Source: an optimization exercise on an open RTL-to-GDS flow (aim: small area). Production flows keep margins and buffers that such runs may drop. RTL that was checked went through simulation tests only; none was proved equivalent to the original. Not every run is shown, and edits may drop behaviour that the tests do not exercise. No functional check of the RTL was part of runs 3 and 11. Power figures rest on the tool's default switching activity, not on a simulated workload.

`flow/run.sh`:
```
#!/bin/bash
# synth_recipe.tcl (not shown) runs the flow's synth.tcl, then flattens the netlist and writes it again
# the make line also repeats each setting of config.mk as NAME=value (left out here)
make -C /OpenROAD-flow-scripts/flow DESIGN_CONFIG=/design/flow/config.mk WORK_HOME=/design/flow/orfs CLKGATE_MAP_FILE= SYNTH_SCRIPT=/design/flow/synth_recipe.tcl finish
```
`flow/config.mk`:
```
export PLATFORM = sky130hd
export DESIGN_NAME = SAL_ARBITER_RR_64TO1
export DESIGN_NICKNAME = SAL_ARBITER_RR_64TO1
export VERILOG_FILES = /design/flow/design.v
export SDC_FILE = /design/flow/constraint.sdc
export NUM_CORES = 4
export LEC_CHECK = 0
export CAP_MARGIN = 20
export CORE_AREA = 10 10 320 320
export DIE_AREA = 0 0 330 330
export SLEW_MARGIN = 20
```
`flow/constraint.sdc`:
```
create_clock -name core_clock -period 5.5 [get_ports {clk}]
set_input_delay 1.1000 -clock core_clock [delete_from_list [all_inputs] [get_ports {clk}]]
set_output_delay 1.1000 -clock core_clock [all_outputs]
set_load 0.01 [all_outputs]
```
`flow/design.v`:
```
module SAL_ARBITER_RR_4TO1
#(
    parameter   REQ_CNT                 = 4
  , parameter   REQ_CNT_LG2             = $clog2(REQ_CNT)
  , parameter   DATA_WIDTH              = 64
)
(
    input   wire                        clk
  , input   wire                        rst_n
  , input   wire    [REQ_CNT-1:0]       req_arr_i
  , input   wire    [REQ_CNT*DATA_WIDTH-1:0] data_arr_i   
  , output  logic   [REQ_CNT-1:0]       gnt_arr_o
  , output  logic                       req_o
  , output  logic   [DATA_WIDTH-1:0]    data_o   
  , input   wire                        gnt_i
);
    logic   [REQ_CNT_LG2-1:0]           prev_winner, prev_winner_n;
    logic   [REQ_CNT-1:0]               shift_valid;
    logic   [REQ_CNT-1:0]               shift_ready;
    logic   [REQ_CNT-1:0]               gnt_arr;
    always_ff @(posedge clk) begin
        if (!rst_n) begin
            prev_winner                 <= 'd3;
        end else begin
            prev_winner                 <= prev_winner_n;
        end
    end
    always_comb begin
        prev_winner_n                   = prev_winner;
        req_o                           = 'd0;
        data_o                          = 'd0;
        gnt_arr_o                       = 'h0;
        if (req_arr_i[0] & gnt_arr[0]) begin
            req_o                       = req_arr_i[0];
            data_o                      = data_arr_i[0*DATA_WIDTH +: DATA_WIDTH];
            if(gnt_i) begin
                prev_winner_n           = 2'd0;
                gnt_arr_o[0]            = 1'b1;
            end
        end else if (req_arr_i[1] & gnt_arr[1]) begin
            req_o                       = req_arr_i[1];
            data_o                      = data_arr_i[1*DATA_WIDTH +: DATA_WIDTH];
            if(gnt_i) begin
                prev_winner_n           = 2'd1;
                gnt_arr_o[1]            = 1'b1;
            end
        end else if (req_arr_i[2] & gnt_arr[2]) begin
            req_o                       = req_arr_i[2];
            data_o                      = data_arr_i[2*DATA_WIDTH +: DATA_WIDTH];
            if(gnt_i) begin
                prev_winner_n           = 2'd2;
                gnt_arr_o[2]            = 1'b1;
            end
        end else if (req_arr_i[3] & gnt_arr[3]) begin
            req_o                       = req_arr_i[3];
            data_o                      = data_arr_i[3*DATA_WIDTH +: DATA_WIDTH];
            if(gnt_i) begin
                prev_winner_n           = 2'd3;
                gnt_arr_o[3]            = 1'b1;
            end
        end
    end
    always_comb begin
        case(prev_winner)
            'd3: begin
                shift_valid             = {req_arr_i[3], req_arr_i[2], req_arr_i[1], req_arr_i[0]};
                gnt_arr                 = {shift_ready[3], shift_ready[2], shift_ready[1], shift_ready[0]};
            end
            'd0: begin
                shift_valid             = {req_arr_i[0], req_arr_i[3], req_arr_i[2], req_arr_i[1]};
                gnt_arr                 = {shift_ready[2], shift_ready[1], shift_ready[0], shift_ready[3]};
            end
            'd1: begin
                shift_valid             = {req_arr_i[1], req_arr_i[0], req_arr_i[3], req_arr_i[2]};
                gnt_arr                 = {shift_ready[1], shift_ready[0], shift_ready[3], shift_ready[2]};
            end
            'd2: begin
                shift_valid             = {req_arr_i[2], req_arr_i[1], req_arr_i[0], req_arr_i[3]};
                gnt_arr                 = {shift_ready[0], shift_ready[3], shift_ready[2], shift_ready[1]};
            end
        endcase
    end
    always_comb begin
        shift_ready                     = {REQ_CNT{1'b0}};
        if(shift_valid[0])              shift_ready[0] = 1'b1;
        else if(shift_valid[1])         shift_ready[1] = 1'b1;
        else if(shift_valid[2])         shift_ready[2] = 1'b1;
        else if(shift_valid[3])         shift_ready[3] = 1'b1;
    end
endmodule
module SAL_ARBITER_RR_64TO1
#(
    parameter   REQ_CNT                 = 64
  , parameter   REQ_CNT_LG2             = $clog2(REQ_CNT)
  , parameter	DATA_WIDTH	        = 12
)
(
    input   wire                        clk
  , input   wire                        rst_n
  , input   wire    [REQ_CNT-1:0]       req_arr_i
  , input   wire    [REQ_CNT*DATA_WIDTH-1:0] data_arr_i   
  , output  wire    [REQ_CNT-1:0]       gnt_arr_o
  , output  logic                       req_o
  , output  logic   [DATA_WIDTH-1:0]   	data_o 
  , input   wire                        gnt_i
);
    localparam	DEPTH1_REQ_CNT		= REQ_CNT >> 2;  
    localparam	DEPTH0_REQ_CNT		= REQ_CNT >> 4;  
    wire	[DEPTH1_REQ_CNT-1:0]	depth1_req_arr;
    wire	[DEPTH0_REQ_CNT-1:0]	depth0_req_arr;
    wire	[DEPTH1_REQ_CNT*DATA_WIDTH-1:0]	depth1_data_arr;
    wire	[DEPTH0_REQ_CNT*DATA_WIDTH-1:0]	depth0_data_arr;
    wire	[DEPTH1_REQ_CNT-1:0]	depth1_gnt_arr;
    wire	[DEPTH0_REQ_CNT-1:0]	depth0_gnt_arr;
    SAL_ARBITER_RR_4TO1
    #(
	.REQ_CNT                        (4)
      , .DATA_WIDTH			(DATA_WIDTH)
    ) 
    u_arbiter_depth0
    (
	.clk				(clk)
      , .rst_n				(rst_n)
      , .req_arr_i			(depth0_req_arr)
      , .data_arr_i			(depth0_data_arr)
      , .gnt_arr_o			(depth0_gnt_arr)
      , .req_o				(req_o)
      , .data_o				(data_o)
      , .gnt_i                          (gnt_i)
     );
    genvar j;
    generate
        for(j = 0; j < 4; j = j + 1) begin
            SAL_ARBITER_RR_4TO1 
            #(
                .REQ_CNT                (4)
              , .DATA_WIDTH		(DATA_WIDTH)
            ) 
            u_arbiter_depth1
            (
                .clk			(clk)
              , .rst_n			(rst_n)
              , .req_arr_i		(depth1_req_arr[(j*4)+:4])
              , .data_arr_i		(depth1_data_arr[(j*4*DATA_WIDTH) +: 4*DATA_WIDTH])
              , .gnt_arr_o		(depth1_gnt_arr[(j*4)+:4])
              , .req_o			(depth0_req_arr[j])
              , .data_o			(depth0_data_arr[j*DATA_WIDTH +: DATA_WIDTH])
              , .gnt_i                  (depth0_gnt_arr[j])
            );
        end
    endgenerate
    genvar i;
    generate
        for(i = 0; i < 16; i = i + 1) begin
            SAL_ARBITER_RR_4TO1 
            #(
                .REQ_CNT                (4)
              , .DATA_WIDTH		(DATA_WIDTH)
            ) 
            u_arbiter_depth2
            (
                .clk			(clk)
              , .rst_n			(rst_n)
              , .req_arr_i		(req_arr_i[(i*4)+:4])
              , .data_arr_i		(data_arr_i[(i*4*DATA_WIDTH) +: 4*DATA_WIDTH])
              , .gnt_arr_o		(gnt_arr_o[(i*4)+:4])
              , .req_o			(depth1_req_arr[i])
              , .data_o			(depth1_data_arr[i*DATA_WIDTH +: DATA_WIDTH])
              , .gnt_i                  (depth1_gnt_arr[i])
            );
        end
    endgenerate
endmodule
```
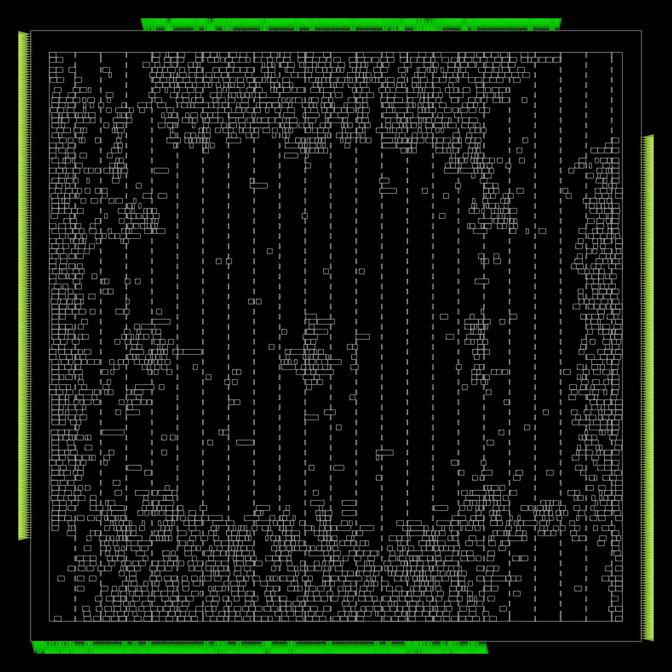
(run_1/final_placement.png)
final design utilization: 25.53%
# rows: 113
TAP cells: 1,265
FFs & Latches: 42
Post-Layout Cell Count: 4,008

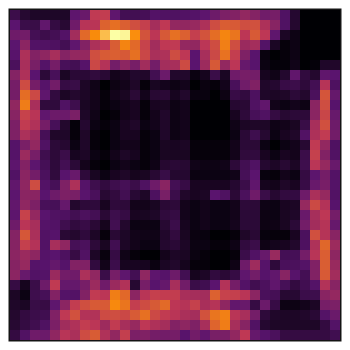
(run_1/wire_density.png)
Scale: 1 px per um. The die is cut into 33 by 33 equal tiles; black is low, pale yellow is high, scaled to the fullest tile. Values are wire area over tile area, all layers added.
fullest tile: 0.82
emptiest ninth of the die: middle
tiles over half the peak: 11%
via count: 19,509
WL/cell: 29.53 um

==> flow_metrics.tcl, run 1 <==
set metrics [dict create \
    outcome "complete, no violations" \
    min-delay-path-class "reg2reg" \
    synth_simple_gate_area_share_pct 26.37 \
    multi_input_area_mm2 0.009269 \
    holdPathStages 2 \
    multi_input_area_share_pct 38.15 \
    max-vdd-ir-drop_mv 0.1096 \
    timing.final.crit_share_pct 98.14 \
    grtUsageTotal_pct 20.15 \
    dominant-cell-class "non-clock buffers" \
    path_cells "clkdlybuf4s50_1 > or4_4 > nor4_4 > buf_4 > nor2_1 > a32oi_2 > buf_12 > buf_4 > a21oi_1 > nor4b_4 > buf_4 > or4_1 > buf_4" \
    multi_input_gates 1332 \
    antenna_found_initial 31 \
    post_cts_buffers 10 \
    inverters 47 \
    finalWorstSetupSlack_ns 0.1023 \
    max_freq_mhz 185.3 \
    relSlewSlack_pct 35.64 \
    reg2reg_to "genblk2[1].u_arbiter_depth2.prev_winner[1]$_SDFFE_PN1P_" \
    chipHeight_um 330 \
    root_buffer "clkbuf_16" \
    path_clk_slew_ns 0.07 \
    pre_cts_slack_ns -1.040 \
    antenna_cells 13 \
    cts_buffers 5 \
    slowest_stage "or4_4" \
    yosys_warnings 1 \
    synthMuxAreaShare_pct 0.6830 \
]
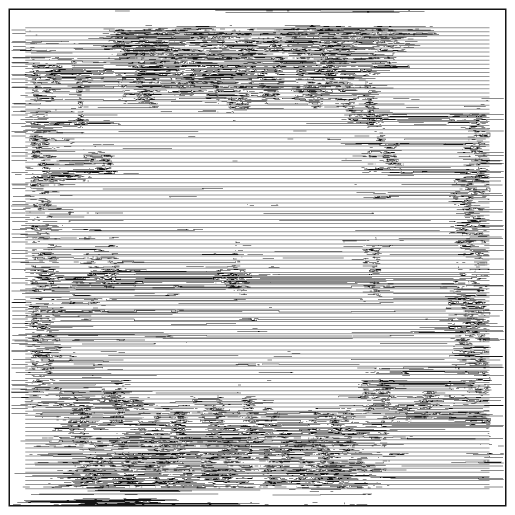
(run_1/met1.png)
Scale: 1.5 px per um. Supply wires on this layer in gray.
share of all routed wire: 38%
longest straight run: 168 um
grt met1 use: 24.06%
final WL: 118,400 um

## run 1: cells by family after synthesis
logic type	after synthesis
compound gates	804
mux	7
simple gates	521
flops	42
buf+inv	200
## run 1: metal layers
metal  track usage (%)  vias to the layer above  wire [um]
met1             24.06                     9285      45430
met3             6.810                      192      13320
met4             5.178                       38       3578
met2             34.20                     1205      55780
li1                  -                     8789          -
met5                 0                        -        252
## run 1: synth_stat cells (17+ instances only)
master      n
nand2b_1   27
inv_1      47
nor2b_1    37
o22ai_1   109
o221ai_1   33
nor2_1    126
clkbuf_1  141
a21oi_1   134
a31oi_1    20
a222oi_1   46
a22oi_1    17
nor3_1     38
nand2_1   118
o21a_1     25
a221oi_1   81
or2_2      23
o21ai_0    82
and2_1     23
dfxtp_1    42
or3_1      21
o211ai_1   24
nor4_1     40
o21bai_1   19
a211oi_1   19
## run 1: state kept, by name, indices dropped and copies added, names as in the netlist
signal	count
genblk1.u_arbiter_depth1.prev_winner	8
genblk2.u_arbiter_depth2.prev_winner	32
u_arbiter_depth0.prev_winner	2
## run 1: power by group
part / leakage [nW] / internal (mW) / switching (mW)
Combinational: 8.90 / 1.06 / 0.926
Clock: 0.0740 / 0.183 / 0.187
Sequential: 0.342 / 0.313 / 0.0179
==> run_1/registers.png <==
Scale: 2 px per um. Other cells in gray.
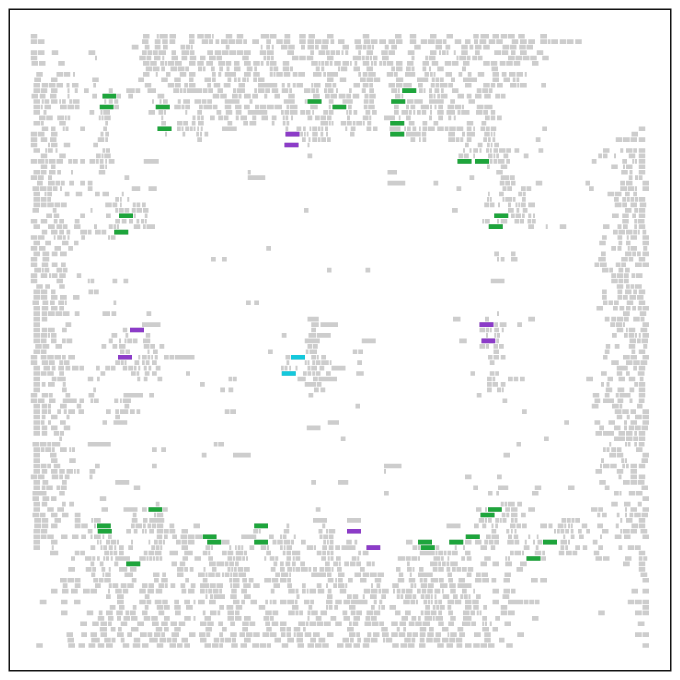

==> inputs of run 2 (changes only) <==
==> flow/design.v (replaced) <==
module SAL_ARBITER_RR_4TO1
(
    input   wire    [3:0]               act_i    
  , input   wire    [1:0]               ptr_i    
  , output  logic   [3:0]               gnt_o    
);
    always_comb begin
        gnt_o = 4'b0000;
        case (ptr_i)
            2'd3: begin
                if      (act_i[0]) gnt_o[0] = 1'b1;
                else if (act_i[1]) gnt_o[1] = 1'b1;
                else if (act_i[2]) gnt_o[2] = 1'b1;
                else if (act_i[3]) gnt_o[3] = 1'b1;
            end
            2'd0: begin
                if      (act_i[1]) gnt_o[1] = 1'b1;
                else if (act_i[2]) gnt_o[2] = 1'b1;
                else if (act_i[3]) gnt_o[3] = 1'b1;
                else if (act_i[0]) gnt_o[0] = 1'b1;
            end
            2'd1: begin
                if      (act_i[2]) gnt_o[2] = 1'b1;
                else if (act_i[3]) gnt_o[3] = 1'b1;
                else if (act_i[0]) gnt_o[0] = 1'b1;
                else if (act_i[1]) gnt_o[1] = 1'b1;
            end
            default: begin
                if      (act_i[3]) gnt_o[3] = 1'b1;
                else if (act_i[0]) gnt_o[0] = 1'b1;
                else if (act_i[1]) gnt_o[1] = 1'b1;
                else if (act_i[2]) gnt_o[2] = 1'b1;
            end
        endcase
    end
endmodule
module SAL_ARBITER_RR_64TO1
#(
    parameter   REQ_CNT                 = 64
  , parameter   REQ_CNT_LG2             = $clog2(REQ_CNT)
  , parameter   DATA_WIDTH              = 12
)
(
    input   wire                        clk
  , input   wire                        rst_n
  , input   wire    [REQ_CNT-1:0]       req_arr_i
  , input   wire    [REQ_CNT*DATA_WIDTH-1:0] data_arr_i   
  , output  wire    [REQ_CNT-1:0]       gnt_arr_o
  , output  logic                       req_o
  , output  logic   [DATA_WIDTH-1:0]    data_o
  , input   wire                        gnt_i
);
    logic   [1:0]       leaf_ptr [16];
    logic   [1:0]       mid_ptr  [4];
    logic   [1:0]       root_ptr;
    logic   [15:0]      leaf_act;
    logic   [3:0]       mid_act;
    logic   [63:0]      leaf_pick;
    logic   [15:0]      mid_pick;
    logic   [3:0]       root_pick;
    logic   [15:0]      leaf_sel;        
    logic   [15:0]      leaf_gnt;        
    logic   [63:0]      sel;             
    logic   [3:0]       mid_gnt;
    genvar l, j;
    generate
        for (l = 0; l < 16; l = l + 1) begin : g_leaf
            assign leaf_act[l] = |req_arr_i[4*l +: 4];
            SAL_ARBITER_RR_4TO1 u_leaf (
                .act_i  (req_arr_i[4*l +: 4])
              , .ptr_i  (leaf_ptr[l])
              , .gnt_o  (leaf_pick[4*l +: 4])
            );
        end
        for (j = 0; j < 4; j = j + 1) begin : g_mid
            assign mid_act[j] = |leaf_act[4*j +: 4];
            SAL_ARBITER_RR_4TO1 u_mid (
                .act_i  (leaf_act[4*j +: 4])
              , .ptr_i  (mid_ptr[j])
              , .gnt_o  (mid_pick[4*j +: 4])
            );
        end
    endgenerate
    SAL_ARBITER_RR_4TO1 u_root (
        .act_i  (mid_act)
      , .ptr_i  (root_ptr)
      , .gnt_o  (root_pick)
    );
    assign req_o = |mid_act;
    always_comb begin
        for (int m = 0; m < 4; m++)
            mid_gnt[m] = root_pick[m] & gnt_i;
        for (int i = 0; i < 16; i++) begin
            leaf_sel[i] = mid_pick[i] & root_pick[i/4];
            leaf_gnt[i] = mid_pick[i] & mid_gnt[i/4];
        end
        for (int k = 0; k < 64; k++)
            sel[k] = leaf_pick[k] & leaf_sel[k/4];
    end
    assign gnt_arr_o = leaf_pick & {{4{leaf_gnt[15]}}, {4{leaf_gnt[14]}}, {4{leaf_gnt[13]}}, {4{leaf_gnt[12]}},
                                    {4{leaf_gnt[11]}}, {4{leaf_gnt[10]}}, {4{leaf_gnt[9]}},  {4{leaf_gnt[8]}},
                                    {4{leaf_gnt[7]}},  {4{leaf_gnt[6]}},  {4{leaf_gnt[5]}},  {4{leaf_gnt[4]}},
                                    {4{leaf_gnt[3]}},  {4{leaf_gnt[2]}},  {4{leaf_gnt[1]}},  {4{leaf_gnt[0]}}};
    always_comb begin
        data_o = '0;
        for (int k = 0; k < 64; k++)
            data_o = data_o | (data_arr_i[k*DATA_WIDTH +: DATA_WIDTH] & {DATA_WIDTH{sel[k]}});
    end
    function automatic [1:0] enc4(input [3:0] oh);
        enc4 = {oh[3] | oh[2], oh[3] | oh[1]};
    endfunction
    always_ff @(posedge clk) begin
        if (!rst_n) begin
            for (int i = 0; i < 16; i++) leaf_ptr[i] <= 2'd3;
            for (int m = 0; m < 4; m++)  mid_ptr[m]  <= 2'd3;
            root_ptr <= 2'd3;
        end else begin
            for (int i = 0; i < 16; i++)
                if (leaf_gnt[i]) leaf_ptr[i] <= enc4(leaf_pick[4*i +: 4]);
            for (int m = 0; m < 4; m++)
                if (mid_gnt[m])  mid_ptr[m]  <= enc4(mid_pick[4*m +: 4]);
            if (gnt_i & req_o) root_ptr <= enc4(root_pick);
        end
    end
endmodule
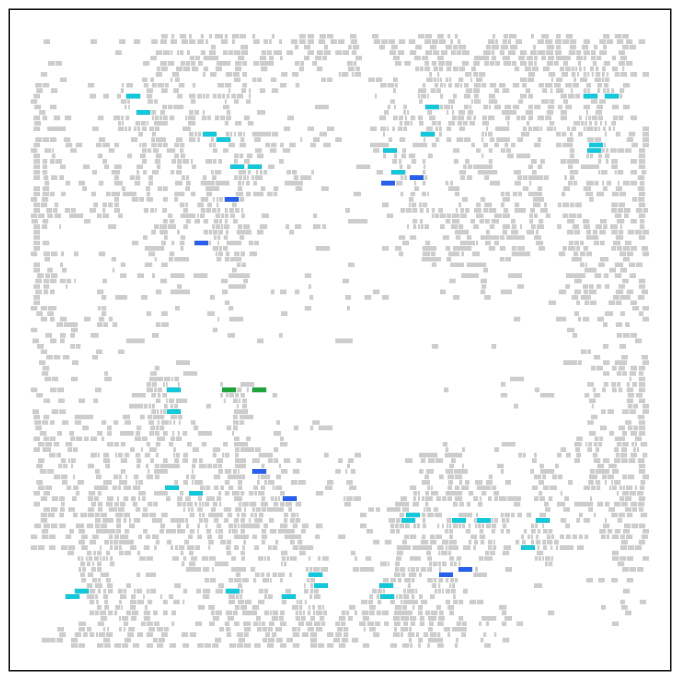
(run_2/registers.png)
Scale: 2 px per um. Other cells in gray.
legend:
  green:
    name_in_the_netlist: root_ptr
    flops: 2
  blue:
    name_in_the_netlist: mid_ptr
    flops: 8
  cyan:
    name_in_the_netlist: leaf_ptr
    flops: 32
    where: spread over the die
sequential group power: 327 uW
final design utilization: 30.29%

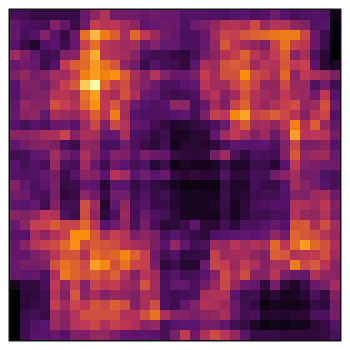
(run_2/wire_density.png)
Scale: 1 px per um. The die is cut into 33 by 33 equal tiles; black is low, pale yellow is high, scaled to the fullest tile. Values are wire area over tile area, all layers added.
fullest tile: 0.80
mean over tiles: 0.27
emptiest ninth of the die: middle
nearly empty tiles: 0.70%
tiles over half the peak: 18%
via count: 22,442
final WL: 174,600 um
Total Routing Usage GR: 30.26%
WL/cell: 39.53 um

==> flow_metrics.tcl, run 2 <==
set metrics [dict create \
    reg2reg_to "leaf_ptr[10][0]$_SDFFE_PN1P_" \
    multi_input_gates 1351 \
    min-delay-path-class "reg2reg" \
    path_clk_slew_ns 0.08 \
    pre_cts_slack_ns -1.531 \
    ys_top_cells_by_count "a22oi_1 (134), nand2_1 (114), nor2_1 (104)" \
    max-vdd-ir-drop_mv 0.1086 \
    holdPathStages 2 \
    tap_cells 1265 \
    yosys_warnings 6 \
    top_register "leaf_ptr" \
    check-failures "negative setup slack" \
    multi_input_area_mm2 0.01047 \
    path_cells "buf_6 > or4_4 > nor4_4 > buf_6 > a2111o_1 > buf_12 > buf_6 > nor2_4 > buf_6 > buf_6 > a22oi_2 > nand3_2 > or4_4 > or4_4 > buf_6" \
    instances_no_fill 4418 \
    dominant-cell-class "non-clock buffers" \
    slowest_stage "or4_4" \
    nonClkBufAreaFrac_pct 53.79 \
    rsz0062_at_grt "yes" \
    timing.final.crit_share_pct 106.8 \
    multi_input_area_share_pct 36.32 \
    finalWorstSetupSlack_ns -0.3752 \
    largest_reg_flops 32 \
    synth_most_common_cell "a22oi_1" \
    root_buffer "clkbuf_16" \
    antenna_cells 35 \
    relSlewSlack_pct 44.53 \
    antenna_found_initial 85 \
    cts_buffers 5 \
    outcome "complete, but fails checks" \
    reg_top3 "leaf_ptr (32), mid_ptr (8), root_ptr (2)" \
    setup_viol 10 \
]
-- run 2: cell count changes after synthesis, sizes merged, moves of 24 or more --
cell    change
a21oi      -48
a221oi     -38
a22o       +61
a22oi     +117
and2       +24
and3       +51
buf        +32
clkbuf     -76
nand3      +45
nand4      +36
nor3       +43
o221ai     -25
o22ai      -87
-- run 2: where the power goes --
part | switching (mW) | internal (mW)
clock | 0.206 | 0.216
sequential | 0.0155 | 0.311
combinational | 0.848 | 1.01
-- run 2: timing repair --
item                       4_1_cts  5_1_grt
buffers inserted                73       22
pin swaps                      102       51
setup endpoints to repair       72       27
gates resized for setup        418      135
gates cloned                     2        0
-- run 2: cell families (layout without fill, tap and decap cells) --
group / Yosys count / after routing / synth area share [%]
AND/OR/NAND/NOR: 684 / 684 / 37.32
AO/OA/AOI/OAI: 664 / 665 / 48.10
buffers and inverters: 156 / 1725 / 6.409
flip-flops: 42 / 42 / 7.975
multiplexers: 2 / 2 / 0.1899
other: 0 / 35 / 0
-- run 2: layer usage --
layer,GRT usage [%],routed length (um)
met1,35.20,66370
met5,0,360
met4,11.44,7611
met2,52.37,84370
met3,8.203,15920
==> run_2/met1.png <==
Scale: 1.5 px per um. Supply wires on this layer in gray.
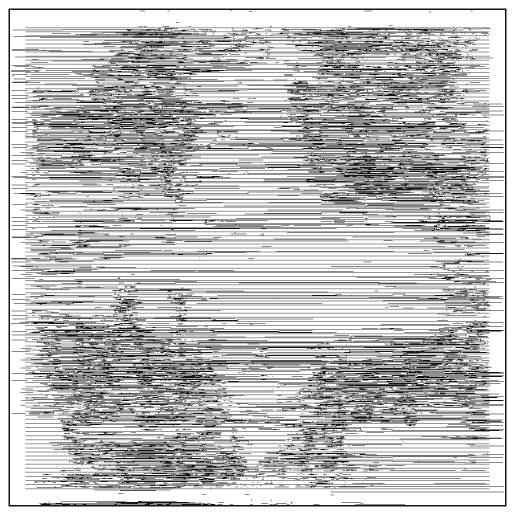

## Run 3: files that changed since run 2, shown whole
removed: flow/run.sh
==> flow/design.v <==
module SAL_ARBITER_RR_4TO1
(
    input   wire    [3:0]               act_i
  , input   wire    [1:0]               ptr_i
  , output  logic   [3:0]               pick_o
);
    always_comb begin
        pick_o = 4'b0000;
        case (ptr_i)
            2'd3: begin
                if      (act_i[0]) pick_o[0] = 1'b1;
                else if (act_i[1]) pick_o[1] = 1'b1;
                else if (act_i[2]) pick_o[2] = 1'b1;
                else if (act_i[3]) pick_o[3] = 1'b1;
            end
            2'd0: begin
                if      (act_i[1]) pick_o[1] = 1'b1;
                else if (act_i[2]) pick_o[2] = 1'b1;
                else if (act_i[3]) pick_o[3] = 1'b1;
                else if (act_i[0]) pick_o[0] = 1'b1;
            end
            2'd1: begin
                if      (act_i[2]) pick_o[2] = 1'b1;
                else if (act_i[3]) pick_o[3] = 1'b1;
                else if (act_i[0]) pick_o[0] = 1'b1;
                else if (act_i[1]) pick_o[1] = 1'b1;
            end
            default: begin
                if      (act_i[3]) pick_o[3] = 1'b1;
                else if (act_i[0]) pick_o[0] = 1'b1;
                else if (act_i[1]) pick_o[1] = 1'b1;
                else if (act_i[2]) pick_o[2] = 1'b1;
            end
        endcase
    end
endmodule
module SAL_ARBITER_RR_PTR_NEXT
(
    input   wire                        rst_n
  , input   wire                        upd_i
  , input   wire    [3:0]               pick_i
  , input   wire    [1:0]               ptr_i
  , output  logic   [1:0]               ptr_o
);
    always_comb begin
        if (!rst_n)     ptr_o = 2'd3;
        else if (upd_i) ptr_o = {pick_i[3] | pick_i[2], pick_i[3] | pick_i[1]};
        else            ptr_o = ptr_i;
    end
endmodule
module SAL_ARBITER_RR_LEAF
(
    input   wire                        rst_n
  , input   wire    [3:0]               req_i
  , input   wire    [1:0]               ptr_i
  , input   wire                        sel_i
  , input   wire                        gnt_i
  , output  logic   [3:0]               sel_n_o
  , output  logic   [3:0]               gnt_o
  , output  logic   [1:0]               ptr_o
  , output  logic                       act_o
);
    logic   [3:0]   pick;
    SAL_ARBITER_RR_4TO1 u_pick (.act_i(req_i), .ptr_i(ptr_i), .pick_o(pick));
    assign act_o   = |req_i;
    assign sel_n_o = ~(pick & {4{sel_i}});
    assign gnt_o   = pick & {4{sel_i & gnt_i}};
    SAL_ARBITER_RR_PTR_NEXT u_ptr (.rst_n(rst_n), .upd_i(sel_i & gnt_i), .pick_i(pick), .ptr_i(ptr_i), .ptr_o(ptr_o));
endmodule
module SAL_ARBITER_RR_NODE
(
    input   wire                        rst_n
  , input   wire    [3:0]               act_i
  , input   wire    [1:0]               ptr_i
  , input   wire                        sel_i
  , input   wire                        gnt_i
  , output  logic   [3:0]               sel_o
  , output  logic   [1:0]               ptr_o
  , output  logic                       act_o
);
    logic   [3:0]   pick;
    SAL_ARBITER_RR_4TO1 u_pick (.act_i(act_i), .ptr_i(ptr_i), .pick_o(pick));
    assign act_o = |act_i;
    assign sel_o = pick & {4{sel_i}};
    SAL_ARBITER_RR_PTR_NEXT u_ptr (.rst_n(rst_n), .upd_i(sel_i & gnt_i & act_o), .pick_i(pick), .ptr_i(ptr_i), .ptr_o(ptr_o));
endmodule
module SAL_ARBITER_RR_DMUX
(
    input   wire    [63:0]              d_i
  , input   wire    [63:0]              sel_n_i
  , output  logic                       d_o
);
    assign d_o = &(d_i | sel_n_i);
endmodule
module SAL_ARBITER_RR_64TO1
#(
    parameter   REQ_CNT                 = 64
  , parameter   REQ_CNT_LG2             = $clog2(REQ_CNT)
  , parameter   DATA_WIDTH              = 12
)
(
    input   wire                        clk
  , input   wire                        rst_n
  , input   wire    [REQ_CNT-1:0]       req_arr_i
  , input   wire    [REQ_CNT*DATA_WIDTH-1:0] data_arr_i   
  , output  wire    [REQ_CNT-1:0]       gnt_arr_o
  , output  logic                       req_o
  , output  logic   [DATA_WIDTH-1:0]    data_o
  , input   wire                        gnt_i
);
    logic   [31:0]      leaf_ptr, leaf_ptr_n;    
    logic   [7:0]       mid_ptr, mid_ptr_n;      
    logic   [1:0]       root_ptr, root_ptr_n;
    logic   [15:0]      leaf_act;                
    logic   [3:0]       mid_act;                 
    logic   [3:0]       mid_sel;                 
    logic   [15:0]      leaf_sel;                
    logic   [63:0]      sel_n;                   
    SAL_ARBITER_RR_NODE u_root (
        .rst_n(rst_n), .act_i(mid_act), .ptr_i(root_ptr), .sel_i(1'b1), .gnt_i(gnt_i)
      , .sel_o(mid_sel), .ptr_o(root_ptr_n), .act_o(req_o)
    );
    genvar j, l, b;
    generate
        for (j = 0; j < 4; j = j + 1) begin : g_mid
            SAL_ARBITER_RR_NODE u_mid (
                .rst_n(rst_n), .act_i(leaf_act[4*j +: 4]), .ptr_i(mid_ptr[2*j +: 2])
              , .sel_i(mid_sel[j]), .gnt_i(gnt_i)
              , .sel_o(leaf_sel[4*j +: 4]), .ptr_o(mid_ptr_n[2*j +: 2]), .act_o(mid_act[j])
            );
        end
        for (l = 0; l < 16; l = l + 1) begin : g_leaf
            SAL_ARBITER_RR_LEAF u_leaf (
                .rst_n(rst_n), .req_i(req_arr_i[4*l +: 4]), .ptr_i(leaf_ptr[2*l +: 2])
              , .sel_i(leaf_sel[l]), .gnt_i(gnt_i)
              , .sel_n_o(sel_n[4*l +: 4]), .gnt_o(gnt_arr_o[4*l +: 4])
              , .ptr_o(leaf_ptr_n[2*l +: 2]), .act_o(leaf_act[l])
            );
        end
        for (b = 0; b < DATA_WIDTH; b = b + 1) begin : g_data
            logic [63:0] d;
            for (genvar k = 0; k < 64; k = k + 1) begin : g_k
                assign d[k] = data_arr_i[k*DATA_WIDTH + b];
            end
            SAL_ARBITER_RR_DMUX u_dmux (.d_i(d), .sel_n_i(sel_n), .d_o(data_o[b]));
        end
    endgenerate
    always_ff @(posedge clk) begin
        leaf_ptr <= leaf_ptr_n;
        mid_ptr  <= mid_ptr_n;
        root_ptr <= root_ptr_n;
    end
endmodule
==> flow/flow/run.sh <==
#!/bin/bash
# The standard layout, with every port buffered by the smallest buffer cell
# (buf_1) instead of the cell buffer_ports picks by default.
set -euo pipefail
export BUFFER_PORTS_ARGS="-buffer_cell sky130_fd_sc_hd__buf_1"
bash standard.sh > standard_flow.log 2>&1
==> flow/standard.sh <==
#!/bin/bash
# synth_recipe.tcl (not shown) runs the flow's synth.tcl, then flattens the netlist and writes it again
# the make line also repeats each setting of config.mk as NAME=value (left out here)
make -C /OpenROAD-flow-scripts/flow DESIGN_CONFIG=/design/flow/config.mk WORK_HOME=/design/flow/orfs CLKGATE_MAP_FILE= SYNTH_SCRIPT=/design/flow/synth_recipe.tcl "${@:-finish}"
==> flow/config.mk <==
export PLATFORM = sky130hd
export DESIGN_NAME = SAL_ARBITER_RR_64TO1
export DESIGN_NICKNAME = SAL_ARBITER_RR_64TO1
export VERILOG_FILES = /design/flow/design.v
export SDC_FILE = /design/flow/constraint.sdc
export NUM_CORES = 4
export LEC_CHECK = 0
export CAP_MARGIN = 20
export CORE_AREA = 10 10 260 260
export DIE_AREA = 0 0 270 270
export SLEW_MARGIN = 20
export SYNTH_HIERARCHICAL = 1
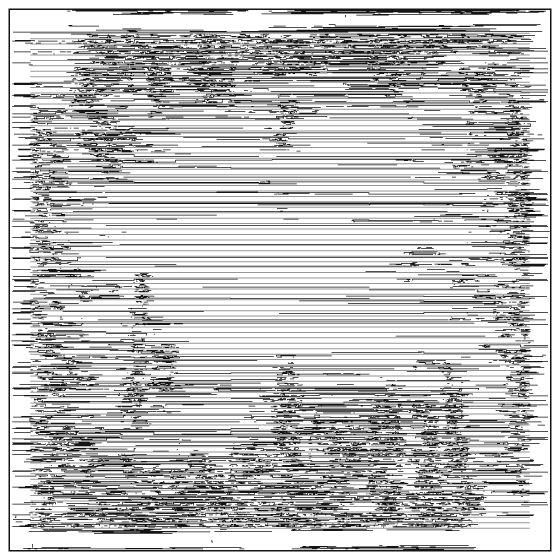
(run_3/met1.png)
Scale: 2 px per um. Supply wires on this layer in gray.
main direction: horizontal
nets with wire on the layer: 3,230
wire length on this layer: 42.0 mm
share of all routed wire: 37%

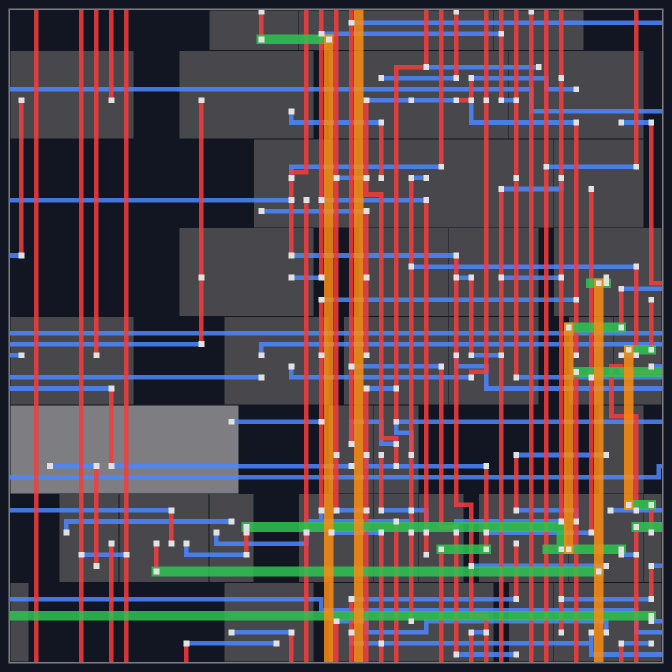
(run_3/zoom.png)
Window x 125 to 145, y 71 to 91 um. Cells in gray, sequential cells in the stronger gray; small squares are vias.
legend:
  green:
    layer: met3
  red:
    layer: met2
  orange:
    layer: met4
  blue:
    layer: met1
sequential cells in the window: 1
netlist names of flops here include: root_ptr (1)
most frequent: buf_4 (8), buf_6 (4)
cells with their middle in the window: 34

==> flow_metrics.tcl, run 3 <==
set metrics [dict create \
    finalWorstSetupSlack_ns -0.1245 \
    root_buffer "clkbuf_16" \
    outcome "complete, but fails checks" \
    num_rows 91 \
    largest_reg_flops 32 \
    chipHeight_um 270 \
    timing.final.crit_share_pct 102.3 \
    instances_no_fill 3520 \
    multi_input_gates 1323 \
    multi_input_area_mm2 0.008691 \
    seq_cells 42 \
    via_count 18295 \
    max-vdd-ir-drop_mv 0.1037 \
    antenna_cells 22 \
    cts_buffers 5 \
    p_int_uw 835.2 \
    pg_clk_uw 348 \
    final_common_cell "buf_1" \
    ys_top_cells_by_count "o22ai_1 (384), nor2_1 (273), nand2_1 (127)" \
    relSlewSlack_pct 62.27 \
    syn_inst 1382 \
    clkPwrFrac_pct 24.3 \
    tap_cells 837 \
    yosys_warnings 9 \
    async_reset_ff_share_pct 0 \
    path_cells "buf_6 > or4_4 > or4_4 > buf_6 > a211oi_2 > o31a_1 > and2_4 > and2_4 > buf_6 > nand2_4 > buf_8 > o22ai_4 > nor2_4 > nand4_1 > buf_6 > nor4_2 > buf_4" \
    routedWlPerCell_um 32.07 \
    top_register "leaf_ptr" \
    p_sw_share_pct 41.69 \
    maxPowerGroup "combinational logic" \
    reg_top3 "leaf_ptr (32), mid_ptr (8), root_ptr (2)" \
    check-failures "negative setup slack" \
    switching_power_uw 597.1 \
    inverters 21 \
    rsz0062_at_grt "yes" \
    grtUsageTotal_pct 28.79 \
    power_frac_seq_pct 22.3 \
    synthXorXnorAreaFrac_pct 0 \
    min-delay-path-class "reg2reg" \
    setup_viol 12 \
    antenna_found_initial 43 \
    worstPathMaxFanout 6 \
    pre_cts_slack_ns -0.9346 \
    nonClkBufAreaFrac_pct 39.85 \
    synth_compound_area_share_pct 43.94 \
    dominant-cell-class "multi-input gates" \
    p_seq_uw 319 \
    synth_fa_ha_area_share_pct 0 \
    synth_most_common_cell "o22ai_1" \
    multi_input_area_share_pct 48.15 \
    synth_top_family_by_area "simple AND/OR/NAND/NOR gates" \
    power_combinational_uw 765 \
    path_clk_slew_ns 0.08 \
]
[run 3: cell count changes after synthesis, sizes merged, moves of 65 or more]
cell | before | now
o22ai | 22 | 384
nor2 | 106 | 273
a22oi | 134 | 0
nor3 | 81 | 0
clkbuf | 66 | 0
a21oi | 86 | 21
[run 3: layer usage]
metal  vias up  wire length (um)  global-route usage [%]
met2      1318             54770                   49.79
met1      8654             41970                   33.55
met5         -                66                       0
met3       217             11480                   7.169
met4        10              4600                   11.27
li1       8096                 -                       -
[run 3: final timing paths]
| kind | startpoint | end | slack (ns) | cells after the start |
|---|---|---|---|---|
| max | req_arr_i[13] | data_o[11] | -0.12 | 17 |
| min | leaf_ptr[19]$_DFF_P_ | leaf_ptr[19]$_DFF_P_ | 0.59 | 2 |
| max reg2reg | root_ptr[0]$_DFF_P_ | root_ptr[0]$_DFF_P_ | 1.46 | 26 |
| min reg2reg | leaf_ptr[19]$_DFF_P_ | leaf_ptr[19]$_DFF_P_ | 0.59 | 2 |
[run 3: repair_timing]
item	in CTS	in global routing
pin swaps	65	67
setup buffers	48	7
resized for setup	207	127
cloned	4	3
endpoints found under the setup margin	21	13
==> run_3/wire_density.png <==
Scale: 1.5 px per um. The die is cut into 27 by 27 equal tiles; black is low, pale yellow is high, scaled to the fullest tile. Values are wire area over tile area, all layers added.
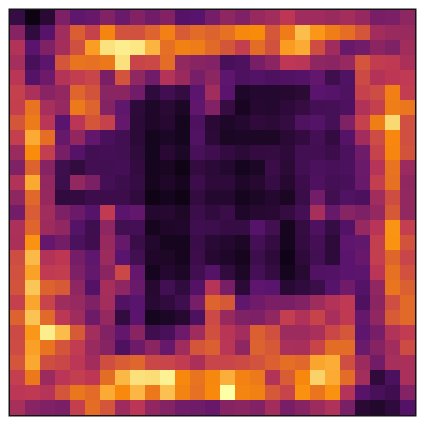

==> run 4: a larger rewrite; changed files in full <==
==> flow/design.v <==
module SAL_RR_INV    (input wire a, output wire y); assign y = ~a; endmodule
module SAL_RR_NAND2  (input wire a, b, output wire y); assign y = ~(a & b); endmodule
module SAL_RR_NOR2   (input wire a, b, output wire y); assign y = ~(a | b); endmodule
module SAL_RR_NAND3  (input wire a, b, c, output wire y); assign y = ~(a & b & c); endmodule
module SAL_RR_AND2   (input wire a, b, output wire y); assign y = a & b; endmodule
module SAL_RR_AND3   (input wire a, b, c, output wire y); assign y = a & b & c; endmodule
module SAL_RR_NAND4  (input wire a, b, c, d, output wire y); assign y = ~(a & b & c & d); endmodule
module SAL_RR_NOR4   (input wire a, b, c, d, output wire y); assign y = ~(a | b | c | d); endmodule
module SAL_RR_OR4    (input wire a, b, c, d, output wire y); assign y = a | b | c | d; endmodule
module SAL_RR_O22AI  (input wire a1, a2, b1, b2, output wire y); assign y = ~((a1 | a2) & (b1 | b2)); endmodule
module SAL_RR_A222OI (input wire a1, a2, b1, b2, c1, c2, output wire y);
    assign y = ~((a1 & a2) | (b1 & b2) | (c1 & c2));
endmodule
module SAL_RR_A2111OI (input wire a1, a2, b1, c1, d1, output wire y);
    assign y = ~((a1 & a2) | b1 | c1 | d1);
endmodule
module SAL_RR_O2111AI (input wire a1, a2, b1, c1, d1, output wire y);
    assign y = ~((a1 | a2) & b1 & c1 & d1);
endmodule
module SAL_ARBITER_RR_4TO1
(
    input   wire    [3:0]               act_i
  , input   wire    [1:0]               b_i
  , input   wire    [1:0]               nb_i
  , output  wire    [3:0]               nblk_o
);
    wire    eq0, eq1, eq2, eq3, ne0, ne1, ne2, ne3;
    SAL_RR_NOR2  u_eq0 (.a(nb_i[1]), .b(b_i[0]),  .y(eq0));
    SAL_RR_NOR2  u_eq1 (.a(b_i[1]),  .b(b_i[0]),  .y(eq1));
    SAL_RR_NOR2  u_eq2 (.a(b_i[1]),  .b(nb_i[0]), .y(eq2));
    SAL_RR_NOR2  u_eq3 (.a(nb_i[1]), .b(nb_i[0]), .y(eq3));
    SAL_RR_NAND2 u_ne0 (.a(b_i[1]),  .b(nb_i[0]), .y(ne0));
    SAL_RR_NAND2 u_ne1 (.a(nb_i[1]), .b(nb_i[0]), .y(ne1));
    SAL_RR_NAND2 u_ne2 (.a(nb_i[1]), .b(b_i[0]),  .y(ne2));
    SAL_RR_NAND2 u_ne3 (.a(b_i[1]),  .b(b_i[0]),  .y(ne3));
    SAL_RR_A222OI u_blk0 (.a1(act_i[3]), .a2(ne3), .b1(act_i[2]), .b2(nb_i[0]), .c1(act_i[1]), .c2(eq0), .y(nblk_o[0]));
    SAL_RR_A222OI u_blk1 (.a1(act_i[0]), .a2(ne0), .b1(act_i[3]), .b2(nb_i[1]), .c1(act_i[2]), .c2(eq1), .y(nblk_o[1]));
    SAL_RR_A222OI u_blk2 (.a1(act_i[1]), .a2(ne1), .b1(act_i[0]), .b2(b_i[0]),  .c1(act_i[3]), .c2(eq2), .y(nblk_o[2]));
    SAL_RR_A222OI u_blk3 (.a1(act_i[2]), .a2(ne2), .b1(act_i[1]), .b2(b_i[1]),  .c1(act_i[0]), .c2(eq3), .y(nblk_o[3]));
endmodule
module SAL_ARBITER_RR_LEAF
(
    input   wire                        rst
  , input   wire    [3:0]               req_i
  , input   wire    [1:0]               nb_i
  , input   wire                        sel_i
  , input   wire                        upd_i
  , output  wire    [3:0]               sel_n_o
  , output  wire    [3:0]               gnt_o
  , output  wire    [1:0]               nb_o
  , output  wire                        act_o
  , output  wire                        ng_o
);
    wire    [1:0]   b;
    wire    [3:0]   nblk;
    wire            ng, n01, n23;
    SAL_RR_INV u_b1 (.a(nb_i[1]), .y(b[1]));
    SAL_RR_INV u_b0 (.a(nb_i[0]), .y(b[0]));
    SAL_ARBITER_RR_4TO1 u_blk (.act_i(req_i), .b_i(b), .nb_i(nb_i), .nblk_o(nblk));
    SAL_RR_NAND2 u_ng (.a(sel_i), .b(upd_i), .y(ng));
    assign ng_o = ng;
    genvar x;
    for (x = 0; x < 4; x = x + 1) begin : g_x
        SAL_RR_NAND3 u_sel (.a(req_i[x]), .b(sel_i), .c(nblk[x]), .y(sel_n_o[x]));
        SAL_RR_NOR2  u_gnt (.a(sel_n_o[x]), .b(ng), .y(gnt_o[x]));
    end
    SAL_RR_A2111OI u_nx1 (.a1(b[1]), .a2(ng), .b1(gnt_o[0]), .c1(gnt_o[3]), .d1(rst), .y(nb_o[1]));
    SAL_RR_A2111OI u_nx0 (.a1(b[0]), .a2(ng), .b1(gnt_o[2]), .c1(gnt_o[3]), .d1(rst), .y(nb_o[0]));
    SAL_RR_NOR2  u_n01 (.a(req_i[0]), .b(req_i[1]), .y(n01));
    SAL_RR_NOR2  u_n23 (.a(req_i[2]), .b(req_i[3]), .y(n23));
    SAL_RR_NAND2 u_act (.a(n01), .b(n23), .y(act_o));
endmodule
module SAL_ARBITER_RR_MID
(
    input   wire                        rst_n
  , input   wire    [3:0]               act_i
  , input   wire    [1:0]               b_i
  , input   wire                        sel_i
  , input   wire                        gnt_i
  , input   wire    [3:0]               ng_i
  , output  wire    [3:0]               sel_o
  , output  wire    [1:0]               b_o
  , output  wire                        act_o
  , output  wire                        upd_o
);
    wire    [1:0]   nb;
    wire    [3:0]   nblk;
    wire            n01, n23;
    SAL_RR_INV u_nb1 (.a(b_i[1]), .y(nb[1]));
    SAL_RR_INV u_nb0 (.a(b_i[0]), .y(nb[0]));
    SAL_ARBITER_RR_4TO1 u_blk (.act_i(act_i), .b_i(b_i), .nb_i(nb), .nblk_o(nblk));
    genvar x;
    for (x = 0; x < 4; x = x + 1) begin : g_x
        SAL_RR_AND2 u_sel (.a(act_i[x]), .b(nblk[x]), .y(sel_o[x]));
    end
    SAL_RR_AND2 u_upd (.a(sel_i), .b(gnt_i), .y(upd_o));
    SAL_RR_O2111AI u_nx1 (.a1(nb[1]), .a2(upd_o), .b1(rst_n), .c1(ng_i[0]), .d1(ng_i[3]), .y(b_o[1]));
    SAL_RR_O2111AI u_nx0 (.a1(nb[0]), .a2(upd_o), .b1(rst_n), .c1(ng_i[2]), .d1(ng_i[3]), .y(b_o[0]));
    SAL_RR_NOR2  u_n01 (.a(act_i[0]), .b(act_i[1]), .y(n01));
    SAL_RR_NOR2  u_n23 (.a(act_i[2]), .b(act_i[3]), .y(n23));
    SAL_RR_NAND2 u_act (.a(n01), .b(n23), .y(act_o));
endmodule
module SAL_ARBITER_RR_ROOT
(
    input   wire                        rst
  , input   wire    [3:0]               act_i
  , input   wire    [1:0]               nb_i
  , input   wire                        gnt_i
  , input   wire    [3:0]               upd_i
  , output  wire    [3:0]               sel_o
  , output  wire    [1:0]               nb_o
  , output  wire                        act_o
);
    wire    [1:0]   b;
    wire    [3:0]   nblk;
    wire            ng, n01, n23;
    SAL_RR_INV u_b1 (.a(nb_i[1]), .y(b[1]));
    SAL_RR_INV u_b0 (.a(nb_i[0]), .y(b[0]));
    SAL_ARBITER_RR_4TO1 u_blk (.act_i(act_i), .b_i(b), .nb_i(nb_i), .nblk_o(nblk));
    genvar x;
    for (x = 0; x < 4; x = x + 1) begin : g_x
        SAL_RR_AND2 u_sel (.a(act_i[x]), .b(nblk[x]), .y(sel_o[x]));
    end
    SAL_RR_NOR2  u_n01 (.a(act_i[0]), .b(act_i[1]), .y(n01));
    SAL_RR_NOR2  u_n23 (.a(act_i[2]), .b(act_i[3]), .y(n23));
    SAL_RR_NAND2 u_act (.a(n01), .b(n23), .y(act_o));
    SAL_RR_NAND2 u_ng (.a(act_o), .b(gnt_i), .y(ng));
    SAL_RR_A2111OI u_nx1 (.a1(b[1]), .a2(ng), .b1(upd_i[0]), .c1(upd_i[3]), .d1(rst), .y(nb_o[1]));
    SAL_RR_A2111OI u_nx0 (.a1(b[0]), .a2(ng), .b1(upd_i[2]), .c1(upd_i[3]), .d1(rst), .y(nb_o[0]));
endmodule
module SAL_ARBITER_RR_DMUX
(
    input   wire    [63:0]              d_i
  , input   wire    [63:0]              sel_n_i
  , input   wire    [3:0]               sel_i
  , output  wire                        d_o
);
    wire    [31:0]  u;
    wire    [7:0]   v;
    wire    [3:0]   w;
    genvar i;
    for (i = 0; i < 32; i = i + 1) begin : g_u
        SAL_RR_O22AI u_o (.a1(d_i[2*i]), .a2(sel_n_i[2*i]), .b1(d_i[2*i+1]), .b2(sel_n_i[2*i+1]), .y(u[i]));
    end
    for (i = 0; i < 8; i = i + 1) begin : g_v
        SAL_RR_NOR4 u_n (.a(u[4*i]), .b(u[4*i+1]), .c(u[4*i+2]), .d(u[4*i+3]), .y(v[i]));
    end
    for (i = 0; i < 4; i = i + 1) begin : g_w
        SAL_RR_NAND3 u_n (.a(sel_i[i]), .b(v[2*i]), .c(v[2*i+1]), .y(w[i]));
    end
    SAL_RR_NAND4 u_o (.a(w[0]), .b(w[1]), .c(w[2]), .d(w[3]), .y(d_o));
endmodule
module SAL_ARBITER_RR_64TO1
#(
    parameter   REQ_CNT                 = 64
  , parameter   REQ_CNT_LG2             = $clog2(REQ_CNT)
  , parameter   DATA_WIDTH              = 12
)
(
    input   wire                        clk
  , input   wire                        rst_n
  , input   wire    [REQ_CNT-1:0]       req_arr_i
  , input   wire    [REQ_CNT*DATA_WIDTH-1:0] data_arr_i   
  , output  wire    [REQ_CNT-1:0]       gnt_arr_o
  , output  logic                       req_o
  , output  logic   [DATA_WIDTH-1:0]    data_o
  , input   wire                        gnt_i
);
    logic   [31:0]      leaf_nb, leaf_nb_n;      
    logic   [7:0]       mid_b, mid_b_n;          
    logic   [1:0]       root_nb, root_nb_n;      
    wire                rst;
    wire    [15:0]      leaf_act;                
    wire    [3:0]       mid_act;                 
    wire    [3:0]       mid_sel;                 
    wire    [3:0]       mid_upd;                 
    wire    [15:0]      leaf_sel;                
    wire    [15:0]      leaf_ng;                 
    wire    [63:0]      sel_n;                   
    SAL_RR_INV u_rst (.a(rst_n), .y(rst));
    SAL_ARBITER_RR_ROOT u_root (
        .rst(rst), .act_i(mid_act), .nb_i(root_nb), .gnt_i(gnt_i), .upd_i(mid_upd)
      , .sel_o(mid_sel), .nb_o(root_nb_n), .act_o(req_o)
    );
    genvar j, l, b, k;
    generate
        for (j = 0; j < 4; j = j + 1) begin : g_mid
            SAL_ARBITER_RR_MID u_mid (
                .rst_n(rst_n), .act_i(leaf_act[4*j +: 4]), .b_i(mid_b[2*j +: 2])
              , .sel_i(mid_sel[j]), .gnt_i(gnt_i), .ng_i(leaf_ng[4*j +: 4])
              , .sel_o(leaf_sel[4*j +: 4]), .b_o(mid_b_n[2*j +: 2]), .act_o(mid_act[j])
              , .upd_o(mid_upd[j])
            );
        end
        for (l = 0; l < 16; l = l + 1) begin : g_leaf
            SAL_ARBITER_RR_LEAF u_leaf (
                .rst(rst), .req_i(req_arr_i[4*l +: 4]), .nb_i(leaf_nb[2*l +: 2])
              , .sel_i(leaf_sel[l]), .upd_i(mid_upd[l/4])
              , .sel_n_o(sel_n[4*l +: 4]), .gnt_o(gnt_arr_o[4*l +: 4])
              , .nb_o(leaf_nb_n[2*l +: 2]), .act_o(leaf_act[l]), .ng_o(leaf_ng[l])
            );
        end
        for (b = 0; b < DATA_WIDTH; b = b + 1) begin : g_data
            wire [63:0] d;
            for (k = 0; k < 64; k = k + 1) begin : g_k
                assign d[k] = data_arr_i[k*DATA_WIDTH + b];
            end
            SAL_ARBITER_RR_DMUX u_dmux (.d_i(d), .sel_n_i(sel_n), .sel_i(mid_sel), .d_o(data_o[b]));
        end
    endgenerate
    always_ff @(posedge clk) begin
        leaf_nb <= leaf_nb_n;
        mid_b   <= mid_b_n;
        root_nb <= root_nb_n;
    end
endmodule
==> flow/flow/run.sh <==
#!/bin/bash
# The standard layout, with two changes:
#  - every combinational cell of the synthesized netlist starts at the
#    smallest-area variant of its type (downsize.tcl); timing repair in the
#    placement sizes up the ones the timing needs;
#  - every port is buffered by the smallest buffer cell (buf_1) instead of the
#    cell buffer_ports picks by default.
set -euo pipefail
export BUFFER_PORTS_ARGS="-buffer_cell sky130_fd_sc_hd__buf_1"
R=orfs/results/$FLOW_PLATFORM/SAL_ARBITER_RR_64TO1/base
bash standard.sh synth > synth.log 2>&1
ODB_IN=$R/1_synth.odb ODB_OUT=$R/1_synth.odb DONT_USE_CELLS="" \
  openroad -no_init -exit flow/downsize.tcl > downsize.log 2>&1
bash standard.sh > layout.log 2>&1
==> flow/flow/downsize.tcl <==
# Give every combinational cell of the synthesized netlist the smallest-area
# variant of its cell type (for example nor4_2 -> nor4_1); the placement's
# timing repair sizes up the ones the timing needs. Flip-flops are left as
# synthesis made them.
read_db $::env(ODB_IN)
set db [ord::get_db]
set smallest [dict create]
foreach lib [$db getLibs] {
  foreach m [$lib getMasters] {
    set n [$m getName]
    if {![regexp {^(sky130_fd_sc_hd__[a-z0-9]+)_([0-9]+)$} $n -> base drive]} { continue }
    set area [expr {[$m getWidth] * [$m getHeight]}]
    # the smallest area; among equal areas the strongest drive
    if {![dict exists $smallest $base] || $area < [lindex [dict get $smallest $base] 1]
        || ($area == [lindex [dict get $smallest $base] 1] && $drive > [lindex [dict get $smallest $base] 2])} {
      dict set smallest $base [list $m $area $drive]
    }
  }
}
set dont_use {}
foreach c $::env(DONT_USE_CELLS) { lappend dont_use $c }
set n 0
set swaps [dict create]
foreach inst [[[$db getChip] getBlock] getInsts] {
  set m [$inst getMaster]
  set name [$m getName]
  if {![regexp {^(sky130_fd_sc_hd__[a-z0-9]+)_([0-9]+)$} $name -> base drive]} { continue }
  if {[regexp {__(df|ed|sd|dl|clk|conb|tap|fill|decap|diode)} $name]} { continue }
  if {![dict exists $smallest $base]} { continue }
  set sm [lindex [dict get $smallest $base] 0]
  if {[$sm getName] eq $name || [lsearch -exact $dont_use [$sm getName]] >= 0} { continue }
  if {[$inst swapMaster $sm]} { incr n; dict incr swaps "$name -> [$sm getName]" }
}
puts "resized $n cells"
dict for {k v} $swaps { puts "  $v x $k" }
write_db $::env(ODB_OUT)
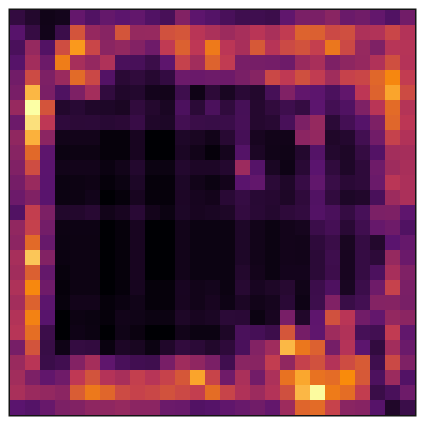
(run_4/wire_density.png)
Scale: 1.5 px per um. The die is cut into 27 by 27 equal tiles; black is low, pale yellow is high, scaled to the fullest tile. Values are wire area over tile area, all layers added.
emptiest ninth of the die: middle
fullest tile: 0.85
mean over tiles: 0.22
tiles over half the peak: 15%
nearly empty tiles: 6.3%
via count: 16,423
final WL: 92,590 um
WL/cell: 30.51 um
Total Routing Usage GR: 23.28%

==> flow_metrics.tcl, run 4 <==
set metrics [dict create \
    top_register "leaf_nb" \
    min-delay-path-class "reg2reg" \
    antenna_found_initial 21 \
    worstPathMaxFanout 13 \
    post_cts_buffers 0 \
    chipHeight_um 270 \
    inverters 43 \
    utilization_pct 20.65 \
    setup_viol 0 \
    reg2regPathDepth 8 \
    instances_no_fill 3035 \
    num_rows 91 \
    relSlewSlack_pct 45.27 \
    root_buffer "clkbuf_16" \
    nonClkBufAreaFrac_pct 33.99 \
    multi_input_area_share_pct 48.31 \
    reg_top3 "leaf_nb (32), mid_b (8), root_nb (2)" \
    dominant-cell-class "multi-input gates" \
    whs_endpoint "root_nb[1]$_DFF_P_" \
    path_cells "buf_1 > nor2_1 > nand2_1 > a222oi_1 > and2_1 > nand3_1 > o22ai_1 > nor4_1 > nand3_1 > nand4_1 > buf_1" \
    seq_cells 42 \
    outcome "complete, no violations" \
    path_clk_slew_ns 0.07 \
    multi_input_area_mm2 0.006168 \
    hp-start "root_nb[1]$_DFF_P_" \
    rsz0062_at_grt "no" \
    cts_resized 0 \
    reg2reg_to "leaf_nb[14]$_DFF_P_" \
    yosys_warnings 7 \
    slowest_stage "nor4_1" \
    multi_input_gates 1066 \
    cts_buffers 5 \
    max_freq_mhz 189.0 \
]
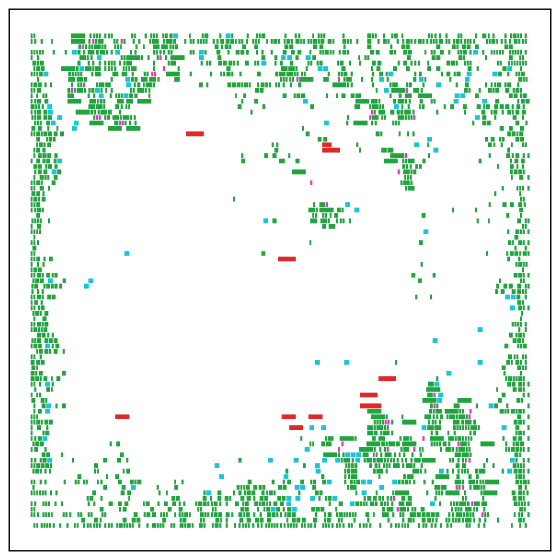
(run_4/drive_strength.png)
Scale: 2 px per um.
legend:
  cyan:
    size: drive 3 to 4
    cells: 116
    share: 5.3%
  green:
    size: drive 1 or less
    cells: 2,011
    share: 92%
  magenta:
    size: drive 2
    cells: 43
    share: 2.0%
  red:
    size: drive 6 and up
    cells: 11
    share: 0.50%
Non-CTS buffers: 1,023
Design Area, Final: 0.01277 mm2

==> run 4: tightest hold or removal path, cell delays in order (launching register included) <==
cell and delay (ns):
dfxtp_1 0.36, inv_2 0.11, a2111oi_0 0.09
==> run 4: layer usage <==
metal / track usage (%) / wire [um] / share of wire, %
met1: 25.42 / 32610 / 35
met2: 40.28 / 44840 / 48
met3: 6.275 / 9959 / 11
met4: 13.02 / 5156 / 5.6
met5: 0 / 24 / 0.026
==> run 4: worst max-delay path by stage <==
stage	startpoint	endpoint	slack [ns]
final	req_arr_i[61]	data_o[7]	0.21
after global routing	req_arr_i[61]	data_o[7]	0.10
after CTS	req_arr_i[61]	data_o[7]	0.27
after detailed placement	req_arr_i[61]	data_o[7]	0.28
after global placement	req_arr_i[49]	data_o[7]	0.24
after floorplan	req_arr_i[37]	gnt_arr_o[63]	1.57
==> run 4: power by group <==
group	total, mW	switching [mW]	internal, mW	leakage (nW)
logic	0.755	0.458	0.297	3.32
registers	0.323	0.0119	0.311	0.340
clock network	0.386	0.160	0.225	0.0830
==> run_4/met1.png <==
Scale: 2 px per um. Supply wires on this layer in gray.
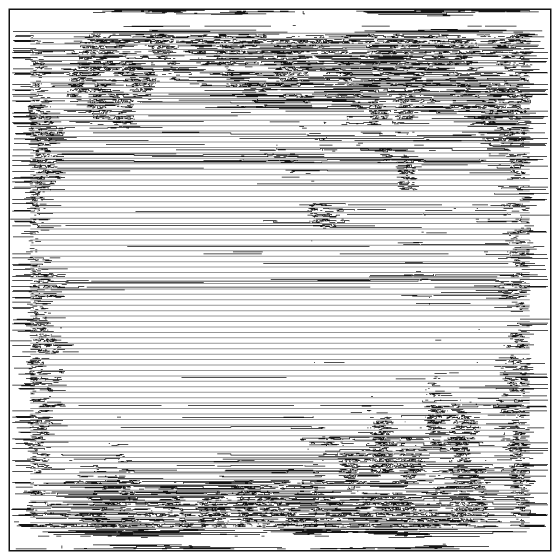

==> inputs of run 5 (changes only) <==
==> flow/flow/run.sh (replaced) <==
#!/bin/bash
# The standard layout, with three changes:
#  - every combinational cell of the synthesized netlist starts at the
#    smallest-area variant of its type (downsize.tcl); timing repair in the
#    placement sizes up the ones the timing needs;
#  - every port is buffered by the smallest buffer cell (buf_1) instead of the
#    cell buffer_ports picks by default;
#  - the ports are placed by requester, in order around the die (pins.tcl).
set -euo pipefail
export BUFFER_PORTS_ARGS="-buffer_cell sky130_fd_sc_hd__buf_1"
export PRE_IO_PLACEMENT_TCL="$PWD/flow/pins.tcl"
R=orfs/results/$FLOW_PLATFORM/SAL_ARBITER_RR_64TO1/base
bash standard.sh synth > synth.log 2>&1
ODB_IN=$R/1_synth.odb ODB_OUT=$R/1_synth.odb DONT_USE_CELLS="" \
  openroad -no_init -exit flow/downsize.tcl > downsize.log 2>&1
bash standard.sh > layout.log 2>&1
==> flow/flow/pins.tcl (new file) <==
# Pin placement constraints, read before place_pins (PRE_IO_PLACEMENT_TCL).
# Each requester's ports (its request, its 12 data bits and its grant) stay
# together and in order, and the requesters go around the die's edge in
# order: 0-19 on the bottom edge, 20-31 on the right, 32-51 on the top and
# 52-63 on the left. A leaf's and a middle node's requesters are then
# neighbours, and so is the logic that serves them.
set die [[ord::get_db_block] getDieArea]
set W [expr {[$die xMax] / 1000.0}]
set H [expr {[$die yMax] / 1000.0}]
set m 3.0
proc req_pins {k} {
  set names [list "req_arr_i\[$k\]"]
  for {set b 0} {$b < 12} {incr b} { lappend names "data_arr_i\[[expr {12*$k + $b}]\]" }
  lappend names "gnt_arr_o\[$k\]"
  return $names
}
# edge, first requester, number of requesters, edge length; the bottom and
# right edges run in increasing coordinates, the top and left in decreasing,
# so the order is continuous around the die.
foreach {edge first count len} [list bottom 0 20 $W right 20 12 $H top 32 20 $W left 52 12 $H] {
  set step [expr {($len - 2*$m) / $count}]
  for {set i 0} {$i < $count} {incr i} {
    set k [expr {$first + $i}]
    if {$edge eq "bottom" || $edge eq "right"} {
      set lo [expr {$m + $i*$step}]
    } else {
      set lo [expr {$len - $m - ($i+1)*$step}]
    }
    set hi [expr {$lo + $step}]
    set_io_pin_constraint -pin_names [req_pins $k] -region $edge:[format %.2f $lo]-[format %.2f $hi]
    set_io_pin_constraint -pin_names [req_pins $k] -group -order
  }
}
--- a/flow/config.mk
+++ b/flow/config.mk
@@ -7,6 +7,8 @@
 export LEC_CHECK = 0
 export CAP_MARGIN = 20
 export CORE_AREA = 10 10 260 260
+export CTS_BUF_LIST = sky130_fd_sc_hd__clkbuf_8
 export DIE_AREA = 0 0 270 270
+export GPL_TIMING_DRIVEN = 0
 export SLEW_MARGIN = 20
 export SYNTH_HIERARCHICAL = 1
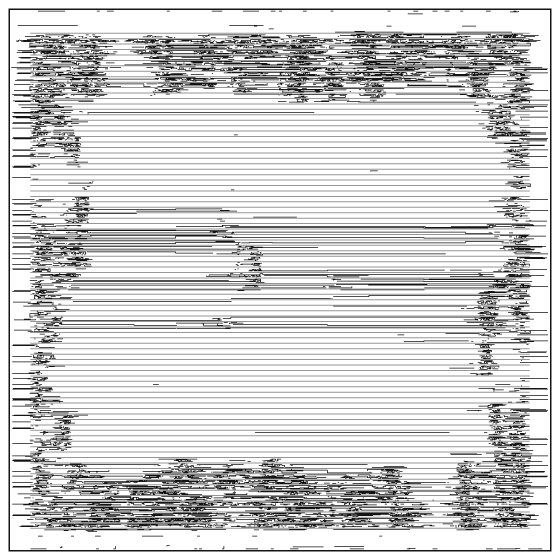
(run_5/met1.png)
Scale: 2 px per um. Supply wires on this layer in gray.
main direction: horizontal
wire length on this layer: 25.8 mm
share of all routed wire: 36%
nets with wire on the layer: 2,635
via count: 14,767
grt met1 use: 19.93%
final WL: 70,800 um

==> flow_metrics.tcl, run 5 <==
set metrics [dict create \
    outcome "complete, no violations" \
    reg_top3 "leaf_nb (32), mid_b (8), root_nb (2)" \
    routedWlPerCell_um 24.34 \
    tightest_slew_ns 1.041 \
    p_seq_uw 322 \
    grt_use_met2_pct 29.52 \
    cts_buffers 5 \
    num_rows 91 \
    pwr-share-comb_pct 56.4 \
    dr_wl_met3_um 7668 \
    nets 2904 \
    clkPwrFrac_pct 19.1 \
    p_sw_share_pct 47.64 \
    post_cts_buffers 0 \
    multi_input_area_mm2 0.006295 \
    critPathKind "in2out" \
    grt-busiest-layer "met2" \
    final_antenna_net_count 0 \
    crit_required_ns 4.40 \
    relSlewSlack_pct 29.96 \
    slowest_stage "nor4_1" \
    power_frac_seq_pct 24.5 \
    root_buffer "clkbuf_8" \
    syn_inst 1151 \
    setup_viol 0 \
    path_clk_slew_ns 0.09 \
    top_register "leaf_nb" \
    grt_max_degree 35 \
    critPathBufInv 2 \
    final_common_cell "buf_1" \
    instances_no_fill 2909 \
    cts_resized 1 \
    wl_met1_um 25810 \
    pg_clk_uw 251 \
    routed.top_layer "met4" \
    chipHeight_um 270 \
    max-vdd-ir-drop_mv 0.07762 \
    hold_viol_final 0 \
    maxPowerGroup "combinational logic" \
    path_cells "buf_1 > nor2_1 > nand2_1 > a222oi_1 > and2_1 > nand3_1 > o22ai_1 > nor4_1 > nand3_1 > nand4_1 > buf_1" \
    finalWorstSetupSlack_ns 0.05827 \
    power_combinational_uw 742 \
    worstPathMaxFanout 13 \
    min-delay-path-class "reg2reg" \
    largest_reg_flops 32 \
    max_freq_mhz 183.8 \
    postLayoutCellArea_mm2 0.01186 \
    grt_use_met3_pct 5.258 \
    p_int_uw 688.5 \
    antenna_found_initial 1 \
    yosys_warnings 7 \
    wl_met2_um 33490 \
    pre_cts_slack_ns -0.06053 \
    grtUsageTotal_pct 17.67 \
    dp_hpwl_um 61690 \
    timing.final.crit_share_pct 98.94 \
]
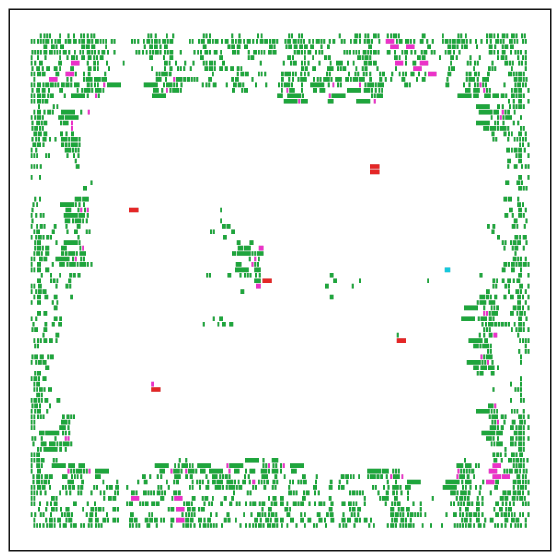
(run_5/drive_strength.png)
Scale: 2 px per um.
legend:
  magenta:
    size: drive 2
    cells: 67
    share: 3.2%
  green:
    size: drive 1 or less
    cells: 1,996
    share: 96%
  red:
    size: drive 6 and up
    cells: 6
    share: 0.29%
  cyan:
    size: drive 3 to 4
    cells: 1
    share: 0.048%

run 5: path summary, 6_finish.rpt:
| kind | end | cells past startpoint | startpoint | slack, ns |
|---|---|---|---|---|
| setup reg to reg | leaf_nb[30]$_DFF_P_ | 7 | root_nb[0]$_DFF_P_ | 2.75 |
| hold reg to reg | leaf_nb[5]$_DFF_P_ | 2 | leaf_nb[5]$_DFF_P_ | 0.62 |
| hold / removal | leaf_nb[5]$_DFF_P_ | 2 | leaf_nb[5]$_DFF_P_ | 0.62 |
| setup / recovery | data_o[10] | 11 | req_arr_i[61] | 0.06 |
run 5: through the flow:
step,total power [mW],TNS (ns),util [%]
global placement,1.034,-0.03433,18.82
finish,1.315,0,19.19
CTS,1.319,0,18.98
floorplan,0.5705,0,-
detailed placement,1.034,-0.06404,18.83
global route,1.410,0,19.18
run 5: area by class of cell:
cell class / count / share of cell area [%]
Sequential cell: 42 / 7.089
Clock buffer: 6 / 0.6962
Tap cell: 837 / 8.829
Multi-Input combinational cell: 1066 / 53.07
Clock inverter: 2 / 0.07384
Timing Repair Buffer: 911 / 28.84
Inverter: 43 / 1.361
Antenna cell: 2 / 0.04219
==> run_5/wire_density.png <==
Scale: 1.5 px per um. The die is cut into 27 by 27 equal tiles; black is low, pale yellow is high, scaled to the fullest tile. Values are wire area over tile area, all layers added.
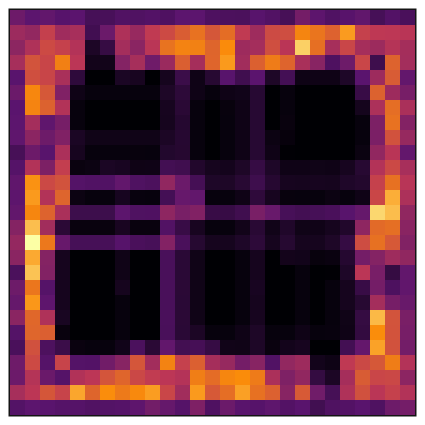

==> inputs of run 6 (changes only) <==
--- a/flow/design.v
+++ b/flow/design.v
@@ -14,6 +14,8 @@
 module SAL_RR_A2111OI (input wire a1, a2, b1, c1, d1, output wire y);
     assign y = ~((a1 & a2) | b1 | c1 | d1);
 endmodule
+module SAL_RR_A211O  (input wire a1, a2, b1, c1, output wire y); assign y = (a1 & a2) | b1 | c1; endmodule
+module SAL_RR_A22OI  (input wire a1, a2, b1, b2, output wire y); assign y = ~((a1 & a2) | (b1 & b2)); endmodule
 module SAL_RR_O2111AI (input wire a1, a2, b1, c1, d1, output wire y);
     assign y = ~((a1 | a2) & b1 & c1 & d1);
 endmodule
@@ -56,12 +58,15 @@
     wire            ng, n01, n23;
     SAL_RR_INV u_b1 (.a(nb_i[1]), .y(b[1]));
     SAL_RR_INV u_b0 (.a(nb_i[0]), .y(b[0]));
-    SAL_ARBITER_RR_4TO1 u_blk (.act_i(req_i), .b_i(b), .nb_i(nb_i), .nblk_o(nblk));
-    SAL_RR_NAND2 u_ng (.a(sel_i), .b(upd_i), .y(ng));
+    wire    [3:0]   L = {b[1], b[0], nb_i[1], nb_i[0]};
+    wire    [3:0]   t;
+    SAL_RR_NAND3 u_ng (.a(act_o), .b(sel_i), .c(upd_i), .y(ng));
     assign ng_o = ng;
     genvar x;
     for (x = 0; x < 4; x = x + 1) begin : g_x
-        SAL_RR_NAND3 u_sel (.a(req_i[x]), .b(sel_i), .c(nblk[x]), .y(sel_n_o[x]));
+        SAL_RR_A211O u_t    (.a1(req_i[(x+1)%4]), .a2(L[(x+3)%4]), .b1(req_i[(x+3)%4]), .c1(req_i[(x+2)%4]), .y(t[x]));
+        SAL_RR_A22OI u_nblk (.a1(L[x]), .a2(t[x]), .b1(req_i[(x+3)%4]), .b2(L[(x+1)%4]), .y(nblk[x]));
+        SAL_RR_NAND3 u_sel  (.a(req_i[x]), .b(sel_i), .c(nblk[x]), .y(sel_n_o[x]));
         SAL_RR_NOR2  u_gnt (.a(sel_n_o[x]), .b(ng), .y(gnt_o[x]));
     end
     SAL_RR_A2111OI u_nx1 (.a1(b[1]), .a2(ng), .b1(gnt_o[0]), .c1(gnt_o[3]), .d1(rst), .y(nb_o[1]));
@@ -89,10 +94,7 @@
     SAL_RR_INV u_nb1 (.a(b_i[1]), .y(nb[1]));
     SAL_RR_INV u_nb0 (.a(b_i[0]), .y(nb[0]));
     SAL_ARBITER_RR_4TO1 u_blk (.act_i(act_i), .b_i(b_i), .nb_i(nb), .nblk_o(nblk));
-    genvar x;
-    for (x = 0; x < 4; x = x + 1) begin : g_x
-        SAL_RR_AND2 u_sel (.a(act_i[x]), .b(nblk[x]), .y(sel_o[x]));
-    end
+    assign sel_o = nblk;
     SAL_RR_AND2 u_upd (.a(sel_i), .b(gnt_i), .y(upd_o));
     SAL_RR_O2111AI u_nx1 (.a1(nb[1]), .a2(upd_o), .b1(rst_n), .c1(ng_i[0]), .d1(ng_i[3]), .y(b_o[1]));
     SAL_RR_O2111AI u_nx0 (.a1(nb[0]), .a2(upd_o), .b1(rst_n), .c1(ng_i[2]), .d1(ng_i[3]), .y(b_o[0]));
--- a/flow/config.mk
+++ b/flow/config.mk
@@ -10,5 +10,6 @@
 export CTS_BUF_LIST = sky130_fd_sc_hd__clkbuf_8
 export DIE_AREA = 0 0 270 270
 export GPL_TIMING_DRIVEN = 0
+export SETUP_SLACK_MARGIN = 0.15
 export SLEW_MARGIN = 20
 export SYNTH_HIERARCHICAL = 1
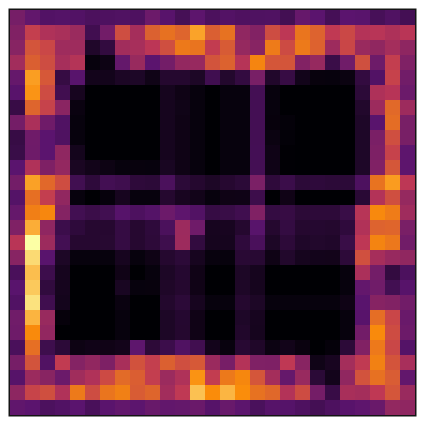
(run_6/wire_density.png)
Scale: 1.5 px per um. The die is cut into 27 by 27 equal tiles; black is low, pale yellow is high, scaled to the fullest tile. Values are wire area over tile area, all layers added.
emptiest ninth of the die: middle
tiles over half the peak: 16%
nearly empty tiles: 17%
fullest tile: 0.69
mean over tiles: 0.16
Total Routing Usage GR: 17.50%
final WL: 70,320 um
WL/cell: 24.72 um

==> flow_metrics.tcl, run 6 <==
set metrics [dict create \
    postLayoutCellArea_mm2 0.01198 \
    finalWorstSetupSlack_ns 0.2165 \
    dr_wl_met3_um 6975 \
    pwr-share-comb_pct 57.6 \
    reg2reg_to "leaf_nb[29]$_DFF_P_" \
    wl_met2_um 33370 \
    path_clk_slew_ns 0.10 \
    max_freq_mhz 189.3 \
    fin_total_pwr_mw 1.326 \
    p_int_uw 691.5 \
    pre_cts_slack_ns -0.1701 \
    wl_met1_um 26290 \
    slowest_stage "a222oi_1" \
    reg_top3 "leaf_nb (32), mid_b (8), root_nb (2)" \
    yosys_warnings 7 \
    dp_hpwl_um 61410 \
    whs_endpoint "leaf_nb[1]$_DFF_P_" \
    cts_buffers 5 \
    routed.top_layer "met4" \
    switching_power_uw 635.0 \
    critPathKind "in2out" \
    grt_use_met3_pct 4.558 \
    largest_reg_flops 32 \
    hp-start "leaf_nb[1]$_DFF_P_" \
    path_cells "buf_1 > nor2_1 > nand2_1 > nor2_1 > nand2_1 > a222oi_1 > and2_4 > and2_2 > nand3_1 > nor2_2 > buf_1" \
    final_antenna_net_count 0 \
    final_common_cell "buf_1" \
    grt_use_met1_pct 20.21 \
    relSlewSlack_pct 26.95 \
    syn_inst 1071 \
    startpoint "req_arr_i[35]" \
    grt_use_met2_pct 29.05 \
    holdPathStages 2 \
    top_register "leaf_nb" \
    grt_max_degree 35 \
    antenna_found_initial 2 \
    htree_levels 2 \
    p_sw_share_pct 47.87 \
    outcome "complete, no violations" \
    via_count 14295 \
    r2r-start "root_nb[0]$_DFF_P_" \
    grt-busiest-layer "met2" \
    root_buffer "clkbuf_8" \
    tightest_slew_ns 1.094 \
    power_frac_seq_pct 24.2 \
    timing.final.crit_share_pct 96.06 \
    min-delay-path-class "reg2reg" \
    num_rows 91 \
    tns_ns 0 \
    instances_no_fill 2845 \
    max-vdd-ir-drop_mv 0.07963 \
    rsz0062_at_grt "yes" \
    hold_viol_final 0 \
    chipHeight_um 270 \
    cts_resized 19 \
]
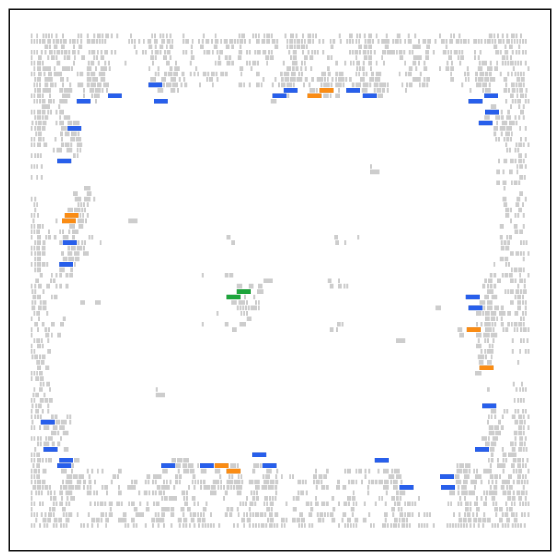
(run_6/registers.png)
Scale: 2 px per um. Other cells in gray.
legend:
  green:
    name_in_the_netlist: root_nb
    flops: 2
  blue:
    name_in_the_netlist: leaf_nb
    flops: 32
    where: spread over the die
  orange:
    name_in_the_netlist: mid_b
    flops: 8
    where: spread over the die

==> run 6: cell types whose count changed in the layout (fill, tap and decap cells not counted), moves of 21 or more <==
| cell | change |
|---|---|
| a222oi_1 | -64 |
| and2_1 | -21 |
| nand2_1 | -79 |
| a211o_1 | +64 |
| a22oi_1 | +64 |
| nor2_1 | -67 |
==> run 6: critical path: cells and delay by family <==
family / cells / cell delay (ns)
AND/OR/NAND/NOR: 8 / 1.97
buffers and inverters: 2 / 0.37
AO/OA/AOI/OAI: 1 / 0.73
==> run 6: cell type report <==
type,instances,area [um2],area share (%)
Antenna cell,1,2.502,0.02089
Timing Repair Buffer,929,3556,29.68
Clock inverter,2,7.507,0.06266
Inverter,43,161.4,1.347
Tap cell,837,1047,8.741
Sequential cell,42,840.8,7.018
Clock buffer,5,68.82,0.5744
Multi-Input combinational cell,986,6297,52.56
==> run 6: power by group through the flow <==
stage                     combinational, mW  clock, mW  sequential [mW]
after floorplan                       0.244          0            0.326
after global placement                0.706          0            0.328
after detailed placement              0.706          0            0.328
after CTS                             0.721      0.285            0.321
after global routing                  0.821      0.283            0.322
final                                 0.765      0.241            0.321
==> run_6/final_placement.png <==
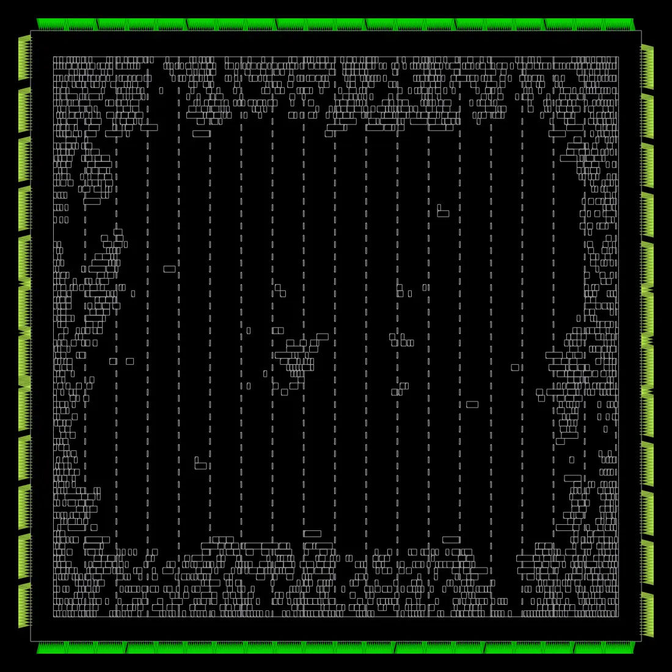

==> inputs of run 7 (changes only) <==
--- a/flow/flow/run.sh
+++ b/flow/flow/run.sh
@@ -5,10 +5,12 @@
 #    placement sizes up the ones the timing needs;
 #  - every port is buffered by the smallest buffer cell (buf_1) instead of the
 #    cell buffer_ports picks by default;
-#  - the ports are placed by requester, in order around the die (pins.tcl).
+#  - the ports are placed by requester, in order around the die (pins.tcl),
+#    one routing track apart, so that the die can be small.
 set -euo pipefail
 export BUFFER_PORTS_ARGS="-buffer_cell sky130_fd_sc_hd__buf_1"
 export PRE_IO_PLACEMENT_TCL="$PWD/flow/pins.tcl"
+export PLACE_PINS_ARGS="-min_distance 1 -min_distance_in_tracks"
 R=orfs/results/$FLOW_PLATFORM/SAL_ARBITER_RR_64TO1/base
 bash standard.sh synth > synth.log 2>&1
 ODB_IN=$R/1_synth.odb ODB_OUT=$R/1_synth.odb DONT_USE_CELLS="" \
--- a/flow/flow/pins.tcl
+++ b/flow/flow/pins.tcl
@@ -7,7 +7,7 @@
 set die [[ord::get_db_block] getDieArea]
 set W [expr {[$die xMax] / 1000.0}]
 set H [expr {[$die yMax] / 1000.0}]
-set m 3.0
+set m 2.0
 proc req_pins {k} {
   set names [list "req_arr_i\[$k\]"]
   for {set b 0} {$b < 12} {incr b} { lappend names "data_arr_i\[[expr {12*$k + $b}]\]" }
--- a/flow/config.mk
+++ b/flow/config.mk
@@ -6,10 +6,9 @@
 export NUM_CORES = 4
 export LEC_CHECK = 0
 export CAP_MARGIN = 20
-export CORE_AREA = 10 10 260 260
+export CORE_AREA = 10 10 170 170
 export CTS_BUF_LIST = sky130_fd_sc_hd__clkbuf_8
-export DIE_AREA = 0 0 270 270
+export DIE_AREA = 0 0 180 180
 export GPL_TIMING_DRIVEN = 0
-export SETUP_SLACK_MARGIN = 0.15
 export SLEW_MARGIN = 20
 export SYNTH_HIERARCHICAL = 1
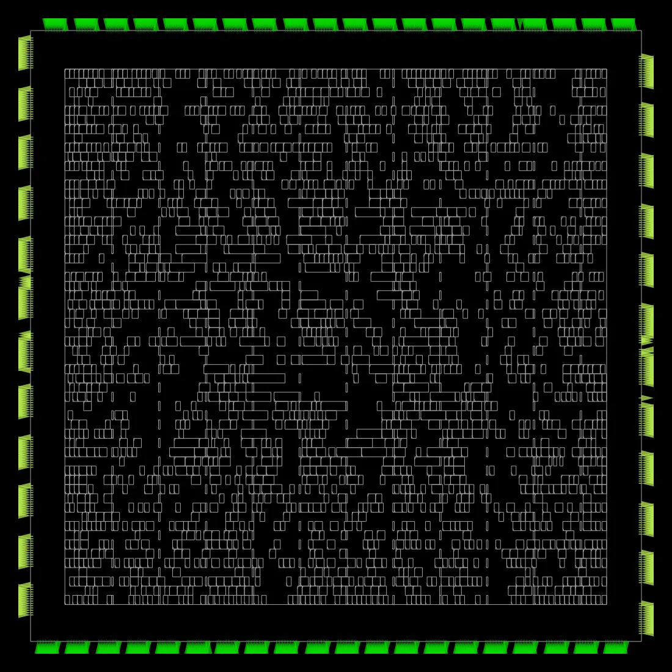
(run_7/final_placement.png)
TAP cells: 330
filler instances: 2,882
Post-Layout Cell Count: 2,328
Seq/total area: 7.662%
# rows: 58

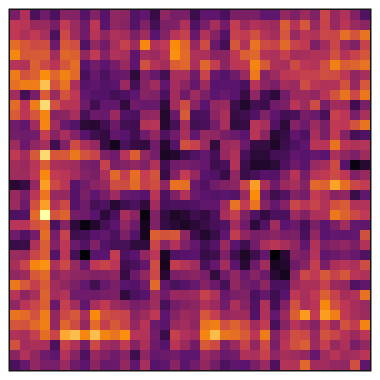
(run_7/wire_density.png)
Scale: 2 px per um. The die is cut into 36 by 36 equal tiles; black is low, pale yellow is high, scaled to the fullest tile. Values are wire area over tile area, all layers added.
fullest tile: 0.91
mean over tiles: 0.36
nearly empty tiles: 0.20%
tiles over half the peak: 24%
emptiest ninth of the die: middle
final WL: 66,330 um
Total Routing Usage GR: 37.07%
WL/cell: 28.49 um
via count: 14,722

==> flow_metrics.tcl, run 7 <==
set metrics [dict create \
    outcome "complete, no violations" \
    grt_use_met2_pct 63.39 \
    worstPathMaxFanout 13 \
    pre_cts_slack_ns 0.5155 \
    root_buffer "clkbuf_8" \
    top_register "leaf_nb" \
    switching_power_uw 512.6 \
    post_cts_buffers 0 \
    relSlewSlack_pct 47.11 \
    regArea_um2 840.8 \
    wl_met1_um 22820 \
    finalWorstSetupSlack_ns 0.4270 \
    antenna_found_initial 8 \
    timing.final.crit_share_pct 92.24 \
    cts_resized 0 \
    critPathKind "in2out" \
    largest_reg_flops 32 \
    slowest_stage "a222oi_1" \
    tightest_slew_ns 0.7934 \
    htree_levels 2 \
    syn_inst 1071 \
    pwr-share-comb_pct 53.6 \
    multi_input_area_mm2 0.006008 \
    max_freq_mhz 197.1 \
    clkPwrFrac_pct 20.2 \
    crit_required_ns 4.40 \
    crit_arrival_ns 3.97 \
    utilization_pct 43.58 \
    grt_use_met3_pct 13.19 \
    routed.top_layer "met4" \
    cts_buffers 5 \
    nets 2824 \
    wl_met2_um 31660 \
    tns_ns 0 \
    final_antenna_net_count 0 \
    max-vdd-ir-drop_mv 0.07585 \
    reg_top3 "leaf_nb (32), mid_b (8), root_nb (2)" \
    endpoint_kind "primary output" \
    vias_per_cell 6.324 \
    min-delay-path-class "reg2reg" \
    p_int_uw 713.0 \
    postLayoutCellArea_mm2 0.01097 \
    path_clk_slew_ns 0.09 \
    path_cells "buf_1 > nor2_1 > nand2_1 > a222oi_1 > nand3_1 > o22ai_1 > nor4_1 > nand3_1 > nand4_1 > buf_1" \
    power_frac_seq_pct 26.2 \
    dp_hpwl_um 59020 \
    rsz0062_at_grt "no" \
    grt-busiest-layer "met2" \
    cp_top_family "simple AND/OR/NAND/NOR gates" \
    chipHeight_um 180 \
    fin_total_pwr_mw 1.226 \
    yosys_warnings 7 \
]
## run 7: final cells by class
| cell class | instances | share of cell area [%] |
|---|---|---|
| Clock buffer | 5 | 0.6271 |
| Sequential cell | 42 | 7.662 |
| Timing Repair Buffer | 911 | 31.16 |
| Antenna cell | 8 | 0.1824 |
| Clock inverter | 3 | 0.3763 |
| Tap cell | 330 | 3.763 |
| Inverter | 43 | 1.471 |
| Multi-Input combinational cell | 986 | 54.75 |
## run 7: path summary, 6_finish.rpt
check | to | slack [ns] | startpoint | cells after the start
setup reg to reg | leaf_nb[6]$_DFF_P_ | 2.80 | root_nb[1]$_DFF_P_ | 7
setup / recovery | data_o[2] | 0.43 | req_arr_i[47] | 10
hold / removal | leaf_nb[22]$_DFF_P_ | 0.57 | leaf_nb[22]$_DFF_P_ | 2
hold reg to reg | leaf_nb[22]$_DFF_P_ | 0.57 | leaf_nb[22]$_DFF_P_ | 2
## run 7: power by group through the flow
stage	Combinational [mW]	Clock, mW	Sequential, mW
3_3_place_gp	0.625	0	0.327
3_5_place_dp	0.633	0	0.328
5_1_grt	0.707	0.265	0.322
2_1_floorplan	0.244	0	0.326
6_report	0.657	0.248	0.321
4_1_cts	0.637	0.253	0.321
==> run_7/met1.png <==
Scale: 3 px per um. Supply wires on this layer in gray.
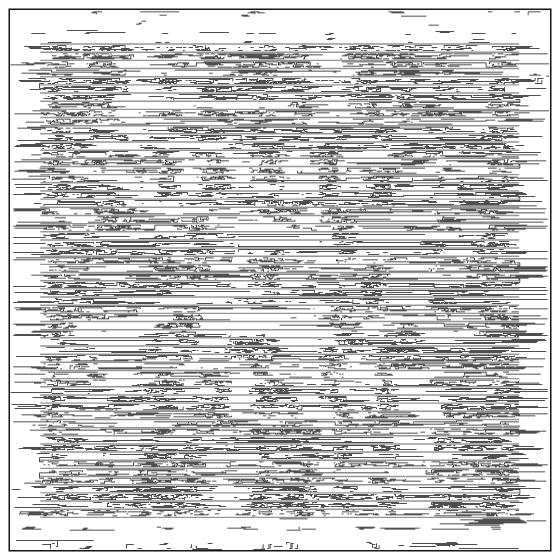

==> inputs of run 8 (changes only) <==
==> flow/flow/run.sh (replaced) <==
#!/bin/bash
# The standard layout, with four changes:
#  - every combinational cell of the synthesized netlist starts at the
#    smallest-area variant of its type (downsize.tcl); timing repair in the
#    placement sizes up the ones the timing needs;
#  - every port is buffered by the smallest buffer cell (buf_1) instead of the
#    cell buffer_ports picks by default;
#  - the ports are placed by requester, in order around the die (pins.tcl),
#    one routing track apart, so that the die can be small;
#  - the clock tree gets no dummy loads.
set -euo pipefail
export BUFFER_PORTS_ARGS="-buffer_cell sky130_fd_sc_hd__buf_1"
export PRE_IO_PLACEMENT_TCL="$PWD/flow/pins.tcl"
export PLACE_PINS_ARGS="-min_distance 1 -min_distance_in_tracks"
export CTS_ARGS="-sink_clustering_enable -repair_clock_nets -buf_list sky130_fd_sc_hd__clkbuf_8 -dont_use_dummy_load"
R=orfs/results/$FLOW_PLATFORM/SAL_ARBITER_RR_64TO1/base
bash standard.sh synth > synth.log 2>&1
ODB_IN=$R/1_synth.odb ODB_OUT=$R/1_synth.odb DONT_USE_CELLS="" \
  openroad -no_init -exit flow/downsize.tcl > downsize.log 2>&1
bash standard.sh > layout.log 2>&1
--- a/flow/config.mk
+++ b/flow/config.mk
@@ -7,7 +7,6 @@
 export LEC_CHECK = 0
 export CAP_MARGIN = 20
 export CORE_AREA = 10 10 170 170
-export CTS_BUF_LIST = sky130_fd_sc_hd__clkbuf_8
 export DIE_AREA = 0 0 180 180
 export GPL_TIMING_DRIVEN = 0
 export SLEW_MARGIN = 20
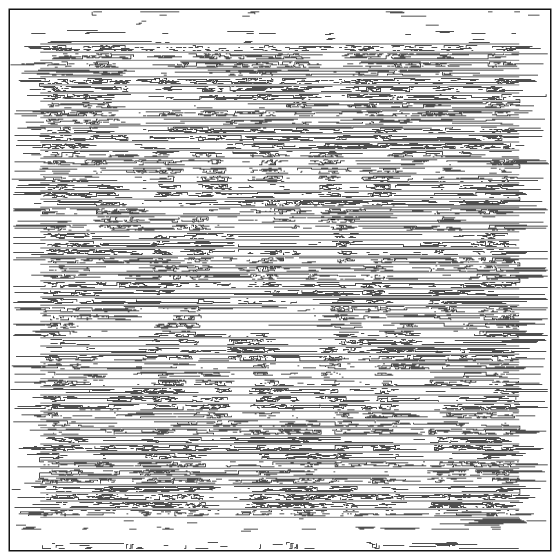
(run_8/met1.png)
Scale: 3 px per um. Supply wires on this layer in gray.
wire length on this layer: 23.0 mm
share of all routed wire: 35%
grt met1 use: 39.09%
final WL: 66,270 um
via count: 14,706

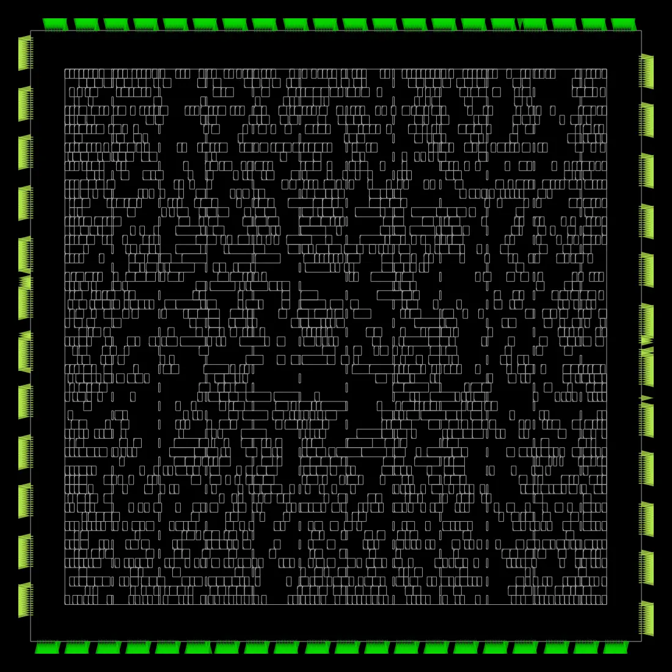
(run_8/final_placement.png)
Post-Layout Cell Count: 2,324
Seq/total area: 7.693%
Core Area: 0.02518 mm2

==> flow_metrics.tcl, run 8 <==
set metrics [dict create \
    reg2reg_to "leaf_nb[6]$_DFF_P_" \
    outcome "complete, no violations" \
    vias_per_cell 6.328 \
    fin_total_pwr_mw 1.162 \
    htree_levels 2 \
    grtUsageTotal_pct 37.09 \
    whs_endpoint "leaf_nb[20]$_DFF_P_" \
    post_cts_buffers 0 \
    rsz0062_at_grt "no" \
    r2r-start "root_nb[1]$_DFF_P_" \
    reg2reg_slack_ns 2.83 \
    power_combinational_uw 658 \
    root_buffer "clkbuf_8" \
    hp-start "leaf_nb[20]$_DFF_P_" \
    largest_reg_flops 32 \
    min-delay-path-class "reg2reg" \
    critPathBufInv 2 \
    dp_hpwl_um 59020 \
    maxPowerGroup "combinational logic" \
    nFillCells 2883 \
    utilization_pct 43.40 \
    p_int_uw 661.4 \
    reg_top3 "leaf_nb (32), mid_b (8), root_nb (2)" \
    pwr-share-comb_pct 56.6 \
    endpoint_kind "primary output" \
    crit_arrival_ns 4.02 \
    cp_top_family "simple AND/OR/NAND/NOR gates" \
    holdPathStages 2 \
    tightest_slew_ns 0.8189 \
    max-vdd-ir-drop_mv 0.07136 \
    cts_buffers 5 \
    grt_max_degree 35 \
    clkPwrFrac_pct 15.7 \
    tns_ns 0 \
    pre_cts_slack_ns 0.5155 \
    setup_viol 0 \
    top_register "leaf_nb" \
    path_clk_slew_ns 0.09 \
    critPathKind "in2out" \
]
-- run 8: worst max path at each step --
| stage | endpoint | slack (ns) | cells after the start |
|---|---|---|---|
| floorplan | gnt_arr_o[63] | 1.47 | 9 |
| global placement | data_o[2] | 0.55 | 10 |
| detailed placement | gnt_arr_o[35] | 0.52 | 11 |
| CTS | gnt_arr_o[35] | 0.52 | 11 |
| global route | gnt_arr_o[35] | 0.006 | 11 |
| finish | data_o[7] | 0.38 | 10 |
-- run 8: final cells by class --
cell class | count | area, um2 | share of cell area (%)
Sequential cell | 42 | 840.8 | 7.693
Inverter | 43 | 161.4 | 1.477
Tap cell | 330 | 412.9 | 3.778
Multi-Input combinational cell | 986 | 6008 | 54.97
Clock buffer | 5 | 68.82 | 0.6297
Timing Repair Buffer | 911 | 3420 | 31.29
Antenna cell | 7 | 17.52 | 0.1603
-- run 8: layer usage --
metal | vias to the layer above | GRT usage, % | routed length (um)
met1 | 6718 | 39.09 | 22960
met3 | 245 | 13.17 | 7599
met4 | 2 | 20.24 | 3981
li1 | 6636 | - | -
met2 | 1105 | 63.47 | 31710
met5 | - | 0 | 13
==> run_8/zoom.png <==
Window x 80 to 100, y 44 to 64 um. Cells in gray, sequential cells in the stronger gray; small squares are vias.
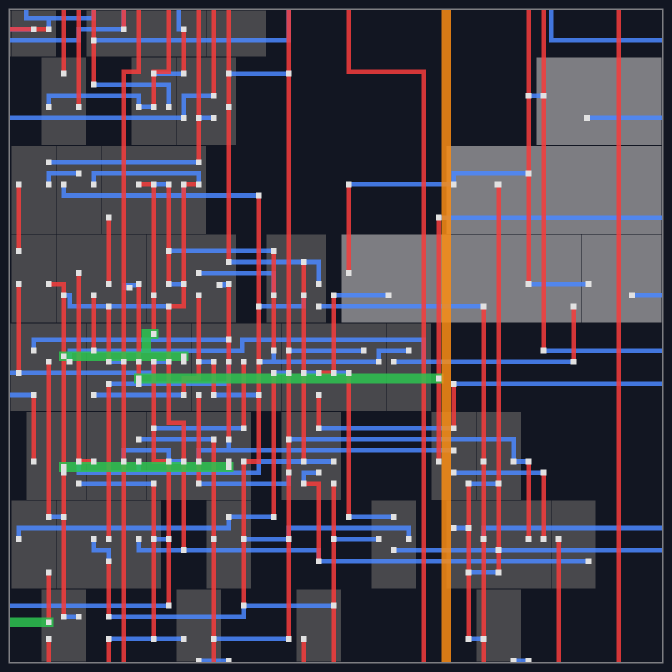

==> inputs of run 9 (changes only) <==
--- a/flow/design.v
+++ b/flow/design.v
@@ -90,17 +90,20 @@
 );
     wire    [1:0]   nb;
     wire    [3:0]   nblk;
-    wire            n01, n23;
     SAL_RR_INV u_nb1 (.a(b_i[1]), .y(nb[1]));
     SAL_RR_INV u_nb0 (.a(b_i[0]), .y(nb[0]));
-    SAL_ARBITER_RR_4TO1 u_blk (.act_i(act_i), .b_i(b_i), .nb_i(nb), .nblk_o(nblk));
+    wire    [3:0]   L = {b_i[1], b_i[0], nb[1], nb[0]};
+    wire    [3:0]   t;
+    genvar x;
+    for (x = 0; x < 4; x = x + 1) begin : g_x
+        SAL_RR_A211O u_t    (.a1(act_i[(x+1)%4]), .a2(L[(x+3)%4]), .b1(act_i[(x+3)%4]), .c1(act_i[(x+2)%4]), .y(t[x]));
+        SAL_RR_A22OI u_nblk (.a1(L[x]), .a2(t[x]), .b1(act_i[(x+3)%4]), .b2(L[(x+1)%4]), .y(nblk[x]));
+    end
     assign sel_o = nblk;
     SAL_RR_AND2 u_upd (.a(sel_i), .b(gnt_i), .y(upd_o));
     SAL_RR_O2111AI u_nx1 (.a1(nb[1]), .a2(upd_o), .b1(rst_n), .c1(ng_i[0]), .d1(ng_i[3]), .y(b_o[1]));
     SAL_RR_O2111AI u_nx0 (.a1(nb[0]), .a2(upd_o), .b1(rst_n), .c1(ng_i[2]), .d1(ng_i[3]), .y(b_o[0]));
-    SAL_RR_NOR2  u_n01 (.a(act_i[0]), .b(act_i[1]), .y(n01));
-    SAL_RR_NOR2  u_n23 (.a(act_i[2]), .b(act_i[3]), .y(n23));
-    SAL_RR_NAND2 u_act (.a(n01), .b(n23), .y(act_o));
+    SAL_RR_OR4 u_act (.a(act_i[0]), .b(act_i[1]), .c(act_i[2]), .d(act_i[3]), .y(act_o));
 endmodule
 module SAL_ARBITER_RR_ROOT
 (
@@ -115,7 +118,7 @@
 );
     wire    [1:0]   b;
     wire    [3:0]   nblk;
-    wire            ng, n01, n23;
+    wire            ng;
     SAL_RR_INV u_b1 (.a(nb_i[1]), .y(b[1]));
     SAL_RR_INV u_b0 (.a(nb_i[0]), .y(b[0]));
     SAL_ARBITER_RR_4TO1 u_blk (.act_i(act_i), .b_i(b), .nb_i(nb_i), .nblk_o(nblk));
@@ -123,9 +126,7 @@
     for (x = 0; x < 4; x = x + 1) begin : g_x
         SAL_RR_AND2 u_sel (.a(act_i[x]), .b(nblk[x]), .y(sel_o[x]));
     end
-    SAL_RR_NOR2  u_n01 (.a(act_i[0]), .b(act_i[1]), .y(n01));
-    SAL_RR_NOR2  u_n23 (.a(act_i[2]), .b(act_i[3]), .y(n23));
-    SAL_RR_NAND2 u_act (.a(n01), .b(n23), .y(act_o));
+    SAL_RR_OR4 u_act (.a(act_i[0]), .b(act_i[1]), .c(act_i[2]), .d(act_i[3]), .y(act_o));
     SAL_RR_NAND2 u_ng (.a(act_o), .b(gnt_i), .y(ng));
     SAL_RR_A2111OI u_nx1 (.a1(b[1]), .a2(ng), .b1(upd_i[0]), .c1(upd_i[3]), .d1(rst), .y(nb_o[1]));
     SAL_RR_A2111OI u_nx0 (.a1(b[0]), .a2(ng), .b1(upd_i[2]), .c1(upd_i[3]), .d1(rst), .y(nb_o[0]));
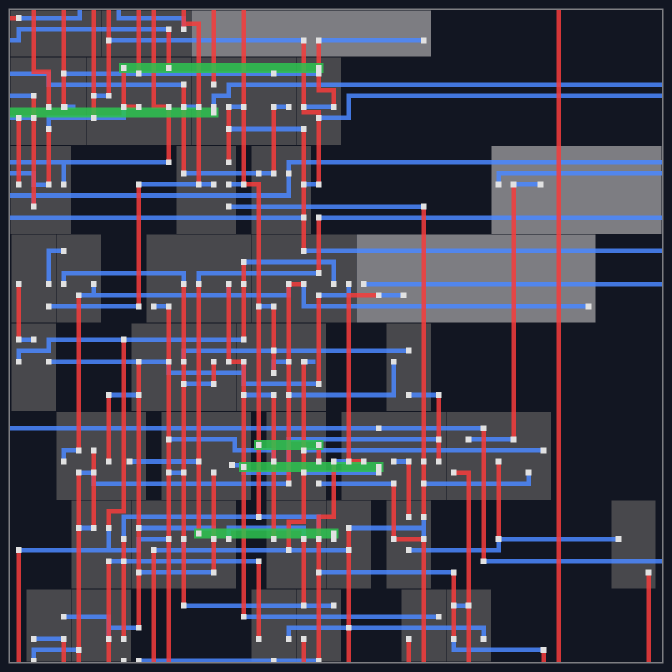
(run_9/zoom.png)
Window x 80 to 100, y 44 to 64 um. Cells in gray, sequential cells in the stronger gray; small squares are vias.
legend:
  red:
    layer: met2
  green:
    layer: met3
  blue:
    layer: met1
sequential cells in the window: 3
cells with their middle in the window: 37
most frequent: a211o_1 (7), nand3_1 (6)
netlist names of flops here include: leaf_nb (2), mid_b (1)

==> flow_metrics.tcl, run 9 <==
set metrics [dict create \
    postLayoutCellArea_mm2 0.01090 \
    switching_power_uw 506.3 \
    vias_per_cell 6.273 \
    globalplace.congestion 1.076 \
    largest_reg_flops 32 \
    clkPwrFrac_pct 16.4 \
    post_cts_buffers 0 \
    htree_levels 2 \
    yosys_warnings 7 \
    dp.cells 2286 \
    cts_buffers 5 \
    tns_ns 0 \
    instances_no_fill 2300 \
    chipHeight_um 180 \
    relSlewSlack_pct 46.33 \
    syn_inst 1045 \
    nets 2798 \
    multi_input_area_mm2 0.005974 \
    outcome "complete, no violations" \
    dp_hpwl_um 56890 \
    top_register "leaf_nb" \
    endpoint_kind "primary output" \
    grt_max_degree 35 \
    num_rows 58 \
    power_combinational_uw 656 \
    timing.final.crit_share_pct 96.38 \
    utilization_pct 43.29 \
    critPathKind "in2out" \
    rsz0062_at_grt "no" \
    nFillCells 2878 \
    core_mm2 0.02518 \
    final_antenna_net_count 0 \
    crit_arrival_ns 4.20 \
    drv_slew 0 \
    maxPowerGroup "combinational logic" \
    tightest_slew_ns 0.7976 \
    pwr-share-comb_pct 56.1 \
    power_frac_seq_pct 27.4 \
    p_sw_share_pct 43.31 \
    finalWorstSetupSlack_ns 0.1991 \
    root_buffer "clkbuf_8" \
    crit_required_ns 4.40 \
    pre_cts_slack_ns 0.1260 \
    p_seq_uw 321 \
    hold_viol_final 0 \
    slowest_stage "or4_1" \
    setup_viol 0 \
    pg_clk_uw 192 \
    critPathLaunchType "input port" \
    path_clk_slew_ns 0.06 \
    antenna_found_initial 7 \
    final_common_cell "buf_1" \
    regArea_um2 840.8 \
    max-vdd-ir-drop_mv 0.08748 \
    worstPathMaxFanout 13 \
    min-delay-path-class "reg2reg" \
    reg_top3 "leaf_nb (32), mid_b (8), root_nb (2)" \
    fin_total_pwr_mw 1.169 \
]
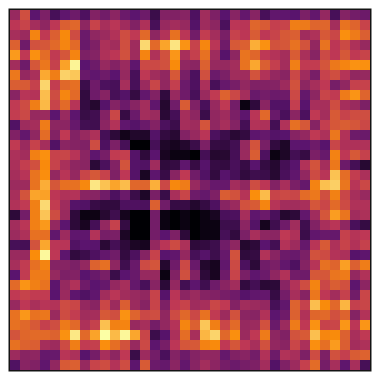
(run_9/wire_density.png)
Scale: 2 px per um. The die is cut into 36 by 36 equal tiles; black is low, pale yellow is high, scaled to the fullest tile. Values are wire area over tile area, all layers added.
nearly empty tiles: 1.1%
mean over tiles: 0.35
tiles over half the peak: 35%
fullest tile: 0.82
Total Routing Usage GR: 35.64%
WL/cell: 27.97 um
via count: 14,429
final WL: 64,330 um

run 9: timing repair:
action | in CTS | in global routing
endpoints found under the hold margin | 0 | 0
resized for setup | 0 | 4
setup endpoints to repair | 0 | 19
run 9: critical path: cells and delay by family:
kind | cells | cell delay, ns
simple gates | 7 | 2.27
buf+inv | 2 | 0.42
compound gates | 1 | 0.41
run 9: final timing paths:
kind	start	to	slack [ns]	cells after the start
worst max-delay path	req_arr_i[39]	gnt_arr_o[63]	0.20	10
worst min-delay path	leaf_nb[31]$_DFF_P_	leaf_nb[31]$_DFF_P_	0.56	2
worst max register to register	root_nb[0]$_DFF_P_	leaf_nb[6]$_DFF_P_	2.97	7
worst min register to register	leaf_nb[31]$_DFF_P_	leaf_nb[31]$_DFF_P_	0.56	2
run 9: cell type report:
type	count	share of cell area [%]
clock buffers	5	0.6313
inverters	43	1.481
flip-flops and latches	42	7.713
multi-input cells	960	54.81
diodes	9	0.2066
well taps	330	3.788
repair buffers	911	31.37
run 9: routing by layer:
metal,track usage (%),wire length [um],vias up
li1,-,-,6560
met1,37.43,22100,6481
met5,0,10,-
met2,60.70,30910,1142
met3,12.71,7536,244
met4,20.41,3766,2
==> run_9/met1.png <==
Scale: 3 px per um. Supply wires on this layer in gray.
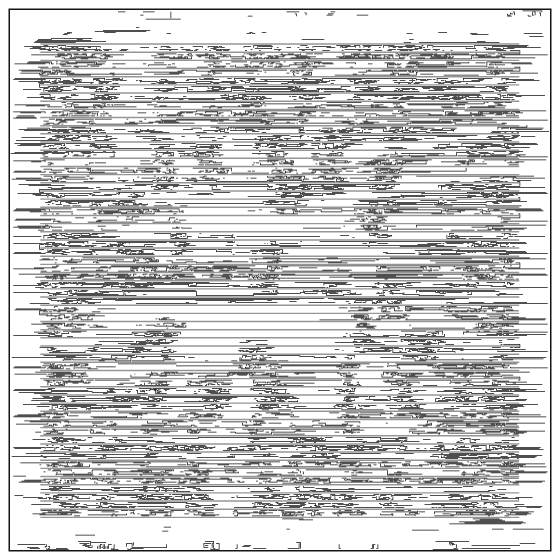

==> inputs of run 10 (changes only) <==
--- a/flow/config.mk
+++ b/flow/config.mk
@@ -6,8 +6,8 @@
 export NUM_CORES = 4
 export LEC_CHECK = 0
 export CAP_MARGIN = 20
-export CORE_AREA = 10 10 170 170
-export DIE_AREA = 0 0 180 180
+export CORE_AREA = 10 10 180 180
+export DIE_AREA = 0 0 190 190
 export GPL_TIMING_DRIVEN = 0
 export SLEW_MARGIN = 20
 export SYNTH_HIERARCHICAL = 1
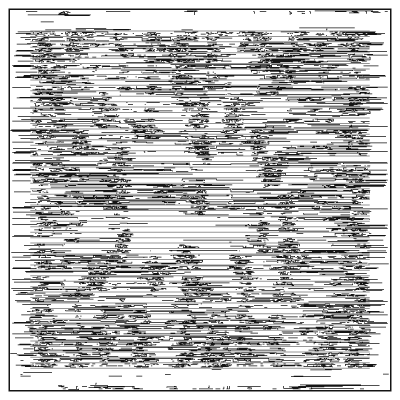
(run_10/met1.png)
Scale: 2 px per um. Supply wires on this layer in gray.
longest straight run: 59.8 um
main direction: horizontal
share of all routed wire: 34%
wire length on this layer: 23.2 mm

==> flow_metrics.tcl, run 10 <==
set metrics [dict create \
    critPathKind "in2out" \
    clkPwrFrac_pct 16.2 \
    postLayoutCellArea_mm2 0.01097 \
    routedWlPerCell_um 28.87 \
    timing.final.crit_share_pct 95.37 \
    power_frac_seq_pct 27.2 \
    outcome "complete, no violations" \
    root_buffer "clkbuf_8" \
    relSlewSlack_pct 50.52 \
    switching_power_uw 519.5 \
    num_rows 62 \
    hp-start "leaf_nb[22]$_DFF_P_" \
    htree_levels 2 \
    utilization_pct 38.32 \
    tns_ns 0 \
    tightest_slew_ns 0.7354 \
    dp.cells 2340 \
    antenna_found_initial 9 \
    min-delay-path-class "reg2reg" \
    critPathLaunchType "input port" \
    max_freq_mhz 190.7 \
    hold_viol_final 0 \
    worstPathMaxFanout 13 \
    p_int_uw 662.8 \
    cts_resized 0 \
    drv_slew 0 \
    routed_wl_um 67840 \
    p_seq_uw 321 \
    reg_top3 "leaf_nb (32), mid_b (8), root_nb (2)" \
    via_count 14298 \
    nets 2798 \
    yosys_warnings 7 \
    max-vdd-ir-drop_mv 0.07230 \
    dp_hpwl_um 60400 \
    startpoint "req_arr_i[1]" \
    instances_no_fill 2350 \
    pg_clk_uw 192 \
    vias_per_cell 6.084 \
    pre_cts_slack_ns 0.08314 \
    post_cts_buffers 0 \
    rsz0062_at_grt "no" \
    grtUsageTotal_pct 33.65 \
    globalplace.congestion 1.066 \
    r2r-start "root_nb[0]$_DFF_P_" \
    top_register "leaf_nb" \
    p_sw_share_pct 43.94 \
    final_antenna_net_count 0 \
    largest_reg_flops 32 \
    fin_total_pwr_mw 1.182 \
    pwr-share-comb_pct 56.6 \
    syn_inst 1045 \
    cts_buffers 5 \
    grt_max_degree 35 \
    endpoint_kind "primary output" \
    final_common_cell "buf_1" \
    core_mm2 0.02863 \
    maxPowerGroup "combinational logic" \
]
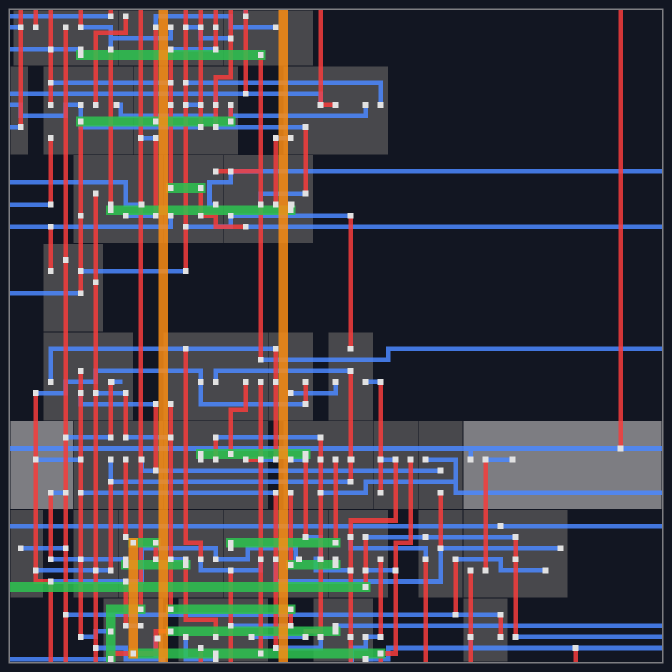
(run_10/zoom.png)
Window x 85 to 105, y 47 to 67 um. Cells in gray, sequential cells in the stronger gray; small squares are vias.
legend:
  orange:
    layer: met4
  red:
    layer: met2
  blue:
    layer: met1
  green:
    layer: met3
sequential cells in the window: 1
netlist names of flops here include: leaf_nb (1)
cells with their middle in the window: 30
most frequent: a22oi_1 (7), a211o_1 (7), nand3_1 (5)

-- run 10: final cells by class --
| class | instances | area [um2] |
|---|---|---|
| multi-input cells | 960 | 5986 |
| fillers | 3339 | 17660 |
| clock buffers | 5 | 68.82 |
| repair buffers | 911 | 3420 |
| well taps | 384 | 480.5 |
| diodes | 5 | 12.51 |
| flip-flops and latches | 42 | 840.8 |
| inverters | 43 | 161.4 |
-- run 10: path summary, 6_finish.rpt --
kind | slack [ns] | end | cells past startpoint
setup / recovery | 0.25 | gnt_arr_o[51] | 10
hold / removal | 0.56 | leaf_nb[22]$_DFF_P_ | 2
setup reg to reg | 2.96 | leaf_nb[25]$_DFF_P_ | 7
hold reg to reg | 0.56 | leaf_nb[22]$_DFF_P_ | 2
-- run 10: metal layers --
layer  track usage [%]  vias to the layer above  wire, um
met1             35.04                     6457     23220
met5                 0                        -        39
met3             13.18                      202      8088
met2             58.38                     1071     33150
li1                  -                     6564         -
met4             15.81                        4      3338
-- run 10: critical path: stages --
cell and delay, ns:
buf_1 0.15, nor2_1 0.13, nand2_1 0.18, or4_1 0.64, a222oi_1 0.38, and2_2 0.37
and2_1 0.38, nand3_1 0.27, nor2_1 0.24, buf_1 0.29
==> run_10/wire_density.png <==
Scale: 2 px per um. The die is cut into 38 by 38 equal tiles; black is low, pale yellow is high, scaled to the fullest tile. Values are wire area over tile area, all layers added.
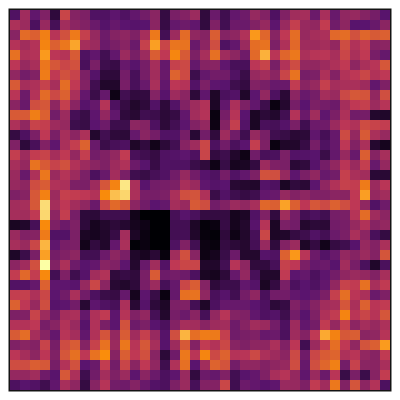

==> inputs of run 11 (changes only) <==
--- a/flow/design.v
+++ b/flow/design.v
@@ -16,6 +16,9 @@
 endmodule
 module SAL_RR_A211O  (input wire a1, a2, b1, c1, output wire y); assign y = (a1 & a2) | b1 | c1; endmodule
 module SAL_RR_A22OI  (input wire a1, a2, b1, b2, output wire y); assign y = ~((a1 & a2) | (b1 & b2)); endmodule
+module SAL_RR_NAND3B (input wire a_n, b, c, output wire y); assign y = ~(~a_n & b & c); endmodule
+module SAL_RR_O211AI (input wire a1, a2, b1, c1, output wire y); assign y = ~((a1 | a2) & b1 & c1); endmodule
+module SAL_RR_A2BB2OI (input wire a1_n, a2_n, b1, b2, output wire y); assign y = ~((~a1_n & ~a2_n) | (b1 & b2)); endmodule
 module SAL_RR_O2111AI (input wire a1, a2, b1, c1, d1, output wire y);
     assign y = ~((a1 | a2) & b1 & c1 & d1);
 endmodule
@@ -50,17 +53,17 @@
   , output  wire    [3:0]               sel_n_o
   , output  wire    [3:0]               gnt_o
   , output  wire    [1:0]               nb_o
-  , output  wire                        act_o
+  , output  wire                        act_n_o
   , output  wire                        ng_o
 );
     wire    [1:0]   b;
     wire    [3:0]   nblk;
-    wire            ng, n01, n23;
+    wire            ng;
     SAL_RR_INV u_b1 (.a(nb_i[1]), .y(b[1]));
     SAL_RR_INV u_b0 (.a(nb_i[0]), .y(b[0]));
     wire    [3:0]   L = {b[1], b[0], nb_i[1], nb_i[0]};
     wire    [3:0]   t;
-    SAL_RR_NAND3 u_ng (.a(act_o), .b(sel_i), .c(upd_i), .y(ng));
+    SAL_RR_NAND3B u_ng (.a_n(act_n_o), .b(sel_i), .c(upd_i), .y(ng));
     assign ng_o = ng;
     genvar x;
     for (x = 0; x < 4; x = x + 1) begin : g_x
@@ -71,14 +74,12 @@
     end
     SAL_RR_A2111OI u_nx1 (.a1(b[1]), .a2(ng), .b1(gnt_o[0]), .c1(gnt_o[3]), .d1(rst), .y(nb_o[1]));
     SAL_RR_A2111OI u_nx0 (.a1(b[0]), .a2(ng), .b1(gnt_o[2]), .c1(gnt_o[3]), .d1(rst), .y(nb_o[0]));
-    SAL_RR_NOR2  u_n01 (.a(req_i[0]), .b(req_i[1]), .y(n01));
-    SAL_RR_NOR2  u_n23 (.a(req_i[2]), .b(req_i[3]), .y(n23));
-    SAL_RR_NAND2 u_act (.a(n01), .b(n23), .y(act_o));
+    SAL_RR_NOR4  u_act (.a(req_i[0]), .b(req_i[1]), .c(req_i[2]), .d(req_i[3]), .y(act_n_o));
 endmodule
 module SAL_ARBITER_RR_MID
 (
     input   wire                        rst_n
-  , input   wire    [3:0]               act_i
+  , input   wire    [3:0]               act_n_i
   , input   wire    [1:0]               b_i
   , input   wire                        sel_i
   , input   wire                        gnt_i
@@ -89,21 +90,19 @@
   , output  wire                        upd_o
 );
     wire    [1:0]   nb;
-    wire    [3:0]   nblk;
+    wire    [3:0]   t;
     SAL_RR_INV u_nb1 (.a(b_i[1]), .y(nb[1]));
     SAL_RR_INV u_nb0 (.a(b_i[0]), .y(nb[0]));
     wire    [3:0]   L = {b_i[1], b_i[0], nb[1], nb[0]};
-    wire    [3:0]   t;
     genvar x;
     for (x = 0; x < 4; x = x + 1) begin : g_x
-        SAL_RR_A211O u_t    (.a1(act_i[(x+1)%4]), .a2(L[(x+3)%4]), .b1(act_i[(x+3)%4]), .c1(act_i[(x+2)%4]), .y(t[x]));
-        SAL_RR_A22OI u_nblk (.a1(L[x]), .a2(t[x]), .b1(act_i[(x+3)%4]), .b2(L[(x+1)%4]), .y(nblk[x]));
-    end
-    assign sel_o = nblk;
+        SAL_RR_O211AI  u_t    (.a1(act_n_i[(x+1)%4]), .a2(L[(x+1)%4]), .b1(act_n_i[(x+3)%4]), .c1(act_n_i[(x+2)%4]), .y(t[x]));
+        SAL_RR_A2BB2OI u_nblk (.a1_n(act_n_i[(x+3)%4]), .a2_n(L[(x+3)%4]), .b1(L[x]), .b2(t[x]), .y(sel_o[x]));
+    end
     SAL_RR_AND2 u_upd (.a(sel_i), .b(gnt_i), .y(upd_o));
     SAL_RR_O2111AI u_nx1 (.a1(nb[1]), .a2(upd_o), .b1(rst_n), .c1(ng_i[0]), .d1(ng_i[3]), .y(b_o[1]));
     SAL_RR_O2111AI u_nx0 (.a1(nb[0]), .a2(upd_o), .b1(rst_n), .c1(ng_i[2]), .d1(ng_i[3]), .y(b_o[0]));
-    SAL_RR_OR4 u_act (.a(act_i[0]), .b(act_i[1]), .c(act_i[2]), .d(act_i[3]), .y(act_o));
+    SAL_RR_NAND4 u_act (.a(act_n_i[0]), .b(act_n_i[1]), .c(act_n_i[2]), .d(act_n_i[3]), .y(act_o));
 endmodule
 module SAL_ARBITER_RR_ROOT
 (
@@ -118,7 +117,7 @@
 );
     wire    [1:0]   b;
     wire    [3:0]   nblk;
-    wire            ng;
+    wire            ng, n01, n23;
     SAL_RR_INV u_b1 (.a(nb_i[1]), .y(b[1]));
     SAL_RR_INV u_b0 (.a(nb_i[0]), .y(b[0]));
     SAL_ARBITER_RR_4TO1 u_blk (.act_i(act_i), .b_i(b), .nb_i(nb_i), .nblk_o(nblk));
@@ -126,7 +125,9 @@
     for (x = 0; x < 4; x = x + 1) begin : g_x
         SAL_RR_AND2 u_sel (.a(act_i[x]), .b(nblk[x]), .y(sel_o[x]));
     end
-    SAL_RR_OR4 u_act (.a(act_i[0]), .b(act_i[1]), .c(act_i[2]), .d(act_i[3]), .y(act_o));
+    SAL_RR_NOR2  u_n01 (.a(act_i[0]), .b(act_i[1]), .y(n01));
+    SAL_RR_NOR2  u_n23 (.a(act_i[2]), .b(act_i[3]), .y(n23));
+    SAL_RR_NAND2 u_act (.a(n01), .b(n23), .y(act_o));
     SAL_RR_NAND2 u_ng (.a(act_o), .b(gnt_i), .y(ng));
     SAL_RR_A2111OI u_nx1 (.a1(b[1]), .a2(ng), .b1(upd_i[0]), .c1(upd_i[3]), .d1(rst), .y(nb_o[1]));
     SAL_RR_A2111OI u_nx0 (.a1(b[0]), .a2(ng), .b1(upd_i[2]), .c1(upd_i[3]), .d1(rst), .y(nb_o[0]));
@@ -173,7 +174,7 @@
     logic   [7:0]       mid_b, mid_b_n;          
     logic   [1:0]       root_nb, root_nb_n;      
     wire                rst;
-    wire    [15:0]      leaf_act;                
+    wire    [15:0]      leaf_act_n;              
     wire    [3:0]       mid_act;                 
     wire    [3:0]       mid_sel;                 
     wire    [3:0]       mid_upd;                 
@@ -189,7 +190,7 @@
     generate
         for (j = 0; j < 4; j = j + 1) begin : g_mid
             SAL_ARBITER_RR_MID u_mid (
-                .rst_n(rst_n), .act_i(leaf_act[4*j +: 4]), .b_i(mid_b[2*j +: 2])
+                .rst_n(rst_n), .act_n_i(leaf_act_n[4*j +: 4]), .b_i(mid_b[2*j +: 2])
               , .sel_i(mid_sel[j]), .gnt_i(gnt_i), .ng_i(leaf_ng[4*j +: 4])
               , .sel_o(leaf_sel[4*j +: 4]), .b_o(mid_b_n[2*j +: 2]), .act_o(mid_act[j])
               , .upd_o(mid_upd[j])
@@ -200,7 +201,7 @@
                 .rst(rst), .req_i(req_arr_i[4*l +: 4]), .nb_i(leaf_nb[2*l +: 2])
               , .sel_i(leaf_sel[l]), .upd_i(mid_upd[l/4])
               , .sel_n_o(sel_n[4*l +: 4]), .gnt_o(gnt_arr_o[4*l +: 4])
-              , .nb_o(leaf_nb_n[2*l +: 2]), .act_o(leaf_act[l]), .ng_o(leaf_ng[l])
+              , .nb_o(leaf_nb_n[2*l +: 2]), .act_n_o(leaf_act_n[l]), .ng_o(leaf_ng[l])
             );
         end
         for (b = 0; b < DATA_WIDTH; b = b + 1) begin : g_data
--- a/flow/config.mk
+++ b/flow/config.mk
@@ -6,8 +6,8 @@
 export NUM_CORES = 4
 export LEC_CHECK = 0
 export CAP_MARGIN = 20
-export CORE_AREA = 10 10 180 180
-export DIE_AREA = 0 0 190 190
+export CORE_AREA = 10 10 170 170
+export DIE_AREA = 0 0 180 180
 export GPL_TIMING_DRIVEN = 0
 export SLEW_MARGIN = 20
 export SYNTH_HIERARCHICAL = 1
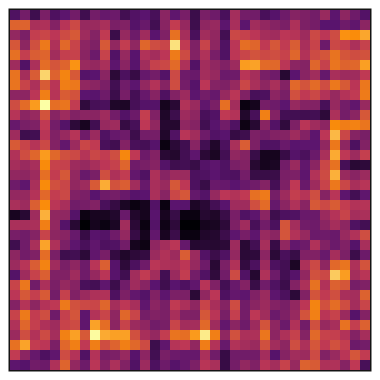
(run_11/wire_density.png)
Scale: 2 px per um. The die is cut into 36 by 36 equal tiles; black is low, pale yellow is high, scaled to the fullest tile. Values are wire area over tile area, all layers added.
nearly empty tiles: 0.20%
emptiest ninth of the die: middle
mean over tiles: 0.36
fullest tile: 0.92

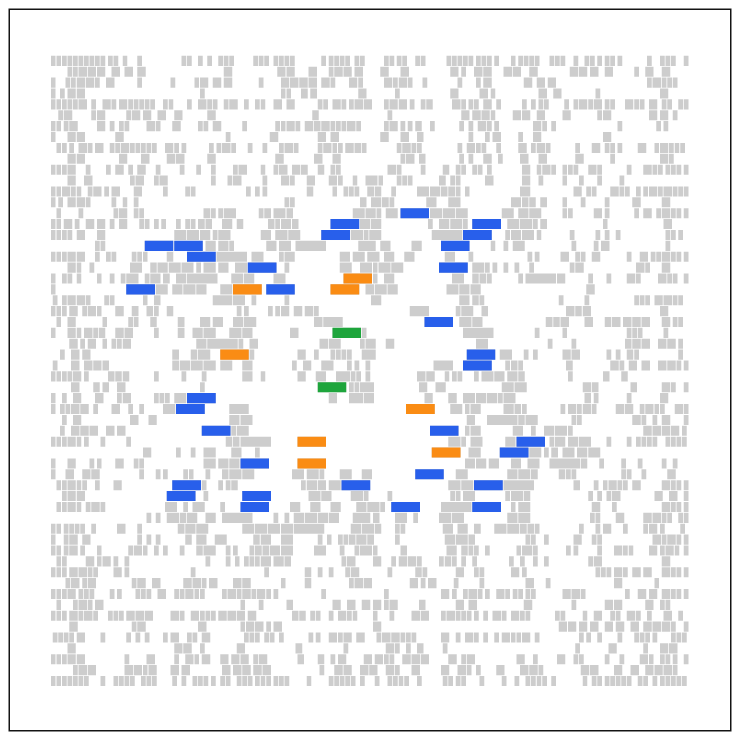
(run_11/registers.png)
Scale: 4 px per um. Other cells in gray.
legend:
  green:
    name_in_the_netlist: root_nb
    flops: 2
  orange:
    name_in_the_netlist: mid_b
    flops: 8
    where: middle
  blue:
    name_in_the_netlist: leaf_nb
    flops: 32
    where: middle
sequential group power: 321 uW
final design utilization: 44.01%
Reg area: 840.8 um2
Seq/total area: 7.587%

==> flow_metrics.tcl, run 11 <==
set metrics [dict create \
    outcome "complete, no violations" \
    postLayoutCellArea_mm2 0.01108 \
    dominant-cell-class "multi-input gates" \
    inverters 43 \
    switching_power_uw 511.0 \
    grt_max_degree 35 \
    relSlewSlack_pct 52.83 \
    critPathLaunchType "input port" \
    dp.cells 2256 \
    critPathKind "in2out" \
    dp_hpwl_um 58160 \
    max-vdd-ir-drop_mv 0.07797 \
    grtUsageTotal_pct 36.45 \
    clockBufferCount 5 \
    tns_ns 0 \
    worstPathMaxFanout 13 \
    globalplace.congestion 1.088 \
    slowest_stage "nor4_2" \
    power_frac_seq_pct 27.2 \
    crit_required_ns 4.40 \
    grt_use_met3_pct 14.82 \
    critPathBufInv 2 \
    nFillCells 2819 \
    pwr-share-comb_pct 57.0 \
    grt-busiest-layer "met2" \
    instances_no_fill 2270 \
    final_antenna_net_count 0 \
    cp_top_family "simple AND/OR/NAND/NOR gates" \
    nets 2768 \
    cts_resized 16 \
    pg_clk_uw 185 \
    final_common_cell "buf_1" \
    grt_use_met1_pct 37.22 \
    via_count 14394 \
    core_mm2 0.02518 \
]
## run 11: changes by cell type in the layout (fill, tap and decap cells not counted), moves of 4 or more
cell / before / now
nor2_1: 100 / 70
a211o_1: 80 / 64
a22oi_1: 80 / 64
a2bb2oi_1: 0 / 16
nand3b_1: 0 / 16
o211ai_1: 0 / 16
nand2_1: 21 / 6
nand3_1: 126 / 112
nor4_4: 0 / 14
or4_1: 5 / 0
diode_2: 5 / 9
nand4_1: 12 / 16
## run 11: metal layers
layer / vias up / wire (um)
li1: 6515 / -
met4: 0 / 4196
met2: 1128 / 31280
met5: - / 0
met1: 6503 / 22110
met3: 248 / 8025
## run 11: path summary, 6_finish.rpt
path | start | endpoint | slack (ns) | cells after the start
setup / recovery | req_arr_i[8] | gnt_arr_o[31] | 0.23 | 9
hold / removal | leaf_nb[25]$_DFF_P_ | leaf_nb[25]$_DFF_P_ | 0.56 | 2
setup reg to reg | root_nb[0]$_DFF_P_ | leaf_nb[6]$_DFF_P_ | 2.88 | 7
hold reg to reg | leaf_nb[25]$_DFF_P_ | leaf_nb[25]$_DFF_P_ | 0.56 | 2

-- port drivers added, routing unchanged --
The results above use ideal ports. As a check the final layouts listed here were re-extracted and re-timed, cells and wires unchanged.
Step 1, drivers: a clkbuf_16 drives clk and a buf_2 each remaining input, both assumed.
Step 2 adds t to the input delays and takes it off the output delays; t is the mean of the earliest and latest rising clock arrival at the registers after step 1. Input paths then give back, and output paths get back, about the clock's delay inside the block.
Slacks: ideal / step 1 / step 2; pairs: ideal / step 1.
run	t (ns)	slack for setup (ns)	worst setup path after step 2	cell pins on the clock port's net
run 1	0.390	0.102 / 0.062 / 0.062	input to output	1
run 2	0.402	-0.375 / -0.423 / -0.423	input to output	1
run 3	0.379	-0.125 / -0.181 / -0.202	input to register	1
run 4	0.365	0.210 / 0.176 / 0.176	input to output	1
run 5	0.407	0.058 / 0.011 / 0.011	input to output	1
run 6	0.407	0.217 / 0.183 / 0.183	input to output	1
run 7	0.339	0.427 / 0.364 / 0.364	input to output	1
run 8	0.332	0.379 / 0.322 / 0.322	input to output	1
run 9	0.334	0.199 / 0.141 / 0.141	input to output	1
run 10	0.349	0.255 / 0.190 / 0.190	input to output	1
run 11	0.333	0.231 / 0.179 / 0.179	input to output	1
For run 3, which loses most, drivers alone change the setup slack by -0.056 ns; drivers and shift together by -0.077 ns.
